Background: an optimization exercise with open tools, aiming at small area. Do not read the settings as production practice. RTL that was checked went through simulation tests only; none was proved equivalent to the original. Not every run is shown, and edits may drop behaviour that the tests do not exercise. The RTL of run 2 was laid out without a check of its function. Power and IR drop assume default switching activity.

Figure 1. Placed cells, one colour a class (run 1).
Scale bar: 100 um.
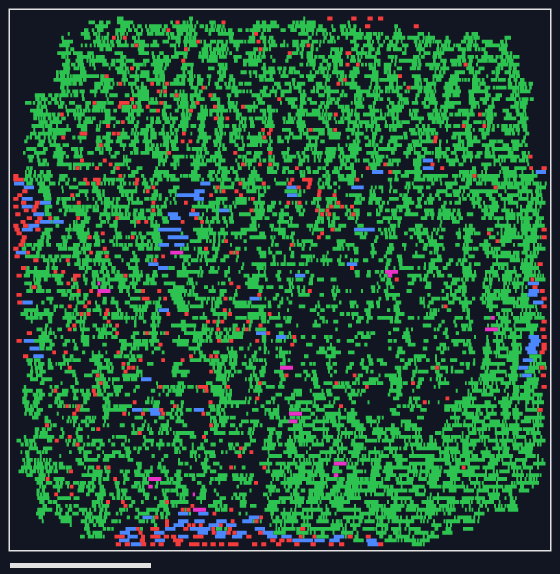
Figure 2. Clock tree after CTS (run 1).
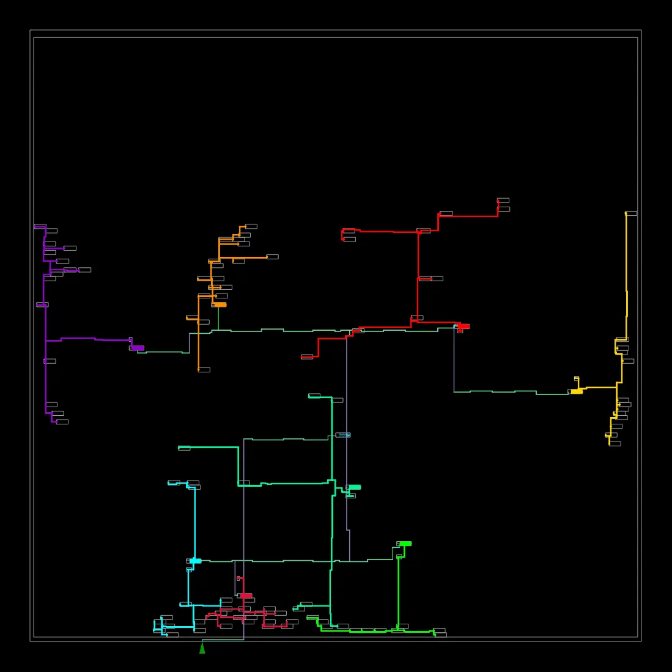
Figure 3. Cell area per tile (run 1).
Scale bar: 100 um. The die is cut into 38 by 38 equal tiles; white is low, dark blue is high, 0 to 100% covered.
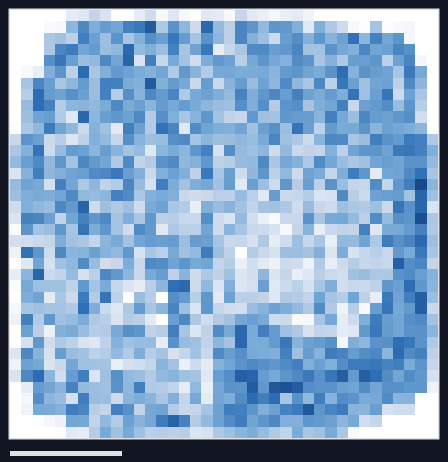
Figure 4. Routed metal, one colour a layer (run 1).
Scale bar: 100 um. Two of the layers only.
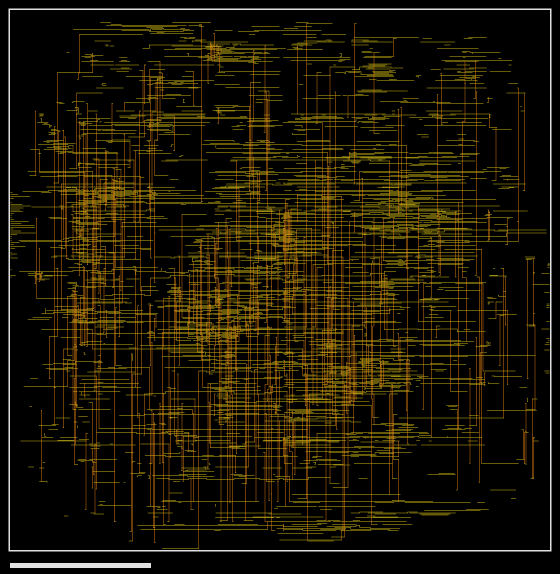
===== flow/design.v =====
module custom_alu_top(
    input             CLK,
    input      [31:0] RA,
    input      [31:0] RB,
    input      [4:0]  ALU_OP,
    output reg [31:0] Y,
    output reg        C
    );
reg [31:0] ra_q;
reg [31:0] rb_q;
reg [4:0]  op_q;
wire [31:0] y_d;
wire        c_d;
custom_alu CUSTOM_ALU(
.RA(ra_q),
.RB(rb_q),
.ALU_OP(op_q),
.Y(y_d),
.C(c_d)
);
always @(posedge CLK) begin
    ra_q <= RA;
    rb_q <= RB;
    op_q <= ALU_OP;
    Y    <= y_d;
    C    <= c_d;
end
endmodule

`timescale 1ns / 1ps
module custom_alu(
    input [31:0] RA,
    input [31:0] RB,
    input [4:0] ALU_OP,
    output reg [31:0] Y,
    output reg C
    );
always@(*)begin
    Y = 32'b0;
    C = 1'b0;
    case (ALU_OP)
        5'b00000: begin
            Y = RA+RB;
            C = Y!=0;
        end
        5'b00001: begin
            Y = RA-RB;
            C = Y!=0;
        end
        5'b00010: begin
            Y = RA^RB;
            C = Y!=0;
        end
        5'b00011: begin
            Y = {31'b0, (RA!=0)^(RB!=0)};
            C = Y!=0;
        end
        5'b00100: begin
            Y = ~(RA^RB);
            C = Y!=0;
        end
        5'b00101: begin
            Y = {31'b0, ~((RA!=0)^(RB!=0))};
            C = Y!=0;
        end
        5'b00110: begin
            Y = RA|RB;
            C = Y!=0;
        end
        5'b00111: begin
            Y = RA||RB;
            C = Y!=0;
        end
        5'b01000: begin
            Y = RA&RB;
            C = Y!=0;
        end
        5'b01001: begin
            Y = RA&&RB;
            C = Y!=0;
        end
        5'b01010: begin
            Y = RA<<RB;
            C = Y!=0;
        end
        5'b01011: begin
            Y = RA>>RB;
            C = Y!=0;
        end
        5'b01100: begin
            Y = RA*RB;
            C = Y!=0;
        end
        5'b01101: begin
            Y = (RB==0) ? 32'hFFFFFFFF : RA/RB;
            C = Y!=0;
        end
        5'b01110: begin
            C = RA<RB;
            Y = {31'b0, C};
        end
        5'b01111: begin
            C = RA<=RB;
            Y = {31'b0, C};
        end
        5'b10000: begin
            C = RA>RB;
            Y = {31'b0, C};
        end
        5'b10001: begin
            C = RA>=RB;
            Y = {31'b0, C};
        end
        5'b10010: begin
            C = RA==RB;
            Y = {31'b0, C};
        end
        5'b10011: begin
            C = RA!=RB;
            Y = {31'b0, C};
        end
        5'b10100: begin
            Y = RA;
            C = Y!=0;
        end
        5'b10101: begin
            Y = RB;
            C = Y!=0;
        end
        default: begin
            Y = 32'b0;
            C = 1'b0;
        end
    endcase
end    
endmodule

===== flow/run.sh =====
#!/bin/bash
# synth_recipe.tcl (not shown) runs the flow's synth.tcl, then flattens the netlist and writes it again
# the make line also repeats each setting of config.mk as NAME=value (left out here)
make -C /OpenROAD-flow-scripts/flow DESIGN_CONFIG=/design/flow/config.mk WORK_HOME=/design/flow/orfs CLKGATE_MAP_FILE= SYNTH_SCRIPT=/design/flow/synth_recipe.tcl finish

===== flow/config.mk =====
export PLATFORM = sky130hd
export DESIGN_NAME = custom_alu_top
export DESIGN_NICKNAME = custom_alu_top
export VERILOG_FILES = /design/flow/design.v
export SDC_FILE = /design/flow/constraint.sdc
export NUM_CORES = 4
export LEC_CHECK = 0
export CAP_MARGIN = 20
export CORE_MARGIN = 2
export CORE_UTILIZATION = 40
export CTS_CLUSTER_DIAMETER = 60
export CTS_CLUSTER_SIZE = 10
export SLEW_MARGIN = 20

===== flow/constraint.sdc =====
create_clock -name core_clock -period 75.0 [get_ports {CLK}]
set_input_delay 15.0000 -clock core_clock [delete_from_list [all_inputs] [get_ports {CLK}]]
set_output_delay 15.0000 -clock core_clock [all_outputs]
set_load 0.01 [all_outputs]

==> Implementation_results.wiki, run 1 <==
{| class="wikitable"
! Metric !! Value
|-
| Proportion of power drawn by the clock network || under 10%
|-
| Setup-violating endpoint count in the final report || 0
|-
| Number of distinct library cell variants in the gate-level netlist after synthesis || around 100
|-
| Sinks on Clock Net || 102
|-
| Met3 wire length || 33900 um
|-
| Cell area power density || about 39 nW/um^2
|-
| Detailed Route Iter0 Violations || 8430
|-
| Crit path DAT || a little over 70000 ps
|-
| Pre-CTS worst setup slack || -1830 ps
|-
| Result of the run || timing/DRC/antenna clean
|-
| Crit Reg-Reg Startpoint || rb_q[15]$_DFF_P_
|-
| Antenna viol nets, final || 0
|-
| Max-capacitance violation count || 0
|-
| Worst setup path end || C$_DFF_P_
|-
| Final non-filler cell total || between 9000 and 10000
|-
| CTS resizes || 11
|-
| Final worst clock skew || ~35 ps
|-
| Residual DRC count || 0
|-
| Aggregate global routing overflow || 0
|-
| Total die area || about 150000 um^2
|-
| Slew Viols, Final || 0
|-
| Total design power || ~0.0024 W
|-
| Max Buffers Root-to-Sink || 2
|-
| Largest net degree at the start of global routing || 50
|-
| Vias per Instance || 6.58
|-
| Total detailed-routing wirelength || ~310000 um
|}
## Picture notes: Figure 1
blue -> registers  # cells 102
green -> remaining logic cells  # cells 7358
red -> remaining buffers and delay cells  # cells 427
magenta -> clock drivers and dummy loads  # cells 16
share of cell area taken by flip-flops and latches: 3.30%
utilization of the core after routing: 44.2%
post-route cell area: 62700 um^2
site row count: 138

## Picture notes: Figure 2
TritonCTS buffer count: 9
depth of the CTS H-tree: 3
FFs & Latches: 102

## Picture notes: Figure 3
nearly empty tiles = 6.0%
tiles over 75% full = 2.7%
fullest tile = 89%
mean over tiles = 41%

## Picture notes: Figure 4
yellow -> M3  # wire length 33.9 mm
orange -> M4  # wire length 21.1 mm

run 1: state kept, by name, indices dropped and copies added, names as in the netlist:
name / flops
Y: 32
ra_q: 32
rb_q: 32
op_q: 5
C: 1
run 1: Yosys cell counts, drive strengths merged (24+ instances only):
cell type,count
xnor2,285
a31oi,105
a21oi,532
mux2,68
a211o,24
o31a,24
nor2,763
o21a,146
a211oi,88
ha,752
clkbuf,296
o31ai,57
dfxtp,102
nand2b,64
a2111oi,29
or2,54
fa,410
nor3,193
mux4,57
nand2,951
buf,97
o221ai,43
o22ai,45
a21boi,27
nor4,88
a21o,196
o2111ai,32
and3,46
and2,45
o211ai,83
xor2,171
nor2b,68
or3,72
nand4,79
o21ai,390
a221oi,34
inv,693
o21bai,52
mux2i,105
nand3,163
run 1: final cells by class:
| class | instances | area (um^2) |
|---|---|---|
| flip-flops and latches | 102 | 2070 |
| repair buffers | 427 | 3500 |
| clock inverters | 7 | 58.8 |
| fillers | 14717 | 79300 |
| inverters | 700 | 2630 |
| multi-input cells | 6658 | 51800 |
| clock buffers | 9 | 225 |
| diodes | 11 | 27.5 |
| well taps | 1890 | 2360 |
==> run 2: too many edits to list; what changed since run 1 <==
flow/design.v: 136 -> 3527 lines; modules unchanged: 1
  custom_alu: edited, 106 -> 410 lines
  custom_alu_row0: new, 10 lines
  custom_alu_row1: new, 12 lines
  custom_alu_row2: new, 14 lines
  custom_alu_row3: new, 16 lines
  custom_alu_row4: new, 18 lines
  custom_alu_row5: new, 20 lines
  custom_alu_row6: new, 22 lines
  custom_alu_row7: new, 24 lines
  custom_alu_row8: new, 26 lines
  custom_alu_row9: new, 28 lines
  custom_alu_row10: new, 30 lines
  custom_alu_row11: new, 32 lines
  custom_alu_row12: new, 88 lines
  custom_alu_row13: new, 93 lines
  custom_alu_row14: new, 104 lines
  custom_alu_row15: new, 109 lines
  custom_alu_row16: new, 116 lines
  custom_alu_row17: new, 121 lines
  custom_alu_row18: new, 130 lines
  custom_alu_row19: new, 135 lines
  custom_alu_row20: new, 142 lines
  custom_alu_row21: new, 147 lines
  custom_alu_row22: new, 158 lines
  custom_alu_row23: new, 163 lines
  custom_alu_row24: new, 170 lines
  custom_alu_row25: new, 175 lines
  custom_alu_row26: new, 184 lines
  custom_alu_row27: new, 189 lines
  custom_alu_row28: new, 196 lines
  and 2 more new or edited modules
==> module custom_alu_row2 as of run 2 <==
module custom_alu_row2(input [2:0] x, input [2:0] y, input ci, input ms, input en, output [2:0] r, output qo);
    wire [3:0] a_c;
    wire [2:0] a_s;
    assign a_c[0] = ci;
    assign a_s[0] = x[0] ^ y[0] ^ a_c[0];
    assign a_c[1] = (x[0] & y[0]) | (a_c[0] & (x[0] ^ y[0]));
    assign a_s[1] = x[1] ^ y[1] ^ a_c[1];
    assign a_c[2] = (x[1] & y[1]) | (a_c[1] & (x[1] ^ y[1]));
    assign a_s[2] = x[2] ^ y[2] ^ a_c[2];
    assign a_c[3] = (x[2] & y[2]) | (a_c[2] & (x[2] ^ y[2]));
    assign qo = en & a_c[3];
    wire sel = ms | qo;
    assign r = sel ? {a_s[2], a_s[1], a_s[0]} : x;
endmodule
==> module custom_alu_row19 as of run 2 <==
module custom_alu_row19(input [19:0] x, input [19:0] y, input ci, input ms, input en, output [19:0] r, output qo);
    wire [20:0] a_p, a_g;
    assign a_p[0] = 1'b0;
    assign a_g[0] = ci;
    assign a_p[1] = x[0] ^ y[0];
    assign a_g[1] = x[0] & y[0];
    assign a_p[2] = x[1] ^ y[1];
    assign a_g[2] = x[1] & y[1];
    assign a_p[3] = x[2] ^ y[2];
    assign a_g[3] = x[2] & y[2];
    assign a_p[4] = x[3] ^ y[3];
    assign a_g[4] = x[3] & y[3];
    assign a_p[5] = x[4] ^ y[4];
    assign a_g[5] = x[4] & y[4];
    assign a_p[6] = x[5] ^ y[5];
    assign a_g[6] = x[5] & y[5];
    assign a_p[7] = x[6] ^ y[6];
    assign a_g[7] = x[6] & y[6];
    assign a_p[8] = x[7] ^ y[7];
    assign a_g[8] = x[7] & y[7];
    assign a_p[9] = x[8] ^ y[8];
    assign a_g[9] = x[8] & y[8];
    assign a_p[10] = x[9] ^ y[9];
    assign a_g[10] = x[9] & y[9];
    assign a_p[11] = x[10] ^ y[10];
    assign a_g[11] = x[10] & y[10];
    assign a_p[12] = x[11] ^ y[11];
    assign a_g[12] = x[11] & y[11];
    assign a_p[13] = x[12] ^ y[12];
    assign a_g[13] = x[12] & y[12];
    assign a_p[14] = x[13] ^ y[13];
    assign a_g[14] = x[13] & y[13];
    assign a_p[15] = x[14] ^ y[14];
    assign a_g[15] = x[14] & y[14];
    assign a_p[16] = x[15] ^ y[15];
    assign a_g[16] = x[15] & y[15];
    assign a_p[17] = x[16] ^ y[16];
    assign a_g[17] = x[16] & y[16];
    assign a_p[18] = x[17] ^ y[17];
    assign a_g[18] = x[17] & y[17];
    assign a_p[19] = x[18] ^ y[18];
    assign a_g[19] = x[18] & y[18];
    assign a_p[20] = x[19] ^ y[19];
    assign a_g[20] = x[19] & y[19];
    wire a_G0_1 = a_g[1] | (a_p[1] & a_g[0]);
    wire a_G0_3 = a_g[3] | (a_p[3] & a_g[2]);
    wire a_P0_3 = a_p[3] & a_p[2];
    wire a_G0_5 = a_g[5] | (a_p[5] & a_g[4]);
    wire a_P0_5 = a_p[5] & a_p[4];
    wire a_G0_7 = a_g[7] | (a_p[7] & a_g[6]);
    wire a_P0_7 = a_p[7] & a_p[6];
    wire a_G0_9 = a_g[9] | (a_p[9] & a_g[8]);
    wire a_P0_9 = a_p[9] & a_p[8];
    wire a_G0_11 = a_g[11] | (a_p[11] & a_g[10]);
    wire a_P0_11 = a_p[11] & a_p[10];
    wire a_G0_13 = a_g[13] | (a_p[13] & a_g[12]);
    wire a_P0_13 = a_p[13] & a_p[12];
    wire a_G0_15 = a_g[15] | (a_p[15] & a_g[14]);
    wire a_P0_15 = a_p[15] & a_p[14];
    wire a_G0_17 = a_g[17] | (a_p[17] & a_g[16]);
    wire a_P0_17 = a_p[17] & a_p[16];
    wire a_G0_19 = a_g[19] | (a_p[19] & a_g[18]);
    wire a_P0_19 = a_p[19] & a_p[18];
    wire a_G1_3 = a_G0_3 | (a_P0_3 & a_G0_1);
    wire a_P1_3 = a_P0_3 & 1'b0;
    wire a_G1_7 = a_G0_7 | (a_P0_7 & a_G0_5);
    wire a_P1_7 = a_P0_7 & a_P0_5;
    wire a_G1_11 = a_G0_11 | (a_P0_11 & a_G0_9);
    wire a_P1_11 = a_P0_11 & a_P0_9;
    wire a_G1_15 = a_G0_15 | (a_P0_15 & a_G0_13);
    wire a_P1_15 = a_P0_15 & a_P0_13;
    wire a_G1_19 = a_G0_19 | (a_P0_19 & a_G0_17);
    wire a_P1_19 = a_P0_19 & a_P0_17;
    wire a_G2_7 = a_G1_7 | (a_P1_7 & a_G1_3);
    wire a_P2_7 = a_P1_7 & a_P1_3;
    wire a_G2_15 = a_G1_15 | (a_P1_15 & a_G1_11);
    wire a_P2_15 = a_P1_15 & a_P1_11;
    wire a_G3_15 = a_G2_15 | (a_P2_15 & a_G2_7);
    wire a_P3_15 = a_P2_15 & a_P2_7;
    wire a_G4_11 = a_G1_11 | (a_P1_11 & a_G2_7);
    wire a_P4_11 = a_P1_11 & a_P2_7;
    wire a_G4_19 = a_G1_19 | (a_P1_19 & a_G3_15);
    wire a_P4_19 = a_P1_19 & a_P3_15;
    wire a_G5_5 = a_G0_5 | (a_P0_5 & a_G1_3);
    wire a_P5_5 = a_P0_5 & a_P1_3;
    wire a_G5_9 = a_G0_9 | (a_P0_9 & a_G2_7);
    wire a_P5_9 = a_P0_9 & a_P2_7;
    wire a_G5_13 = a_G0_13 | (a_P0_13 & a_G4_11);
    wire a_P5_13 = a_P0_13 & a_P4_11;
    wire a_G5_17 = a_G0_17 | (a_P0_17 & a_G3_15);
    wire a_P5_17 = a_P0_17 & a_P3_15;
    wire a_G6_2 = a_g[2] | (a_p[2] & a_G0_1);
    wire a_P6_2 = a_p[2] & 1'b0;
    wire a_G6_4 = a_g[4] | (a_p[4] & a_G1_3);
    wire a_P6_4 = a_p[4] & a_P1_3;
    wire a_G6_6 = a_g[6] | (a_p[6] & a_G5_5);
    wire a_P6_6 = a_p[6] & a_P5_5;
    wire a_G6_8 = a_g[8] | (a_p[8] & a_G2_7);
    wire a_P6_8 = a_p[8] & a_P2_7;
    wire a_G6_10 = a_g[10] | (a_p[10] & a_G5_9);
    wire a_P6_10 = a_p[10] & a_P5_9;
    wire a_G6_12 = a_g[12] | (a_p[12] & a_G4_11);
    wire a_P6_12 = a_p[12] & a_P4_11;
    wire a_G6_14 = a_g[14] | (a_p[14] & a_G5_13);
    wire a_P6_14 = a_p[14] & a_P5_13;
    wire a_G6_16 = a_g[16] | (a_p[16] & a_G3_15);
    wire a_P6_16 = a_p[16] & a_P3_15;
    wire a_G6_18 = a_g[18] | (a_p[18] & a_G5_17);
    wire a_P6_18 = a_p[18] & a_P5_17;
    wire a_G6_20 = a_g[20] | (a_p[20] & a_G4_19);
    wire a_P6_20 = a_p[20] & a_P4_19;
    wire a_s0 = a_p[1] ^ a_g[0];
    wire a_s1 = a_p[2] ^ a_G0_1;
    wire a_s2 = a_p[3] ^ a_G6_2;
    wire a_s3 = a_p[4] ^ a_G1_3;
    wire a_s4 = a_p[5] ^ a_G6_4;
    wire a_s5 = a_p[6] ^ a_G5_5;
    wire a_s6 = a_p[7] ^ a_G6_6;
    wire a_s7 = a_p[8] ^ a_G2_7;
    wire a_s8 = a_p[9] ^ a_G6_8;
    wire a_s9 = a_p[10] ^ a_G5_9;
    wire a_s10 = a_p[11] ^ a_G6_10;
    wire a_s11 = a_p[12] ^ a_G4_11;
    wire a_s12 = a_p[13] ^ a_G6_12;
    wire a_s13 = a_p[14] ^ a_G5_13;
    wire a_s14 = a_p[15] ^ a_G6_14;
    wire a_s15 = a_p[16] ^ a_G3_15;
    wire a_s16 = a_p[17] ^ a_G6_16;
    wire a_s17 = a_p[18] ^ a_G5_17;
    wire a_s18 = a_p[19] ^ a_G6_18;
    wire a_s19 = a_p[20] ^ a_G4_19;
    assign qo = en & a_G6_20;
    wire sel = ms | qo;
    assign r = sel ? {a_s19, a_s18, a_s17, a_s16, a_s15, a_s14, a_s13, a_s12, a_s11, a_s10, a_s9, a_s8, a_s7, a_s6, a_s5, a_s4, a_s3, a_s2, a_s1, a_s0} : x;
endmodule
==> module custom_alu_row20 as of run 2 <==
module custom_alu_row20(input [20:0] x, input [20:0] y, input ci, input ms, input en, output [20:0] r, output qo);
    wire [21:0] a_p, a_g;
    assign a_p[0] = 1'b0;
    assign a_g[0] = ci;
    assign a_p[1] = x[0] ^ y[0];
    assign a_g[1] = x[0] & y[0];
    assign a_p[2] = x[1] ^ y[1];
    assign a_g[2] = x[1] & y[1];
    assign a_p[3] = x[2] ^ y[2];
    assign a_g[3] = x[2] & y[2];
    assign a_p[4] = x[3] ^ y[3];
    assign a_g[4] = x[3] & y[3];
    assign a_p[5] = x[4] ^ y[4];
    assign a_g[5] = x[4] & y[4];
    assign a_p[6] = x[5] ^ y[5];
    assign a_g[6] = x[5] & y[5];
    assign a_p[7] = x[6] ^ y[6];
    assign a_g[7] = x[6] & y[6];
    assign a_p[8] = x[7] ^ y[7];
    assign a_g[8] = x[7] & y[7];
    assign a_p[9] = x[8] ^ y[8];
    assign a_g[9] = x[8] & y[8];
    assign a_p[10] = x[9] ^ y[9];
    assign a_g[10] = x[9] & y[9];
    assign a_p[11] = x[10] ^ y[10];
    assign a_g[11] = x[10] & y[10];
    assign a_p[12] = x[11] ^ y[11];
    assign a_g[12] = x[11] & y[11];
    assign a_p[13] = x[12] ^ y[12];
    assign a_g[13] = x[12] & y[12];
    assign a_p[14] = x[13] ^ y[13];
    assign a_g[14] = x[13] & y[13];
    assign a_p[15] = x[14] ^ y[14];
    assign a_g[15] = x[14] & y[14];
    assign a_p[16] = x[15] ^ y[15];
    assign a_g[16] = x[15] & y[15];
    assign a_p[17] = x[16] ^ y[16];
    assign a_g[17] = x[16] & y[16];
    assign a_p[18] = x[17] ^ y[17];
    assign a_g[18] = x[17] & y[17];
    assign a_p[19] = x[18] ^ y[18];
    assign a_g[19] = x[18] & y[18];
    assign a_p[20] = x[19] ^ y[19];
    assign a_g[20] = x[19] & y[19];
    assign a_p[21] = x[20] ^ y[20];
    assign a_g[21] = x[20] & y[20];
    wire a_G0_1 = a_g[1] | (a_p[1] & a_g[0]);
    wire a_G0_3 = a_g[3] | (a_p[3] & a_g[2]);
    wire a_P0_3 = a_p[3] & a_p[2];
    wire a_G0_5 = a_g[5] | (a_p[5] & a_g[4]);
    wire a_P0_5 = a_p[5] & a_p[4];
    wire a_G0_7 = a_g[7] | (a_p[7] & a_g[6]);
    wire a_P0_7 = a_p[7] & a_p[6];
    wire a_G0_9 = a_g[9] | (a_p[9] & a_g[8]);
    wire a_P0_9 = a_p[9] & a_p[8];
    wire a_G0_11 = a_g[11] | (a_p[11] & a_g[10]);
    wire a_P0_11 = a_p[11] & a_p[10];
    wire a_G0_13 = a_g[13] | (a_p[13] & a_g[12]);
    wire a_P0_13 = a_p[13] & a_p[12];
    wire a_G0_15 = a_g[15] | (a_p[15] & a_g[14]);
    wire a_P0_15 = a_p[15] & a_p[14];
    wire a_G0_17 = a_g[17] | (a_p[17] & a_g[16]);
    wire a_P0_17 = a_p[17] & a_p[16];
    wire a_G0_19 = a_g[19] | (a_p[19] & a_g[18]);
    wire a_P0_19 = a_p[19] & a_p[18];
    wire a_G0_21 = a_g[21] | (a_p[21] & a_g[20]);
    wire a_P0_21 = a_p[21] & a_p[20];
    wire a_G1_3 = a_G0_3 | (a_P0_3 & a_G0_1);
    wire a_P1_3 = a_P0_3 & 1'b0;
    wire a_G1_7 = a_G0_7 | (a_P0_7 & a_G0_5);
    wire a_P1_7 = a_P0_7 & a_P0_5;
    wire a_G1_11 = a_G0_11 | (a_P0_11 & a_G0_9);
    wire a_P1_11 = a_P0_11 & a_P0_9;
    wire a_G1_15 = a_G0_15 | (a_P0_15 & a_G0_13);
    wire a_P1_15 = a_P0_15 & a_P0_13;
    wire a_G1_19 = a_G0_19 | (a_P0_19 & a_G0_17);
    wire a_P1_19 = a_P0_19 & a_P0_17;
    wire a_G2_7 = a_G1_7 | (a_P1_7 & a_G1_3);
    wire a_P2_7 = a_P1_7 & a_P1_3;
    wire a_G2_15 = a_G1_15 | (a_P1_15 & a_G1_11);
    wire a_P2_15 = a_P1_15 & a_P1_11;
    wire a_G3_15 = a_G2_15 | (a_P2_15 & a_G2_7);
    wire a_P3_15 = a_P2_15 & a_P2_7;
    wire a_G4_11 = a_G1_11 | (a_P1_11 & a_G2_7);
    wire a_P4_11 = a_P1_11 & a_P2_7;
    wire a_G4_19 = a_G1_19 | (a_P1_19 & a_G3_15);
    wire a_P4_19 = a_P1_19 & a_P3_15;
    wire a_G5_5 = a_G0_5 | (a_P0_5 & a_G1_3);
    wire a_P5_5 = a_P0_5 & a_P1_3;
    wire a_G5_9 = a_G0_9 | (a_P0_9 & a_G2_7);
    wire a_P5_9 = a_P0_9 & a_P2_7;
    wire a_G5_13 = a_G0_13 | (a_P0_13 & a_G4_11);
    wire a_P5_13 = a_P0_13 & a_P4_11;
    wire a_G5_17 = a_G0_17 | (a_P0_17 & a_G3_15);
    wire a_P5_17 = a_P0_17 & a_P3_15;
    wire a_G5_21 = a_G0_21 | (a_P0_21 & a_G4_19);
    wire a_P5_21 = a_P0_21 & a_P4_19;
    wire a_G6_2 = a_g[2] | (a_p[2] & a_G0_1);
    wire a_P6_2 = a_p[2] & 1'b0;
    wire a_G6_4 = a_g[4] | (a_p[4] & a_G1_3);
    wire a_P6_4 = a_p[4] & a_P1_3;
    wire a_G6_6 = a_g[6] | (a_p[6] & a_G5_5);
    wire a_P6_6 = a_p[6] & a_P5_5;
    wire a_G6_8 = a_g[8] | (a_p[8] & a_G2_7);
    wire a_P6_8 = a_p[8] & a_P2_7;
    wire a_G6_10 = a_g[10] | (a_p[10] & a_G5_9);
    wire a_P6_10 = a_p[10] & a_P5_9;
    wire a_G6_12 = a_g[12] | (a_p[12] & a_G4_11);
    wire a_P6_12 = a_p[12] & a_P4_11;
    wire a_G6_14 = a_g[14] | (a_p[14] & a_G5_13);
    wire a_P6_14 = a_p[14] & a_P5_13;
    wire a_G6_16 = a_g[16] | (a_p[16] & a_G3_15);
    wire a_P6_16 = a_p[16] & a_P3_15;
    wire a_G6_18 = a_g[18] | (a_p[18] & a_G5_17);
    wire a_P6_18 = a_p[18] & a_P5_17;
    wire a_G6_20 = a_g[20] | (a_p[20] & a_G4_19);
    wire a_P6_20 = a_p[20] & a_P4_19;
    wire a_s0 = a_p[1] ^ a_g[0];
    wire a_s1 = a_p[2] ^ a_G0_1;
    wire a_s2 = a_p[3] ^ a_G6_2;
    wire a_s3 = a_p[4] ^ a_G1_3;
    wire a_s4 = a_p[5] ^ a_G6_4;
    wire a_s5 = a_p[6] ^ a_G5_5;
    wire a_s6 = a_p[7] ^ a_G6_6;
    wire a_s7 = a_p[8] ^ a_G2_7;
    wire a_s8 = a_p[9] ^ a_G6_8;
    wire a_s9 = a_p[10] ^ a_G5_9;
    wire a_s10 = a_p[11] ^ a_G6_10;
    wire a_s11 = a_p[12] ^ a_G4_11;
    wire a_s12 = a_p[13] ^ a_G6_12;
    wire a_s13 = a_p[14] ^ a_G5_13;
    wire a_s14 = a_p[15] ^ a_G6_14;
    wire a_s15 = a_p[16] ^ a_G3_15;
    wire a_s16 = a_p[17] ^ a_G6_16;
    wire a_s17 = a_p[18] ^ a_G5_17;
    wire a_s18 = a_p[19] ^ a_G6_18;
    wire a_s19 = a_p[20] ^ a_G4_19;
    wire a_s20 = a_p[21] ^ a_G6_20;
    assign qo = en & a_G5_21;
    wire sel = ms | qo;
    assign r = sel ? {a_s20, a_s19, a_s18, a_s17, a_s16, a_s15, a_s14, a_s13, a_s12, a_s11, a_s10, a_s9, a_s8, a_s7, a_s6, a_s5, a_s4, a_s3, a_s2, a_s1, a_s0} : x;
endmodule
==> module custom_alu_row1 as of run 2 <==
module custom_alu_row1(input [1:0] x, input [1:0] y, input ci, input ms, input en, output [1:0] r, output qo);
    wire [2:0] a_c;
    wire [1:0] a_s;
    assign a_c[0] = ci;
    assign a_s[0] = x[0] ^ y[0] ^ a_c[0];
    assign a_c[1] = (x[0] & y[0]) | (a_c[0] & (x[0] ^ y[0]));
    assign a_s[1] = x[1] ^ y[1] ^ a_c[1];
    assign a_c[2] = (x[1] & y[1]) | (a_c[1] & (x[1] ^ y[1]));
    assign qo = en & a_c[2];
    wire sel = ms | qo;
    assign r = sel ? {a_s[1], a_s[0]} : x;
endmodule
==> module custom_alu_row4 as of run 2 <==
module custom_alu_row4(input [4:0] x, input [4:0] y, input ci, input ms, input en, output [4:0] r, output qo);
    wire [5:0] a_c;
    wire [4:0] a_s;
    assign a_c[0] = ci;
    assign a_s[0] = x[0] ^ y[0] ^ a_c[0];
    assign a_c[1] = (x[0] & y[0]) | (a_c[0] & (x[0] ^ y[0]));
    assign a_s[1] = x[1] ^ y[1] ^ a_c[1];
    assign a_c[2] = (x[1] & y[1]) | (a_c[1] & (x[1] ^ y[1]));
    assign a_s[2] = x[2] ^ y[2] ^ a_c[2];
    assign a_c[3] = (x[2] & y[2]) | (a_c[2] & (x[2] ^ y[2]));
    assign a_s[3] = x[3] ^ y[3] ^ a_c[3];
    assign a_c[4] = (x[3] & y[3]) | (a_c[3] & (x[3] ^ y[3]));
    assign a_s[4] = x[4] ^ y[4] ^ a_c[4];
    assign a_c[5] = (x[4] & y[4]) | (a_c[4] & (x[4] ^ y[4]));
    assign qo = en & a_c[5];
    wire sel = ms | qo;
    assign r = sel ? {a_s[4], a_s[3], a_s[2], a_s[1], a_s[0]} : x;
endmodule
--- a/flow/config.mk
+++ b/flow/config.mk
@@ -11,3 +11,5 @@
 export CTS_CLUSTER_DIAMETER = 60
 export CTS_CLUSTER_SIZE = 10
+export GPL_TIMING_DRIVEN = 0
 export SLEW_MARGIN = 20
+export SYNTH_HIERARCHICAL = 1
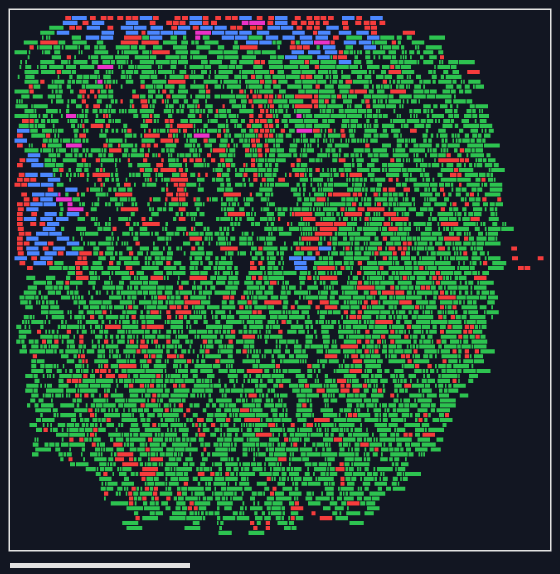
Figure 5: run 2, placed cells, one colour a class.
Scale bar: 100 um.
magenta -> clock drivers and dummy loads  # cells 16
green -> remaining logic cells  # cells 3997
red -> remaining buffers and delay cells  # cells 715
blue -> registers  # cells 102
site row count: 108
utilization of the core after routing: 56.5%
share of cell area taken by flip-flops and latches: 4.19%

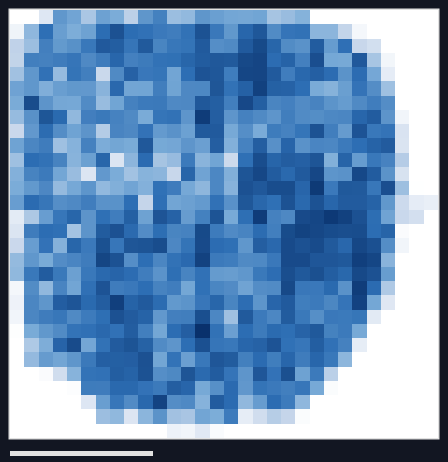
Figure 6: run 2, cell area per tile.
Scale bar: 100 um. The die is cut into 30 by 30 equal tiles; white is low, dark blue is high, 0 to 100% covered.
tiles over 75% full = 26%
nearly empty tiles = 18%
fullest tile = 100%
mean over tiles = 53%

==> Implementation_results.wiki, run 2 <==
{| class="wikitable"
! Metric !! Value
|-
| Clock buffer cells || 10 (+1)
|-
| Tapcell count || 1155 (-39%)
|-
| Fraction of standard cell area in multi-input logic || 73.5% (-9.2 points)
|-
| Vias per Instance || 5.94 (-9.8%)
|-
| Layout buffering overhead excluding clock cells || 14.7% (+9.1 points)
|-
| Count of non-CTS buffers in the layout || 715 (+67%)
|-
| Result of the run || complete, but fails checks
|-
| Top flop regs || Y x32, ra_q x32, rb_q x32
|-
| Total die area || 89700 um^2 (-39%)
|-
| Crit Reg-Reg Startpoint || op_q[2]$_DFF_P_
|-
| Residual DRC count || 0 (unchanged)
|-
| Met3 wire length || 10600 um (-69%)
|-
| Commonest cells in the synthesized netlist || inv_1, ha_1, nand2_1
|-
| Final non-filler cell total || 5985 (-39%)
|-
| Cell class ranked first by area || multi-input gates
|-
| Setup-violating endpoint count in the final report || 1 (+1)
|-
| Cell with the most instances after synthesis || inv_1
|-
| Fin worst setup slack || -420 ps
|-
| Max Buffers Root-to-Sink || 2 (unchanged)
|-
| Detailed Route Iter0 Violations || 2770 (-67%)
|-
| Worst setup path end || C$_DFF_P_
|-
| Number of diodes added for antenna fixing || 0 (-11)
|-
| Slew Viols, Final || 0 (unchanged)
|-
| Set of violated layout checks || negative setup slack
|-
| Crit path DAT || 75700 ps (+3510 ps)
|-
| Count of multi-input combinational gates || 3470 (-48%)
|}
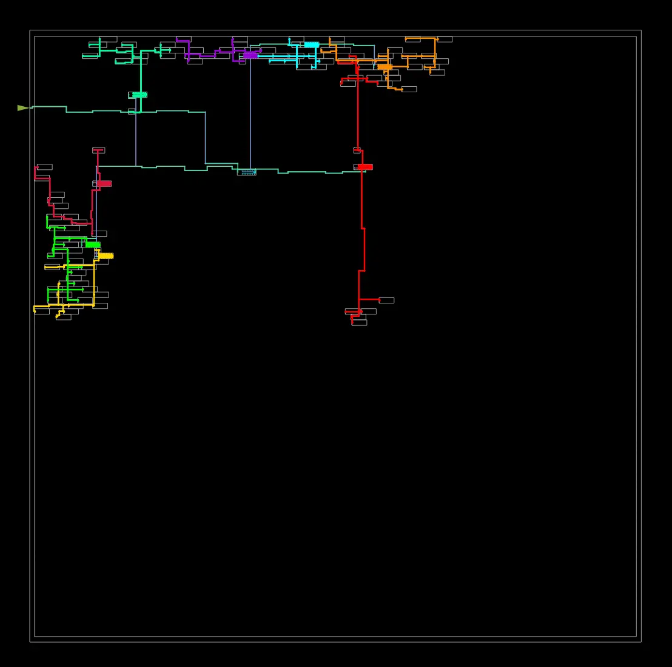
Figure 7: run 2, clock tree after CTS.
Sinks on Clock Net: 102
root cell of the clock tree: clkbuf_16

[run 2: critical path: cells and delay by family (launching register included)]
family | cells | cell delay (ps)
XOR/XNOR | 1 | 140
adder cells (fa/ha/maj) | 101 | 32750
AO/OA/AOI/OAI | 107 | 20300
buffers and inverters | 47 | 5570
multiplexers | 18 | 5140
AND/OR/NAND/NOR | 59 | 10780
flip-flops | 1 | 360
[run 2: per-stage QoR]
step	setup TNS (ps)	hold WS, ps	utilization [%]	power (W)
after floorplan	-538	612	-	0.000599
after global placement	-464520	745	43.5	0.000754
after detailed placement	-351170	753	45.0	0.000777
after CTS	-1910	834	52.6	0.000961
after global routing	-35770	913	56.5	0.00117
final	-420	853	56.5	0.00108
[run 2: kinds of logic (layout without fill, tap and decap cells)]
kind of cell / count (synthesis) / count (layout) / share of synthesized area, %
mux: 224 / 224 / 7.64
simple gates: 1125 / 1126 / 15.5
compound gates: 1104 / 1104 / 22.1
buf+inv: 671 / 1258 / 7.99
flops: 102 / 102 / 5.84
fa+ha+maj: 804 / 804 / 35.6
xor+xnor: 212 / 212 / 5.31
[run 2: what timing repair did]
action,CTS,global route
resized for setup,776,448
pin swaps,278,248
setup buffers,259,167
endpoints found under the setup margin,33,33
cloned,15,8
==> inputs of run 3 (changes only) <==
--- a/flow/design.v
+++ b/flow/design.v
@@ -576,118 +576,288 @@
 endmodule
 module custom_alu_row8(input [8:0] x, input [8:0] y, input ci, input ms, input en, output [8:0] r, output qo);
-    wire [9:0] a_c;
-    wire [8:0] a_s;
-    assign a_c[0] = ci;
-    assign a_s[0] = x[0] ^ y[0] ^ a_c[0];
-    assign a_c[1] = (x[0] & y[0]) | (a_c[0] & (x[0] ^ y[0]));
-    assign a_s[1] = x[1] ^ y[1] ^ a_c[1];
-    assign a_c[2] = (x[1] & y[1]) | (a_c[1] & (x[1] ^ y[1]));
-    assign a_s[2] = x[2] ^ y[2] ^ a_c[2];
-    assign a_c[3] = (x[2] & y[2]) | (a_c[2] & (x[2] ^ y[2]));
-    assign a_s[3] = x[3] ^ y[3] ^ a_c[3];
-    assign a_c[4] = (x[3] & y[3]) | (a_c[3] & (x[3] ^ y[3]));
-    assign a_s[4] = x[4] ^ y[4] ^ a_c[4];
-    assign a_c[5] = (x[4] & y[4]) | (a_c[4] & (x[4] ^ y[4]));
-    assign a_s[5] = x[5] ^ y[5] ^ a_c[5];
-    assign a_c[6] = (x[5] & y[5]) | (a_c[5] & (x[5] ^ y[5]));
-    assign a_s[6] = x[6] ^ y[6] ^ a_c[6];
-    assign a_c[7] = (x[6] & y[6]) | (a_c[6] & (x[6] ^ y[6]));
-    assign a_s[7] = x[7] ^ y[7] ^ a_c[7];
-    assign a_c[8] = (x[7] & y[7]) | (a_c[7] & (x[7] ^ y[7]));
-    assign a_s[8] = x[8] ^ y[8] ^ a_c[8];
-    assign a_c[9] = (x[8] & y[8]) | (a_c[8] & (x[8] ^ y[8]));
-    assign qo = en & a_c[9];
+    wire [9:0] a_p, a_g;
+    assign a_p[0] = 1'b0;
+    assign a_g[0] = ci;
+    assign a_p[1] = x[0] ^ y[0];
+    assign a_g[1] = x[0] & y[0];
+    assign a_p[2] = x[1] ^ y[1];
+    assign a_g[2] = x[1] & y[1];
+    assign a_p[3] = x[2] ^ y[2];
+    assign a_g[3] = x[2] & y[2];
+    assign a_p[4] = x[3] ^ y[3];
+    assign a_g[4] = x[3] & y[3];
+    assign a_p[5] = x[4] ^ y[4];
+    assign a_g[5] = x[4] & y[4];
+    assign a_p[6] = x[5] ^ y[5];
+    assign a_g[6] = x[5] & y[5];
+    assign a_p[7] = x[6] ^ y[6];
+    assign a_g[7] = x[6] & y[6];
+    assign a_p[8] = x[7] ^ y[7];
+    assign a_g[8] = x[7] & y[7];
+    assign a_p[9] = x[8] ^ y[8];
+    assign a_g[9] = x[8] & y[8];
+    wire a_G0_1 = a_g[1] | (a_p[1] & a_g[0]);
+    wire a_G0_3 = a_g[3] | (a_p[3] & a_g[2]);
+    wire a_P0_3 = a_p[3] & a_p[2];
+    wire a_G0_5 = a_g[5] | (a_p[5] & a_g[4]);
+    wire a_P0_5 = a_p[5] & a_p[4];
+    wire a_G0_7 = a_g[7] | (a_p[7] & a_g[6]);
+    wire a_P0_7 = a_p[7] & a_p[6];
+    wire a_G0_9 = a_g[9] | (a_p[9] & a_g[8]);
+    wire a_P0_9 = a_p[9] & a_p[8];
+    wire a_G1_3 = a_G0_3 | (a_P0_3 & a_G0_1);
+    wire a_P1_3 = a_P0_3 & 1'b0;
+    wire a_G1_7 = a_G0_7 | (a_P0_7 & a_G0_5);
+    wire a_P1_7 = a_P0_7 & a_P0_5;
+    wire a_G2_7 = a_G1_7 | (a_P1_7 & a_G1_3);
+    wire a_P2_7 = a_P1_7 & a_P1_3;
+    wire a_G3_5 = a_G0_5 | (a_P0_5 & a_G1_3);
+    wire a_P3_5 = a_P0_5 & a_P1_3;
+    wire a_G3_9 = a_G0_9 | (a_P0_9 & a_G2_7);
+    wire a_P3_9 = a_P0_9 & a_P2_7;
+    wire a_G4_2 = a_g[2] | (a_p[2] & a_G0_1);
+    wire a_P4_2 = a_p[2] & 1'b0;
+    wire a_G4_4 = a_g[4] | (a_p[4] & a_G1_3);
+    wire a_P4_4 = a_p[4] & a_P1_3;
+    wire a_G4_6 = a_g[6] | (a_p[6] & a_G3_5);
+    wire a_P4_6 = a_p[6] & a_P3_5;
+    wire a_G4_8 = a_g[8] | (a_p[8] & a_G2_7);
+    wire a_P4_8 = a_p[8] & a_P2_7;
+    wire a_s0 = a_p[1] ^ a_g[0];
+    wire a_s1 = a_p[2] ^ a_G0_1;
+    wire a_s2 = a_p[3] ^ a_G4_2;
+    wire a_s3 = a_p[4] ^ a_G1_3;
+    wire a_s4 = a_p[5] ^ a_G4_4;
+    wire a_s5 = a_p[6] ^ a_G3_5;
+    wire a_s6 = a_p[7] ^ a_G4_6;
+    wire a_s7 = a_p[8] ^ a_G2_7;
+    wire a_s8 = a_p[9] ^ a_G4_8;
+    assign qo = en & a_G3_9;
     wire sel = ms | qo;
-    assign r = sel ? {a_s[8], a_s[7], a_s[6], a_s[5], a_s[4], a_s[3], a_s[2], a_s[1], a_s[0]} : x;
+    assign r = sel ? {a_s8, a_s7, a_s6, a_s5, a_s4, a_s3, a_s2, a_s1, a_s0} : x;
 endmodule
 module custom_alu_row9(input [9:0] x, input [9:0] y, input ci, input ms, input en, output [9:0] r, output qo);
-    wire [10:0] a_c;
-    wire [9:0] a_s;
-    assign a_c[0] = ci;
-    assign a_s[0] = x[0] ^ y[0] ^ a_c[0];
-    assign a_c[1] = (x[0] & y[0]) | (a_c[0] & (x[0] ^ y[0]));
-    assign a_s[1] = x[1] ^ y[1] ^ a_c[1];
-    assign a_c[2] = (x[1] & y[1]) | (a_c[1] & (x[1] ^ y[1]));
-    assign a_s[2] = x[2] ^ y[2] ^ a_c[2];
-    assign a_c[3] = (x[2] & y[2]) | (a_c[2] & (x[2] ^ y[2]));
-    assign a_s[3] = x[3] ^ y[3] ^ a_c[3];
-    assign a_c[4] = (x[3] & y[3]) | (a_c[3] & (x[3] ^ y[3]));
-    assign a_s[4] = x[4] ^ y[4] ^ a_c[4];
-    assign a_c[5] = (x[4] & y[4]) | (a_c[4] & (x[4] ^ y[4]));
-    assign a_s[5] = x[5] ^ y[5] ^ a_c[5];
-    assign a_c[6] = (x[5] & y[5]) | (a_c[5] & (x[5] ^ y[5]));
-    assign a_s[6] = x[6] ^ y[6] ^ a_c[6];
-    assign a_c[7] = (x[6] & y[6]) | (a_c[6] & (x[6] ^ y[6]));
-    assign a_s[7] = x[7] ^ y[7] ^ a_c[7];
-    assign a_c[8] = (x[7] & y[7]) | (a_c[7] & (x[7] ^ y[7]));
-    assign a_s[8] = x[8] ^ y[8] ^ a_c[8];
-    assign a_c[9] = (x[8] & y[8]) | (a_c[8] & (x[8] ^ y[8]));
-    assign a_s[9] = x[9] ^ y[9] ^ a_c[9];
-    assign a_c[10] = (x[9] & y[9]) | (a_c[9] & (x[9] ^ y[9]));
-    assign qo = en & a_c[10];
+    wire [10:0] a_p, a_g;
+    assign a_p[0] = 1'b0;
+    assign a_g[0] = ci;
+    assign a_p[1] = x[0] ^ y[0];
+    assign a_g[1] = x[0] & y[0];
+    assign a_p[2] = x[1] ^ y[1];
+    assign a_g[2] = x[1] & y[1];
+    assign a_p[3] = x[2] ^ y[2];
+    assign a_g[3] = x[2] & y[2];
+    assign a_p[4] = x[3] ^ y[3];
+    assign a_g[4] = x[3] & y[3];
+    assign a_p[5] = x[4] ^ y[4];
+    assign a_g[5] = x[4] & y[4];
+    assign a_p[6] = x[5] ^ y[5];
+    assign a_g[6] = x[5] & y[5];
+    assign a_p[7] = x[6] ^ y[6];
+    assign a_g[7] = x[6] & y[6];
+    assign a_p[8] = x[7] ^ y[7];
+    assign a_g[8] = x[7] & y[7];
+    assign a_p[9] = x[8] ^ y[8];
+    assign a_g[9] = x[8] & y[8];
+    assign a_p[10] = x[9] ^ y[9];
+    assign a_g[10] = x[9] & y[9];
+    wire a_G0_1 = a_g[1] | (a_p[1] & a_g[0]);
+    wire a_G0_3 = a_g[3] | (a_p[3] & a_g[2]);
+    wire a_P0_3 = a_p[3] & a_p[2];
+    wire a_G0_5 = a_g[5] | (a_p[5] & a_g[4]);
+    wire a_P0_5 = a_p[5] & a_p[4];
+    wire a_G0_7 = a_g[7] | (a_p[7] & a_g[6]);
+    wire a_P0_7 = a_p[7] & a_p[6];
+    wire a_G0_9 = a_g[9] | (a_p[9] & a_g[8]);
+    wire a_P0_9 = a_p[9] & a_p[8];
+    wire a_G1_3 = a_G0_3 | (a_P0_3 & a_G0_1);
+    wire a_P1_3 = a_P0_3 & 1'b0;
+    wire a_G1_7 = a_G0_7 | (a_P0_7 & a_G0_5);
+    wire a_P1_7 = a_P0_7 & a_P0_5;
+    wire a_G2_7 = a_G1_7 | (a_P1_7 & a_G1_3);
+    wire a_P2_7 = a_P1_7 & a_P1_3;
+    wire a_G3_5 = a_G0_5 | (a_P0_5 & a_G1_3);
+    wire a_P3_5 = a_P0_5 & a_P1_3;
+    wire a_G3_9 = a_G0_9 | (a_P0_9 & a_G2_7);
+    wire a_P3_9 = a_P0_9 & a_P2_7;
+    wire a_G4_2 = a_g[2] | (a_p[2] & a_G0_1);
+    wire a_P4_2 = a_p[2] & 1'b0;
+    wire a_G4_4 = a_g[4] | (a_p[4] & a_G1_3);
+    wire a_P4_4 = a_p[4] & a_P1_3;
+    wire a_G4_6 = a_g[6] | (a_p[6] & a_G3_5);
+    wire a_P4_6 = a_p[6] & a_P3_5;
+    wire a_G4_8 = a_g[8] | (a_p[8] & a_G2_7);
+    wire a_P4_8 = a_p[8] & a_P2_7;
+    wire a_G4_10 = a_g[10] | (a_p[10] & a_G3_9);
+    wire a_P4_10 = a_p[10] & a_P3_9;
+    wire a_s0 = a_p[1] ^ a_g[0];
+    wire a_s1 = a_p[2] ^ a_G0_1;
+    wire a_s2 = a_p[3] ^ a_G4_2;
+    wire a_s3 = a_p[4] ^ a_G1_3;
+    wire a_s4 = a_p[5] ^ a_G4_4;
+    wire a_s5 = a_p[6] ^ a_G3_5;
+    wire a_s6 = a_p[7] ^ a_G4_6;
+    wire a_s7 = a_p[8] ^ a_G2_7;
+    wire a_s8 = a_p[9] ^ a_G4_8;
+    wire a_s9 = a_p[10] ^ a_G3_9;
+    assign qo = en & a_G4_10;
     wire sel = ms | qo;
-    assign r = sel ? {a_s[9], a_s[8], a_s[7], a_s[6], a_s[5], a_s[4], a_s[3], a_s[2], a_s[1], a_s[0]} : x;
+    assign r = sel ? {a_s9, a_s8, a_s7, a_s6, a_s5, a_s4, a_s3, a_s2, a_s1, a_s0} : x;
 endmodule
 module custom_alu_row10(input [10:0] x, input [10:0] y, input ci, input ms, input en, output [10:0] r, output qo);
-    wire [11:0] a_c;
-    wire [10:0] a_s;
-    assign a_c[0] = ci;
-    assign a_s[0] = x[0] ^ y[0] ^ a_c[0];
-    assign a_c[1] = (x[0] & y[0]) | (a_c[0] & (x[0] ^ y[0]));
-    assign a_s[1] = x[1] ^ y[1] ^ a_c[1];
-    assign a_c[2] = (x[1] & y[1]) | (a_c[1] & (x[1] ^ y[1]));
-    assign a_s[2] = x[2] ^ y[2] ^ a_c[2];
-    assign a_c[3] = (x[2] & y[2]) | (a_c[2] & (x[2] ^ y[2]));
-    assign a_s[3] = x[3] ^ y[3] ^ a_c[3];
-    assign a_c[4] = (x[3] & y[3]) | (a_c[3] & (x[3] ^ y[3]));
-    assign a_s[4] = x[4] ^ y[4] ^ a_c[4];
-    assign a_c[5] = (x[4] & y[4]) | (a_c[4] & (x[4] ^ y[4]));
-    assign a_s[5] = x[5] ^ y[5] ^ a_c[5];
-    assign a_c[6] = (x[5] & y[5]) | (a_c[5] & (x[5] ^ y[5]));
-    assign a_s[6] = x[6] ^ y[6] ^ a_c[6];
-    assign a_c[7] = (x[6] & y[6]) | (a_c[6] & (x[6] ^ y[6]));
-    assign a_s[7] = x[7] ^ y[7] ^ a_c[7];
-    assign a_c[8] = (x[7] & y[7]) | (a_c[7] & (x[7] ^ y[7]));
-    assign a_s[8] = x[8] ^ y[8] ^ a_c[8];
-    assign a_c[9] = (x[8] & y[8]) | (a_c[8] & (x[8] ^ y[8]));
-    assign a_s[9] = x[9] ^ y[9] ^ a_c[9];
-    assign a_c[10] = (x[9] & y[9]) | (a_c[9] & (x[9] ^ y[9]));
-    assign a_s[10] = x[10] ^ y[10] ^ a_c[10];
-    assign a_c[11] = (x[10] & y[10]) | (a_c[10] & (x[10] ^ y[10]));
-    assign qo = en & a_c[11];
+    wire [11:0] a_p, a_g;
+    assign a_p[0] = 1'b0;
+    assign a_g[0] = ci;
+    assign a_p[1] = x[0] ^ y[0];
+    assign a_g[1] = x[0] & y[0];
+    assign a_p[2] = x[1] ^ y[1];
+    assign a_g[2] = x[1] & y[1];
+    assign a_p[3] = x[2] ^ y[2];
+    assign a_g[3] = x[2] & y[2];
+    assign a_p[4] = x[3] ^ y[3];
+    assign a_g[4] = x[3] & y[3];
+    assign a_p[5] = x[4] ^ y[4];
+    assign a_g[5] = x[4] & y[4];
+    assign a_p[6] = x[5] ^ y[5];
+    assign a_g[6] = x[5] & y[5];
+    assign a_p[7] = x[6] ^ y[6];
+    assign a_g[7] = x[6] & y[6];
+    assign a_p[8] = x[7] ^ y[7];
+    assign a_g[8] = x[7] & y[7];
+    assign a_p[9] = x[8] ^ y[8];
+    assign a_g[9] = x[8] & y[8];
+    assign a_p[10] = x[9] ^ y[9];
+    assign a_g[10] = x[9] & y[9];
+    assign a_p[11] = x[10] ^ y[10];
+    assign a_g[11] = x[10] & y[10];
+    wire a_G0_1 = a_g[1] | (a_p[1] & a_g[0]);
+    wire a_G0_3 = a_g[3] | (a_p[3] & a_g[2]);
+    wire a_P0_3 = a_p[3] & a_p[2];
+    wire a_G0_5 = a_g[5] | (a_p[5] & a_g[4]);
+    wire a_P0_5 = a_p[5] & a_p[4];
+    wire a_G0_7 = a_g[7] | (a_p[7] & a_g[6]);
+    wire a_P0_7 = a_p[7] & a_p[6];
+    wire a_G0_9 = a_g[9] | (a_p[9] & a_g[8]);
+    wire a_P0_9 = a_p[9] & a_p[8];
+    wire a_G0_11 = a_g[11] | (a_p[11] & a_g[10]);
+    wire a_P0_11 = a_p[11] & a_p[10];
+    wire a_G1_3 = a_G0_3 | (a_P0_3 & a_G0_1);
+    wire a_P1_3 = a_P0_3 & 1'b0;
+    wire a_G1_7 = a_G0_7 | (a_P0_7 & a_G0_5);
+    wire a_P1_7 = a_P0_7 & a_P0_5;
+    wire a_G1_11 = a_G0_11 | (a_P0_11 & a_G0_9);
+    wire a_P1_11 = a_P0_11 & a_P0_9;
+    wire a_G2_7 = a_G1_7 | (a_P1_7 & a_G1_3);
+    wire a_P2_7 = a_P1_7 & a_P1_3;
+    wire a_G3_11 = a_G1_11 | (a_P1_11 & a_G2_7);
+    wire a_P3_11 = a_P1_11 & a_P2_7;
+    wire a_G4_5 = a_G0_5 | (a_P0_5 & a_G1_3);
+    wire a_P4_5 = a_P0_5 & a_P1_3;
+    wire a_G4_9 = a_G0_9 | (a_P0_9 & a_G2_7);
+    wire a_P4_9 = a_P0_9 & a_P2_7;
+    wire a_G5_2 = a_g[2] | (a_p[2] & a_G0_1);
+    wire a_P5_2 = a_p[2] & 1'b0;
+    wire a_G5_4 = a_g[4] | (a_p[4] & a_G1_3);
+    wire a_P5_4 = a_p[4] & a_P1_3;
+    wire a_G5_6 = a_g[6] | (a_p[6] & a_G4_5);
+    wire a_P5_6 = a_p[6] & a_P4_5;
+    wire a_G5_8 = a_g[8] | (a_p[8] & a_G2_7);
+    wire a_P5_8 = a_p[8] & a_P2_7;
+    wire a_G5_10 = a_g[10] | (a_p[10] & a_G4_9);
+    wire a_P5_10 = a_p[10] & a_P4_9;
+    wire a_s0 = a_p[1] ^ a_g[0];
+    wire a_s1 = a_p[2] ^ a_G0_1;
+    wire a_s2 = a_p[3] ^ a_G5_2;
+    wire a_s3 = a_p[4] ^ a_G1_3;
+    wire a_s4 = a_p[5] ^ a_G5_4;
+    wire a_s5 = a_p[6] ^ a_G4_5;
+    wire a_s6 = a_p[7] ^ a_G5_6;
+    wire a_s7 = a_p[8] ^ a_G2_7;
+    wire a_s8 = a_p[9] ^ a_G5_8;
+    wire a_s9 = a_p[10] ^ a_G4_9;
+    wire a_s10 = a_p[11] ^ a_G5_10;
+    assign qo = en & a_G3_11;
     wire sel = ms | qo;
-    assign r = sel ? {a_s[10], a_s[9], a_s[8], a_s[7], a_s[6], a_s[5], a_s[4], a_s[3], a_s[2], a_s[1], a_s[0]} : x;
+    assign r = sel ? {a_s10, a_s9, a_s8, a_s7, a_s6, a_s5, a_s4, a_s3, a_s2, a_s1, a_s0} : x;
 endmodule
 module custom_alu_row11(input [11:0] x, input [11:0] y, input ci, input ms, input en, output [11:0] r, output qo);
-    wire [12:0] a_c;
-    wire [11:0] a_s;
-    assign a_c[0] = ci;
-    assign a_s[0] = x[0] ^ y[0] ^ a_c[0];
-    assign a_c[1] = (x[0] & y[0]) | (a_c[0] & (x[0] ^ y[0]));
-    assign a_s[1] = x[1] ^ y[1] ^ a_c[1];
-    assign a_c[2] = (x[1] & y[1]) | (a_c[1] & (x[1] ^ y[1]));
-    assign a_s[2] = x[2] ^ y[2] ^ a_c[2];
-    assign a_c[3] = (x[2] & y[2]) | (a_c[2] & (x[2] ^ y[2]));
-    assign a_s[3] = x[3] ^ y[3] ^ a_c[3];
-    assign a_c[4] = (x[3] & y[3]) | (a_c[3] & (x[3] ^ y[3]));
-    assign a_s[4] = x[4] ^ y[4] ^ a_c[4];
-    assign a_c[5] = (x[4] & y[4]) | (a_c[4] & (x[4] ^ y[4]));
-    assign a_s[5] = x[5] ^ y[5] ^ a_c[5];
-    assign a_c[6] = (x[5] & y[5]) | (a_c[5] & (x[5] ^ y[5]));
-    assign a_s[6] = x[6] ^ y[6] ^ a_c[6];
-    assign a_c[7] = (x[6] & y[6]) | (a_c[6] & (x[6] ^ y[6]));
-    assign a_s[7] = x[7] ^ y[7] ^ a_c[7];
-    assign a_c[8] = (x[7] & y[7]) | (a_c[7] & (x[7] ^ y[7]));
-    assign a_s[8] = x[8] ^ y[8] ^ a_c[8];
-    assign a_c[9] = (x[8] & y[8]) | (a_c[8] & (x[8] ^ y[8]));
-    assign a_s[9] = x[9] ^ y[9] ^ a_c[9];
-    assign a_c[10] = (x[9] & y[9]) | (a_c[9] & (x[9] ^ y[9]));
-    assign a_s[10] = x[10] ^ y[10] ^ a_c[10];
-    assign a_c[11] = (x[10] & y[10]) | (a_c[10] & (x[10] ^ y[10]));
-    assign a_s[11] = x[11] ^ y[11] ^ a_c[11];
-    assign a_c[12] = (x[11] & y[11]) | (a_c[11] & (x[11] ^ y[11]));
-    assign qo = en & a_c[12];
+    wire [12:0] a_p, a_g;
+    assign a_p[0] = 1'b0;
+    assign a_g[0] = ci;
+    assign a_p[1] = x[0] ^ y[0];
+    assign a_g[1] = x[0] & y[0];
+    assign a_p[2] = x[1] ^ y[1];
+    assign a_g[2] = x[1] & y[1];
+    assign a_p[3] = x[2] ^ y[2];
+    assign a_g[3] = x[2] & y[2];
+    assign a_p[4] = x[3] ^ y[3];
+    assign a_g[4] = x[3] & y[3];
+    assign a_p[5] = x[4] ^ y[4];
+    assign a_g[5] = x[4] & y[4];
+    assign a_p[6] = x[5] ^ y[5];
+    assign a_g[6] = x[5] & y[5];
+    assign a_p[7] = x[6] ^ y[6];
+    assign a_g[7] = x[6] & y[6];
+    assign a_p[8] = x[7] ^ y[7];
+    assign a_g[8] = x[7] & y[7];
+    assign a_p[9] = x[8] ^ y[8];
+    assign a_g[9] = x[8] & y[8];
+    assign a_p[10] = x[9] ^ y[9];
+    assign a_g[10] = x[9] & y[9];
+    assign a_p[11] = x[10] ^ y[10];
+    assign a_g[11] = x[10] & y[10];
+    assign a_p[12] = x[11] ^ y[11];
+    assign a_g[12] = x[11] & y[11];
+    wire a_G0_1 = a_g[1] | (a_p[1] & a_g[0]);
+    wire a_G0_3 = a_g[3] | (a_p[3] & a_g[2]);
+    wire a_P0_3 = a_p[3] & a_p[2];
+    wire a_G0_5 = a_g[5] | (a_p[5] & a_g[4]);
+    wire a_P0_5 = a_p[5] & a_p[4];
+    wire a_G0_7 = a_g[7] | (a_p[7] & a_g[6]);
+    wire a_P0_7 = a_p[7] & a_p[6];
+    wire a_G0_9 = a_g[9] | (a_p[9] & a_g[8]);
+    wire a_P0_9 = a_p[9] & a_p[8];
+    wire a_G0_11 = a_g[11] | (a_p[11] & a_g[10]);
+    wire a_P0_11 = a_p[11] & a_p[10];
+    wire a_G1_3 = a_G0_3 | (a_P0_3 & a_G0_1);
+    wire a_P1_3 = a_P0_3 & 1'b0;
+    wire a_G1_7 = a_G0_7 | (a_P0_7 & a_G0_5);
+    wire a_P1_7 = a_P0_7 & a_P0_5;
+    wire a_G1_11 = a_G0_11 | (a_P0_11 & a_G0_9);
+    wire a_P1_11 = a_P0_11 & a_P0_9;
+    wire a_G2_7 = a_G1_7 | (a_P1_7 & a_G1_3);
+    wire a_P2_7 = a_P1_7 & a_P1_3;
+    wire a_G3_11 = a_G1_11 | (a_P1_11 & a_G2_7);
+    wire a_P3_11 = a_P1_11 & a_P2_7;
+    wire a_G4_5 = a_G0_5 | (a_P0_5 & a_G1_3);
+    wire a_P4_5 = a_P0_5 & a_P1_3;
+    wire a_G4_9 = a_G0_9 | (a_P0_9 & a_G2_7);
+    wire a_P4_9 = a_P0_9 & a_P2_7;
+    wire a_G5_2 = a_g[2] | (a_p[2] & a_G0_1);
+    wire a_P5_2 = a_p[2] & 1'b0;
+    wire a_G5_4 = a_g[4] | (a_p[4] & a_G1_3);
+    wire a_P5_4 = a_p[4] & a_P1_3;
+    wire a_G5_6 = a_g[6] | (a_p[6] & a_G4_5);
+    wire a_P5_6 = a_p[6] & a_P4_5;
+    wire a_G5_8 = a_g[8] | (a_p[8] & a_G2_7);
+    wire a_P5_8 = a_p[8] & a_P2_7;
+    wire a_G5_10 = a_g[10] | (a_p[10] & a_G4_9);
+    wire a_P5_10 = a_p[10] & a_P4_9;
+    wire a_G5_12 = a_g[12] | (a_p[12] & a_G3_11);
+    wire a_P5_12 = a_p[12] & a_P3_11;
+    wire a_s0 = a_p[1] ^ a_g[0];
+    wire a_s1 = a_p[2] ^ a_G0_1;
+    wire a_s2 = a_p[3] ^ a_G5_2;
+    wire a_s3 = a_p[4] ^ a_G1_3;
+    wire a_s4 = a_p[5] ^ a_G5_4;
+    wire a_s5 = a_p[6] ^ a_G4_5;
+    wire a_s6 = a_p[7] ^ a_G5_6;
+    wire a_s7 = a_p[8] ^ a_G2_7;
+    wire a_s8 = a_p[9] ^ a_G5_8;
+    wire a_s9 = a_p[10] ^ a_G4_9;
+    wire a_s10 = a_p[11] ^ a_G5_10;
+    wire a_s11 = a_p[12] ^ a_G3_11;
+    assign qo = en & a_G5_12;
     wire sel = ms | qo;
-    assign r = sel ? {a_s[11], a_s[10], a_s[9], a_s[8], a_s[7], a_s[6], a_s[5], a_s[4], a_s[3], a_s[2], a_s[1], a_s[0]} : x;
+    assign r = sel ? {a_s11, a_s10, a_s9, a_s8, a_s7, a_s6, a_s5, a_s4, a_s3, a_s2, a_s1, a_s0} : x;
 endmodule
 module custom_alu_row12(input [12:0] x, input [12:0] y, input ci, input ms, input en, output [12:0] r, output qo);
--- a/flow/config.mk
+++ b/flow/config.mk
@@ -11,5 +11,4 @@
 export CTS_CLUSTER_DIAMETER = 60
 export CTS_CLUSTER_SIZE = 10
-export GPL_TIMING_DRIVEN = 0
 export SLEW_MARGIN = 20
 export SYNTH_HIERARCHICAL = 1
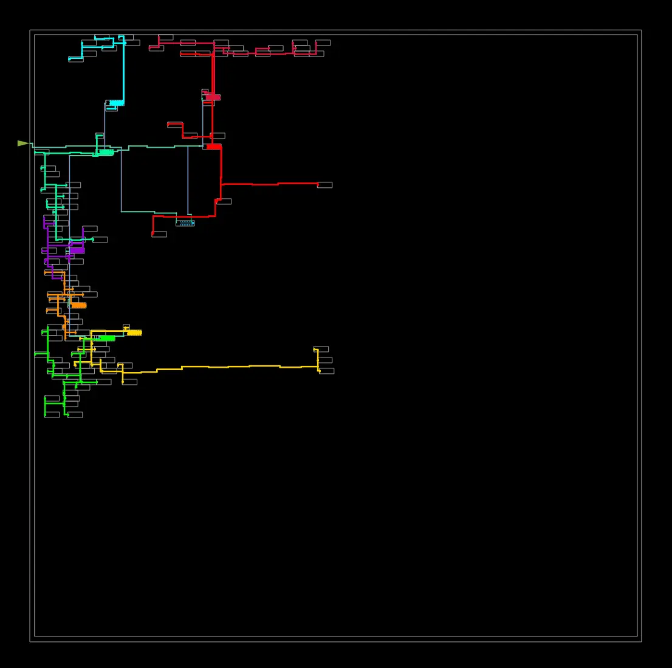
Figure 8: run 3, clock tree after CTS.

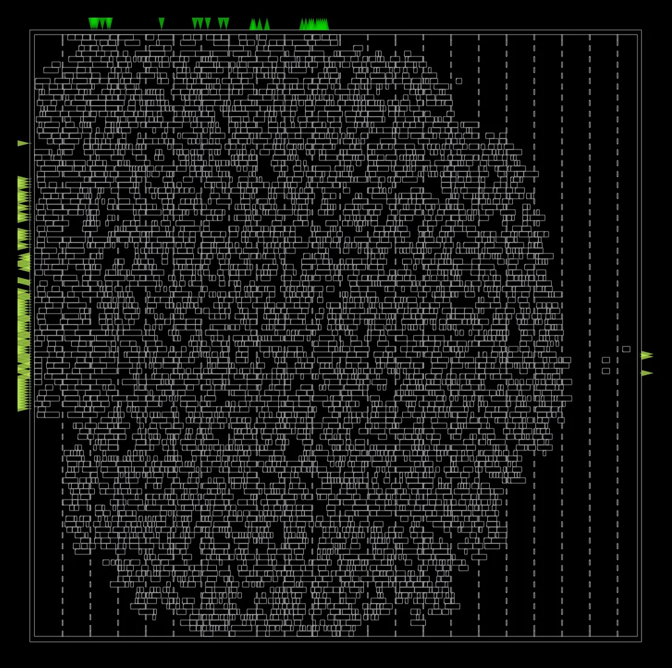
Figure 9: run 3, cell placement.
total core area: 89700 um^2
count of fill cells added during filler insertion: 8962
site row count: 110
share of cell area taken by flip-flops and latches: 5.13%

==> Implementation_results.wiki, run 3 <==
{| class="wikitable"
! Metric !! Value
|-
| Placement Cell Area || between 30000 and 40000 um^2
|-
| Compound-Gate Fraction of Synth Area || 22.9% (+0.79 points)
|-
| Met1 track utilization from global routing || a little over a third
|-
| Post-route worst hold slack || 882 ps (+29.8 ps)
|-
| Number of synthesized flops with an enable pin || 0
|-
| Number of detailed-routing iterations run before antenna repair || 6
|-
| Main combinational cell family by area after synthesis || adder cells
|-
| Half-perimeter wire length of the detailed placement result || between 90000 and 100000 um
|-
| Crit path DAT || 71480 ps (-4220 ps)
|-
| FF+latch area || between 2000 and 2500 um^2
|-
| Count of multi-input combinational gates || 3672 (+5.8%)
|-
| Max Buffers Root-to-Sink || 2 (unchanged)
|-
| Result of the run || timing/DRC/antenna clean
|-
| Number of diodes added for antenna fixing || 1 (+1)
|-
| Setup TNS || 0 ps (+420 ps)
|-
| Commonest cells in the synthesized netlist || inv_1, ha_1, nand2_1
|-
| Fraction of standard cell area in multi-input logic || 79.5% (+6.0 points)
|-
| Fraction of synthesized cell area in xor and xnor cells || 5.56% (+0.25 points)
|-
| Busiest layer in global routing || met2
|-
| Vias per Instance || 5.82 (-2.0%)
|-
| Crit Reg-Reg Startpoint || op_q[1]$_DFF_P_
|-
| Async set or reset register ratio after synthesis || 0%
|-
| Sinks on Clock Net || 102 (unchanged)
|-
| Post-Synth Simple-Gate Area || 16.5% (+0.97 points)
|-
| Cell class ranked first by area || multi-input gates
|-
| Top flop regs || Y x32, ra_q x32, rb_q x32
|-
| Setup-violating endpoint count in the final report || 0 (-1)
|-
| Detailed Route Iter0 Violations || 2758 (-0.43%)
|-
| Total die area || 92600 um^2 (+3.2%)
|-
| Register bit count reported by yosys || approximately 100
|-
| Layout buffering overhead excluding clock cells || 5.76% (-9.0 points)
|-
| Final non-filler cell total || 5781 (-3.4%)
|-
| Met3 wire length || 9600 um (-9.8%)
|-
| Adder-cell share of the synthesized area || 34.8% (-0.85 points)
|-
| Fin worst setup slack || 3780 ps (+4200 ps)
|-
| Clock buffer cells || 9 (-1)
|-
| Critical Path Fanout Max || 34
|-
| Tapcell count || 1176 (+1.8%)
|-
| Total area of multi-input combinational cells || approximately 32000 um^2
|-
| Top-area cell type share of the netlist area || ~18%
|-
| Power in sequential cells || 0.0000669 W
|-
| Maximum single-stage delay on the critical path || roughly 540 ps
|-
| Total design power || 0.000912 W (-15%)
|-
| DR top layer || met5
|-
| Worst setup path startpoint || op_q[1]$_DFF_P_
|-
| Multiplexer fraction of the synthesized cell area || 6.53% (-1.1 points)
|-
| Total nets after synthesis || ~5400
|-
| # nets final || between 5000 and 6000
|-
| Root cell of the clock tree || clkbuf_16
|-
| Leading cell type in the layout, fill and taps excluded || inv_1
|-
| Register share of total power || 7.3%
|-
| Total via count after detailed routing || 33637
|-
| Net load switching power || 0.000488 W
|-
| Cell with the most instances after synthesis || inv_1
|-
| Clock Pin Slew Worst Setup and Hold Paths || approximately 90 ps
|-
| Count of non-CTS buffers in the layout || 260 (-64%)
|-
| Residual DRC count || 0 (unchanged)
|-
| Slew Viols, Final || 0 (unchanged)
|-
| Inverters excl. clock || approximately 550
|}
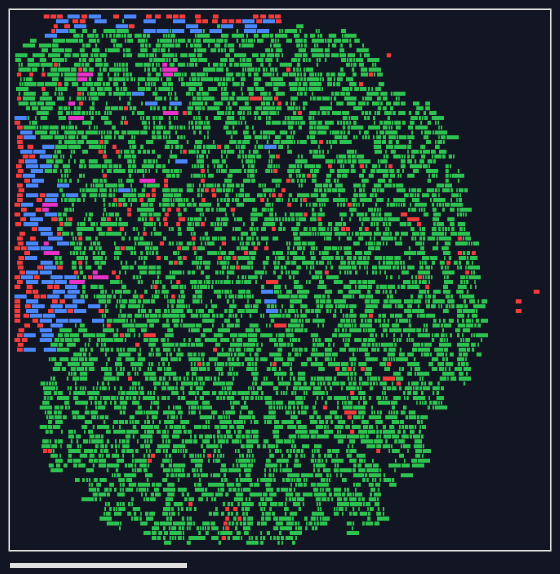
Figure 10: run 3, placed cells, one colour a class.
Scale bar: 100 um.
magenta -> clock drivers and dummy loads  # cells 16
blue -> registers  # cells 102
red -> remaining buffers and delay cells  # cells 260
green -> remaining logic cells  # cells 4226
post-route cell area: 40100 um^2
utilization of the core after routing: 44.6%

-- run 3: cell types whose count changed in the layout (fill, tap and decap cells not counted), moves of 96 or more --
| cell | previous run | this run |
|---|---|---|
| ha_1 | 348 | 522 |
| fa_2 | 96 | 0 |
| nor2_1 | 278 | 379 |
| a21oi_1 | 145 | 350 |
| ha_4 | 129 | 0 |
| buf_4 | 377 | 148 |
-- run 3: path summary, 6_finish.rpt --
path	end	slack [ps]
worst max-delay path	C$_DFF_P_	3780
worst min-delay path	Y[0]$_DFF_P_	880
worst max register to register	C$_DFF_P_	3780
worst min register to register	Y[0]$_DFF_P_	880
-- run 3: worst max-delay path: cells and delay by family (launching register included) --
family | cells | cell delay [ps]
buffers and inverters | 25 | 3250
muxes | 16 | 4650
xor gates and xnor gates | 1 | 170
AOI/OAI and AO/OA | 128 | 24950
adders and majority gates | 69 | 24160
DFF | 1 | 440
and+or+nand+nor | 62 | 13270
-- run 3: timing repair --
| item | CTS | global route |
|---|---|---|
| pin swaps | 3 | 24 |
| gates cloned | 0 | 9 |
| resized for setup | 9 | 122 |
| setup endpoints to repair | 6 | 33 |
| buffers inserted | 6 | 42 |
## Run 4: large edit since run 3, in outline
flow/design.v: 3697 -> 3240 lines; modules unchanged: 9
  custom_alu: edited, 410 -> 379 lines
  custom_alu_row8: edited, 62 -> 54 lines
  custom_alu_row9: edited, 67 -> 58 lines
  custom_alu_row10: edited, 76 -> 66 lines
  custom_alu_row11: edited, 81 -> 70 lines
  custom_alu_row12: edited, 88 -> 76 lines
  custom_alu_row13: edited, 93 -> 80 lines
  custom_alu_row14: edited, 104 -> 90 lines
  custom_alu_row15: edited, 109 -> 94 lines
  custom_alu_row16: edited, 116 -> 100 lines
  custom_alu_row17: edited, 121 -> 104 lines
  custom_alu_row18: edited, 130 -> 112 lines
  custom_alu_row19: edited, 135 -> 116 lines
  custom_alu_row20: edited, 142 -> 122 lines
  custom_alu_row21: edited, 147 -> 126 lines
  custom_alu_row22: edited, 158 -> 136 lines
  custom_alu_row23: edited, 163 -> 140 lines
  custom_alu_row24: edited, 170 -> 146 lines
  custom_alu_row25: edited, 175 -> 150 lines
  custom_alu_row26: edited, 184 -> 158 lines
  custom_alu_row27: edited, 189 -> 162 lines
  custom_alu_row28: edited, 196 -> 168 lines
  custom_alu_row29: edited, 201 -> 172 lines
  custom_alu_row30: edited, 214 -> 184 lines
  custom_alu_pg: new, 4 lines
  custom_alu_gp: new, 4 lines
  custom_alu_go: new, 3 lines
==> module custom_alu_pg as of run 4 <==
module custom_alu_pg(input a, input b, output p, output g);
    assign p = a ^ b;
    assign g = a & b;
endmodule
==> module custom_alu_row26 as of run 4 <==
module custom_alu_row26(input [26:0] x, input [26:0] y, input ci, input ms, input en, output [26:0] r, output qo);
    wire [27:0] a_p, a_g;
    assign a_p[0] = 1'b0;
    assign a_g[0] = ci;
    custom_alu_pg a_pg0 (.a(x[0]), .b(y[0]), .p(a_p[1]), .g(a_g[1]));
    custom_alu_pg a_pg1 (.a(x[1]), .b(y[1]), .p(a_p[2]), .g(a_g[2]));
    custom_alu_pg a_pg2 (.a(x[2]), .b(y[2]), .p(a_p[3]), .g(a_g[3]));
    custom_alu_pg a_pg3 (.a(x[3]), .b(y[3]), .p(a_p[4]), .g(a_g[4]));
    custom_alu_pg a_pg4 (.a(x[4]), .b(y[4]), .p(a_p[5]), .g(a_g[5]));
    custom_alu_pg a_pg5 (.a(x[5]), .b(y[5]), .p(a_p[6]), .g(a_g[6]));
    custom_alu_pg a_pg6 (.a(x[6]), .b(y[6]), .p(a_p[7]), .g(a_g[7]));
    custom_alu_pg a_pg7 (.a(x[7]), .b(y[7]), .p(a_p[8]), .g(a_g[8]));
    custom_alu_pg a_pg8 (.a(x[8]), .b(y[8]), .p(a_p[9]), .g(a_g[9]));
    custom_alu_pg a_pg9 (.a(x[9]), .b(y[9]), .p(a_p[10]), .g(a_g[10]));
    custom_alu_pg a_pg10 (.a(x[10]), .b(y[10]), .p(a_p[11]), .g(a_g[11]));
    custom_alu_pg a_pg11 (.a(x[11]), .b(y[11]), .p(a_p[12]), .g(a_g[12]));
    custom_alu_pg a_pg12 (.a(x[12]), .b(y[12]), .p(a_p[13]), .g(a_g[13]));
    custom_alu_pg a_pg13 (.a(x[13]), .b(y[13]), .p(a_p[14]), .g(a_g[14]));
    custom_alu_pg a_pg14 (.a(x[14]), .b(y[14]), .p(a_p[15]), .g(a_g[15]));
    custom_alu_pg a_pg15 (.a(x[15]), .b(y[15]), .p(a_p[16]), .g(a_g[16]));
    custom_alu_pg a_pg16 (.a(x[16]), .b(y[16]), .p(a_p[17]), .g(a_g[17]));
    custom_alu_pg a_pg17 (.a(x[17]), .b(y[17]), .p(a_p[18]), .g(a_g[18]));
    custom_alu_pg a_pg18 (.a(x[18]), .b(y[18]), .p(a_p[19]), .g(a_g[19]));
    custom_alu_pg a_pg19 (.a(x[19]), .b(y[19]), .p(a_p[20]), .g(a_g[20]));
    custom_alu_pg a_pg20 (.a(x[20]), .b(y[20]), .p(a_p[21]), .g(a_g[21]));
    custom_alu_pg a_pg21 (.a(x[21]), .b(y[21]), .p(a_p[22]), .g(a_g[22]));
    custom_alu_pg a_pg22 (.a(x[22]), .b(y[22]), .p(a_p[23]), .g(a_g[23]));
    custom_alu_pg a_pg23 (.a(x[23]), .b(y[23]), .p(a_p[24]), .g(a_g[24]));
    custom_alu_pg a_pg24 (.a(x[24]), .b(y[24]), .p(a_p[25]), .g(a_g[25]));
    custom_alu_pg a_pg25 (.a(x[25]), .b(y[25]), .p(a_p[26]), .g(a_g[26]));
    custom_alu_pg a_pg26 (.a(x[26]), .b(y[26]), .p(a_p[27]), .g(a_g[27]));
    wire a_G0_1;
    custom_alu_go a_G0_1_u (.gh(a_g[1]), .ph(a_p[1]), .gl(a_g[0]), .g(a_G0_1));
    wire a_G0_3, a_P0_3;
    custom_alu_gp a_G0_3_u (.gh(a_g[3]), .ph(a_p[3]), .gl(a_g[2]), .pl(a_p[2]), .g(a_G0_3), .p(a_P0_3));
    wire a_G0_5, a_P0_5;
    custom_alu_gp a_G0_5_u (.gh(a_g[5]), .ph(a_p[5]), .gl(a_g[4]), .pl(a_p[4]), .g(a_G0_5), .p(a_P0_5));
    wire a_G0_7, a_P0_7;
    custom_alu_gp a_G0_7_u (.gh(a_g[7]), .ph(a_p[7]), .gl(a_g[6]), .pl(a_p[6]), .g(a_G0_7), .p(a_P0_7));
    wire a_G0_9, a_P0_9;
    custom_alu_gp a_G0_9_u (.gh(a_g[9]), .ph(a_p[9]), .gl(a_g[8]), .pl(a_p[8]), .g(a_G0_9), .p(a_P0_9));
    wire a_G0_11, a_P0_11;
    custom_alu_gp a_G0_11_u (.gh(a_g[11]), .ph(a_p[11]), .gl(a_g[10]), .pl(a_p[10]), .g(a_G0_11), .p(a_P0_11));
    wire a_G0_13, a_P0_13;
    custom_alu_gp a_G0_13_u (.gh(a_g[13]), .ph(a_p[13]), .gl(a_g[12]), .pl(a_p[12]), .g(a_G0_13), .p(a_P0_13));
    wire a_G0_15, a_P0_15;
    custom_alu_gp a_G0_15_u (.gh(a_g[15]), .ph(a_p[15]), .gl(a_g[14]), .pl(a_p[14]), .g(a_G0_15), .p(a_P0_15));
    wire a_G0_17, a_P0_17;
    custom_alu_gp a_G0_17_u (.gh(a_g[17]), .ph(a_p[17]), .gl(a_g[16]), .pl(a_p[16]), .g(a_G0_17), .p(a_P0_17));
    wire a_G0_19, a_P0_19;
    custom_alu_gp a_G0_19_u (.gh(a_g[19]), .ph(a_p[19]), .gl(a_g[18]), .pl(a_p[18]), .g(a_G0_19), .p(a_P0_19));
    wire a_G0_21, a_P0_21;
    custom_alu_gp a_G0_21_u (.gh(a_g[21]), .ph(a_p[21]), .gl(a_g[20]), .pl(a_p[20]), .g(a_G0_21), .p(a_P0_21));
    wire a_G0_23, a_P0_23;
    custom_alu_gp a_G0_23_u (.gh(a_g[23]), .ph(a_p[23]), .gl(a_g[22]), .pl(a_p[22]), .g(a_G0_23), .p(a_P0_23));
    wire a_G0_25, a_P0_25;
    custom_alu_gp a_G0_25_u (.gh(a_g[25]), .ph(a_p[25]), .gl(a_g[24]), .pl(a_p[24]), .g(a_G0_25), .p(a_P0_25));
    wire a_G0_27, a_P0_27;
    custom_alu_gp a_G0_27_u (.gh(a_g[27]), .ph(a_p[27]), .gl(a_g[26]), .pl(a_p[26]), .g(a_G0_27), .p(a_P0_27));
    wire a_G1_3;
    custom_alu_go a_G1_3_u (.gh(a_G0_3), .ph(a_P0_3), .gl(a_G0_1), .g(a_G1_3));
    wire a_G1_7, a_P1_7;
    custom_alu_gp a_G1_7_u (.gh(a_G0_7), .ph(a_P0_7), .gl(a_G0_5), .pl(a_P0_5), .g(a_G1_7), .p(a_P1_7));
    wire a_G1_11, a_P1_11;
    custom_alu_gp a_G1_11_u (.gh(a_G0_11), .ph(a_P0_11), .gl(a_G0_9), .pl(a_P0_9), .g(a_G1_11), .p(a_P1_11));
    wire a_G1_15, a_P1_15;
    custom_alu_gp a_G1_15_u (.gh(a_G0_15), .ph(a_P0_15), .gl(a_G0_13), .pl(a_P0_13), .g(a_G1_15), .p(a_P1_15));
    wire a_G1_19, a_P1_19;
    custom_alu_gp a_G1_19_u (.gh(a_G0_19), .ph(a_P0_19), .gl(a_G0_17), .pl(a_P0_17), .g(a_G1_19), .p(a_P1_19));
    wire a_G1_23, a_P1_23;
    custom_alu_gp a_G1_23_u (.gh(a_G0_23), .ph(a_P0_23), .gl(a_G0_21), .pl(a_P0_21), .g(a_G1_23), .p(a_P1_23));
    wire a_G1_27, a_P1_27;
    custom_alu_gp a_G1_27_u (.gh(a_G0_27), .ph(a_P0_27), .gl(a_G0_25), .pl(a_P0_25), .g(a_G1_27), .p(a_P1_27));
    wire a_G2_7;
    custom_alu_go a_G2_7_u (.gh(a_G1_7), .ph(a_P1_7), .gl(a_G1_3), .g(a_G2_7));
    wire a_G2_15, a_P2_15;
    custom_alu_gp a_G2_15_u (.gh(a_G1_15), .ph(a_P1_15), .gl(a_G1_11), .pl(a_P1_11), .g(a_G2_15), .p(a_P2_15));
    wire a_G2_23, a_P2_23;
    custom_alu_gp a_G2_23_u (.gh(a_G1_23), .ph(a_P1_23), .gl(a_G1_19), .pl(a_P1_19), .g(a_G2_23), .p(a_P2_23));
    wire a_G3_15;
    custom_alu_go a_G3_15_u (.gh(a_G2_15), .ph(a_P2_15), .gl(a_G2_7), .g(a_G3_15));
    wire a_G4_23;
    custom_alu_go a_G4_23_u (.gh(a_G2_23), .ph(a_P2_23), .gl(a_G3_15), .g(a_G4_23));
    wire a_G5_11;
    custom_alu_go a_G5_11_u (.gh(a_G1_11), .ph(a_P1_11), .gl(a_G2_7), .g(a_G5_11));
    wire a_G5_19;
    custom_alu_go a_G5_19_u (.gh(a_G1_19), .ph(a_P1_19), .gl(a_G3_15), .g(a_G5_19));
    wire a_G5_27;
    custom_alu_go a_G5_27_u (.gh(a_G1_27), .ph(a_P1_27), .gl(a_G4_23), .g(a_G5_27));
    wire a_G6_5;
    custom_alu_go a_G6_5_u (.gh(a_G0_5), .ph(a_P0_5), .gl(a_G1_3), .g(a_G6_5));
    wire a_G6_9;
    custom_alu_go a_G6_9_u (.gh(a_G0_9), .ph(a_P0_9), .gl(a_G2_7), .g(a_G6_9));
    wire a_G6_13;
    custom_alu_go a_G6_13_u (.gh(a_G0_13), .ph(a_P0_13), .gl(a_G5_11), .g(a_G6_13));
    wire a_G6_17;
    custom_alu_go a_G6_17_u (.gh(a_G0_17), .ph(a_P0_17), .gl(a_G3_15), .g(a_G6_17));
    wire a_G6_21;
    custom_alu_go a_G6_21_u (.gh(a_G0_21), .ph(a_P0_21), .gl(a_G5_19), .g(a_G6_21));
    wire a_G6_25;
    custom_alu_go a_G6_25_u (.gh(a_G0_25), .ph(a_P0_25), .gl(a_G4_23), .g(a_G6_25));
    wire a_G7_2;
    custom_alu_go a_G7_2_u (.gh(a_g[2]), .ph(a_p[2]), .gl(a_G0_1), .g(a_G7_2));
    wire a_G7_4;
    custom_alu_go a_G7_4_u (.gh(a_g[4]), .ph(a_p[4]), .gl(a_G1_3), .g(a_G7_4));
    wire a_G7_6;
    custom_alu_go a_G7_6_u (.gh(a_g[6]), .ph(a_p[6]), .gl(a_G6_5), .g(a_G7_6));
    wire a_G7_8;
    custom_alu_go a_G7_8_u (.gh(a_g[8]), .ph(a_p[8]), .gl(a_G2_7), .g(a_G7_8));
    wire a_G7_10;
    custom_alu_go a_G7_10_u (.gh(a_g[10]), .ph(a_p[10]), .gl(a_G6_9), .g(a_G7_10));
    wire a_G7_12;
    custom_alu_go a_G7_12_u (.gh(a_g[12]), .ph(a_p[12]), .gl(a_G5_11), .g(a_G7_12));
    wire a_G7_14;
    custom_alu_go a_G7_14_u (.gh(a_g[14]), .ph(a_p[14]), .gl(a_G6_13), .g(a_G7_14));
    wire a_G7_16;
    custom_alu_go a_G7_16_u (.gh(a_g[16]), .ph(a_p[16]), .gl(a_G3_15), .g(a_G7_16));
    wire a_G7_18;
    custom_alu_go a_G7_18_u (.gh(a_g[18]), .ph(a_p[18]), .gl(a_G6_17), .g(a_G7_18));
    wire a_G7_20;
    custom_alu_go a_G7_20_u (.gh(a_g[20]), .ph(a_p[20]), .gl(a_G5_19), .g(a_G7_20));
    wire a_G7_22;
    custom_alu_go a_G7_22_u (.gh(a_g[22]), .ph(a_p[22]), .gl(a_G6_21), .g(a_G7_22));
    wire a_G7_24;
    custom_alu_go a_G7_24_u (.gh(a_g[24]), .ph(a_p[24]), .gl(a_G4_23), .g(a_G7_24));
    wire a_G7_26;
    custom_alu_go a_G7_26_u (.gh(a_g[26]), .ph(a_p[26]), .gl(a_G6_25), .g(a_G7_26));
    wire a_s0 = a_p[1] ^ a_g[0];
    wire a_s1 = a_p[2] ^ a_G0_1;
    wire a_s2 = a_p[3] ^ a_G7_2;
    wire a_s3 = a_p[4] ^ a_G1_3;
    wire a_s4 = a_p[5] ^ a_G7_4;
    wire a_s5 = a_p[6] ^ a_G6_5;
    wire a_s6 = a_p[7] ^ a_G7_6;
    wire a_s7 = a_p[8] ^ a_G2_7;
    wire a_s8 = a_p[9] ^ a_G7_8;
    wire a_s9 = a_p[10] ^ a_G6_9;
    wire a_s10 = a_p[11] ^ a_G7_10;
    wire a_s11 = a_p[12] ^ a_G5_11;
    wire a_s12 = a_p[13] ^ a_G7_12;
    wire a_s13 = a_p[14] ^ a_G6_13;
    wire a_s14 = a_p[15] ^ a_G7_14;
    wire a_s15 = a_p[16] ^ a_G3_15;
    wire a_s16 = a_p[17] ^ a_G7_16;
    wire a_s17 = a_p[18] ^ a_G6_17;
    wire a_s18 = a_p[19] ^ a_G7_18;
    wire a_s19 = a_p[20] ^ a_G5_19;
    wire a_s20 = a_p[21] ^ a_G7_20;
    wire a_s21 = a_p[22] ^ a_G6_21;
    wire a_s22 = a_p[23] ^ a_G7_22;
    wire a_s23 = a_p[24] ^ a_G4_23;
    wire a_s24 = a_p[25] ^ a_G7_24;
    wire a_s25 = a_p[26] ^ a_G6_25;
    wire a_s26 = a_p[27] ^ a_G7_26;
    assign qo = en & a_G5_27;
    wire sel = ms | qo;
    assign r = sel ? {a_s26, a_s25, a_s24, a_s23, a_s22, a_s21, a_s20, a_s19, a_s18, a_s17, a_s16, a_s15, a_s14, a_s13, a_s12, a_s11, a_s10, a_s9, a_s8, a_s7, a_s6, a_s5, a_s4, a_s3, a_s2, a_s1, a_s0} : x;
endmodule
==> module custom_alu_gp as of run 4 <==
module custom_alu_gp(input gh, input ph, input gl, input pl, output g, output p);
    assign g = gh | (ph & gl);
    assign p = ph & pl;
endmodule
==> module custom_alu_go as of run 4 <==
module custom_alu_go(input gh, input ph, input gl, output g);
    assign g = gh | (ph & gl);
endmodule
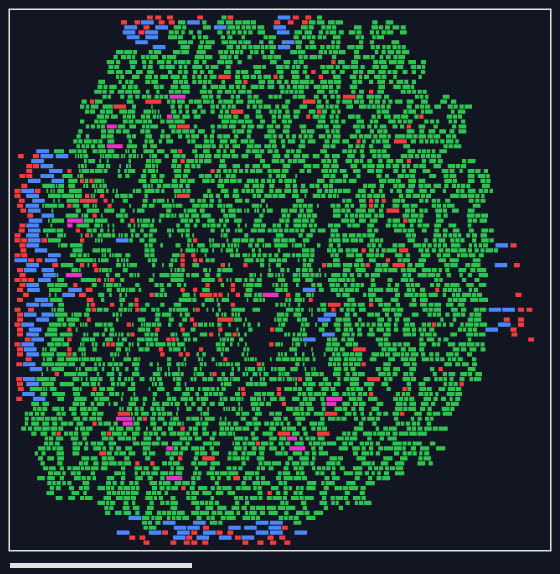
Figure 11: run 4, placed cells, one colour a class.
Scale bar: 100 um.
blue -> registers  # cells 102
red -> remaining buffers and delay cells  # cells 259
green -> remaining logic cells  # cells 3584
magenta -> clock drivers and dummy loads  # cells 16

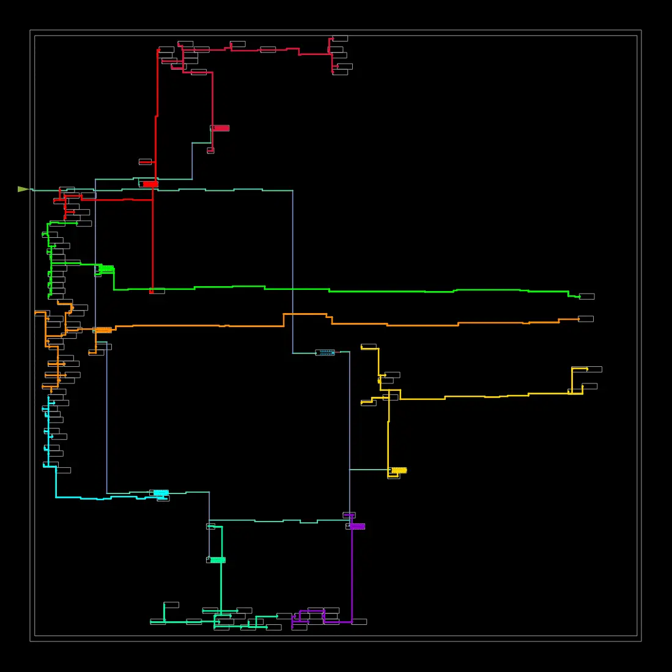
Figure 12: run 4, clock tree after CTS.

==> Implementation_results.wiki, run 4 <==
{| class="wikitable"
! Metric !! Value
|-
| Site row count || 107 (-2.7%)
|-
| Number of synthesized flops with an enable pin || 0 (unchanged)
|-
| Slew margin rel. || between 10 and 15%
|-
| Fin worst setup slack || 2500 ps (-1280 ps)
|-
| Worst setup path startpoint || rb_q[1]$_DFF_P_
|-
| Async set or reset register ratio after synthesis || 0% (unchanged)
|-
| Static Leak || between 20 and 25 nW
|-
| Crit path max-delay family || compound AO/OA/AOI/OAI gates
|-
| Maximum single-stage delay on the critical path || 700 ps (+160 ps)
|-
| Critical Path Fanout Max || 20 (-41%)
|-
| Result of the run || timing/DRC/antenna clean
|-
| Post-route worst hold slack || 875 ps (-7.57 ps)
|-
| Total core area || 85000 um^2 (-5.3%)
|-
| Register bit count reported by yosys || 102 (unchanged)
|-
| Final non-filler cell total || 5107 (-12%)
|-
| Post-route cell area || 38100 um^2 (-5.0%)
|-
| Crit Reg-Reg Startpoint || rb_q[1]$_DFF_P_
|-
| Placement Cell Area || 36900 um^2 (-4.9%)
|-
| Sinks on Clock Net || 102 (unchanged)
|-
| Detailed Route Iter0 Violations || 2288 (-17%)
|-
| Residual DRC count || 0 (unchanged)
|-
| CTS resizes || 1 (-8)
|-
| Root cell of the clock tree || clkbuf_16
|-
| Total design power || 0.000978 W (+7.3%)
|-
| Top-area cell type share of the netlist area || 20.4% (+2.3 points)
|-
| Power in sequential cells || 0.0000662 W (-1%)
|-
| Leading cell type in the layout, fill and taps excluded || a21o_1
|-
| Half-perimeter wire length of the detailed placement result || 94100 um (-5.6%)
|-
| Clock Pin Slew Worst Setup and Hold Paths || 120 ps (+30 ps)
|-
| Total nets after synthesis || 4452 (-17%)
|-
| Register share of total power || 6.8% (-0.5 points)
|-
| Number of detailed-routing iterations run before antenna repair || 5 (-1)
|-
| Max Buffers Root-to-Sink || 2 (unchanged)
|-
| Top flop regs || Y x32, ra_q x32, rb_q x32
|-
| # nets final || 4620 (-16%)
|-
| Worst setup path end || C$_DFF_P_
|-
| Commonest cells in the synthesized netlist || a21o_1, ha_1, xor2_1
|-
| Capture point of the worst reg-to-reg path || C$_DFF_P_
|-
| Setup TNS || 0 ps (unchanged)
|-
| Setup-violating endpoint count in the final report || 0 (unchanged)
|-
| Slew Viols, Final || 0 (unchanged)
|-
| Net load switching power || 0.000484 W (-0.79%)
|-
| Utilization of the core after routing || 44.8% (+0.14 points)
|-
| Vias per Instance || 5.78 (-0.61%)
|-
| Total via count after detailed routing || 29533 (-12%)
|-
| Setup Buffers After CTS || 2 (-4)
|-
| Number of stages on the worst setup path || 296 (-1.7%)
|-
| Total die area || 87900 um^2 (-5.0%)
|}
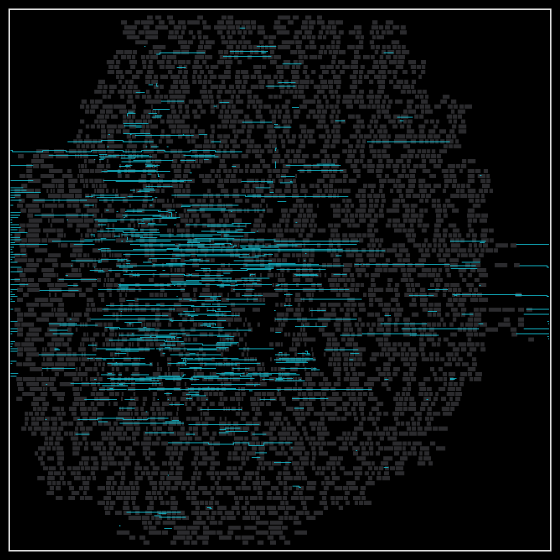
Figure 13: run 4, metal 3.
wire length on this layer = 7040 um
share of all routed wire = 5.9%
nets with wire on the layer = 354

[run 4: cell count changes in the layout (fill, tap and decap cells not counted), sizes merged, moves of 44 or more]
cell / delta
a21o: +782
a21oi: -392
a221o: -44
and2: +327
fa: -264
inv: -452
mux2: +363
mux2i: -56
nand2: -301
nand2b: -74
nor2: -313
o21ai: -96
xnor2: -98
xor2: +363
[run 4: final cells by class]
class | instances | area [um^2]
Sequential cell | 102 | 2050
Antenna cell | 2 | 5.00
Clock inverter | 7 | 93.8
Clock buffer | 9 | 225
Fill cell | 8342 | 47000
Multi-Input combinational cell | 3481 | 31300
Inverter | 103 | 393
Tap cell | 1144 | 1430
Timing Repair Buffer | 259 | 2520
[run 4: per-layer routing]
layer  global-route usage (%)  routed length [um]
met1                     36.7               55000
met2                     41.8               51800
met3                     2.98                7040
met4                     11.2                5380
met5                        0                   0
[run 4: cells by family (layout without fill, tap and decap cells)]
group | count (synthesis) | after routing | share of synthesized area [%]
simple gates | 713 | 713 | 11.9
fa+ha+maj | 594 | 594 | 22.5
compound gates | 1175 | 1178 | 25.9
buf+inv | 208 | 378 | 3.50
flops | 102 | 102 | 5.97
other cells | 0 | 2 | 0
xor+xnor | 494 | 494 | 12.6
mux | 502 | 502 | 17.5

-- separate check: timing with driven ports --
No port has a modelled driver above. Below, the same layouts with a new extraction and two added sets of constraints. Step 1 sets driving cells, clkbuf_16 on the clock port and buf_2 on the other inputs (assumed; they add their load-dependent delay and slew). Step 2 times the ports against the registers' clock, not the clock port: input delays grow and output delays shrink by t, the midpoint of the rising clock arrivals with the driver on. a / b / c = ideal / step 1 / step 2; a / b = the first two.
run | t, ns | setup WS [ns] | clock arrival spread, ns | worst register clock-pin slew, ns | cell pins on the clock port's net
run 1 | 0.518 | 3.148 / 3.148 / 3.148 | 0.036 / 0.035 | 0.11 / 0.11 | 1
run 2 | 0.435 | -0.420 / -0.420 / -0.420 | 0.020 / 0.019 | 0.09 / 0.09 | 1
run 3 | 0.420 | 3.775 / 3.775 / 3.775 | 0.024 / 0.024 | 0.10 / 0.10 | 1
run 4 | 0.493 | 2.498 / 2.498 / 2.498 | 0.048 / 0.049 | 0.13 / 0.13 | 1
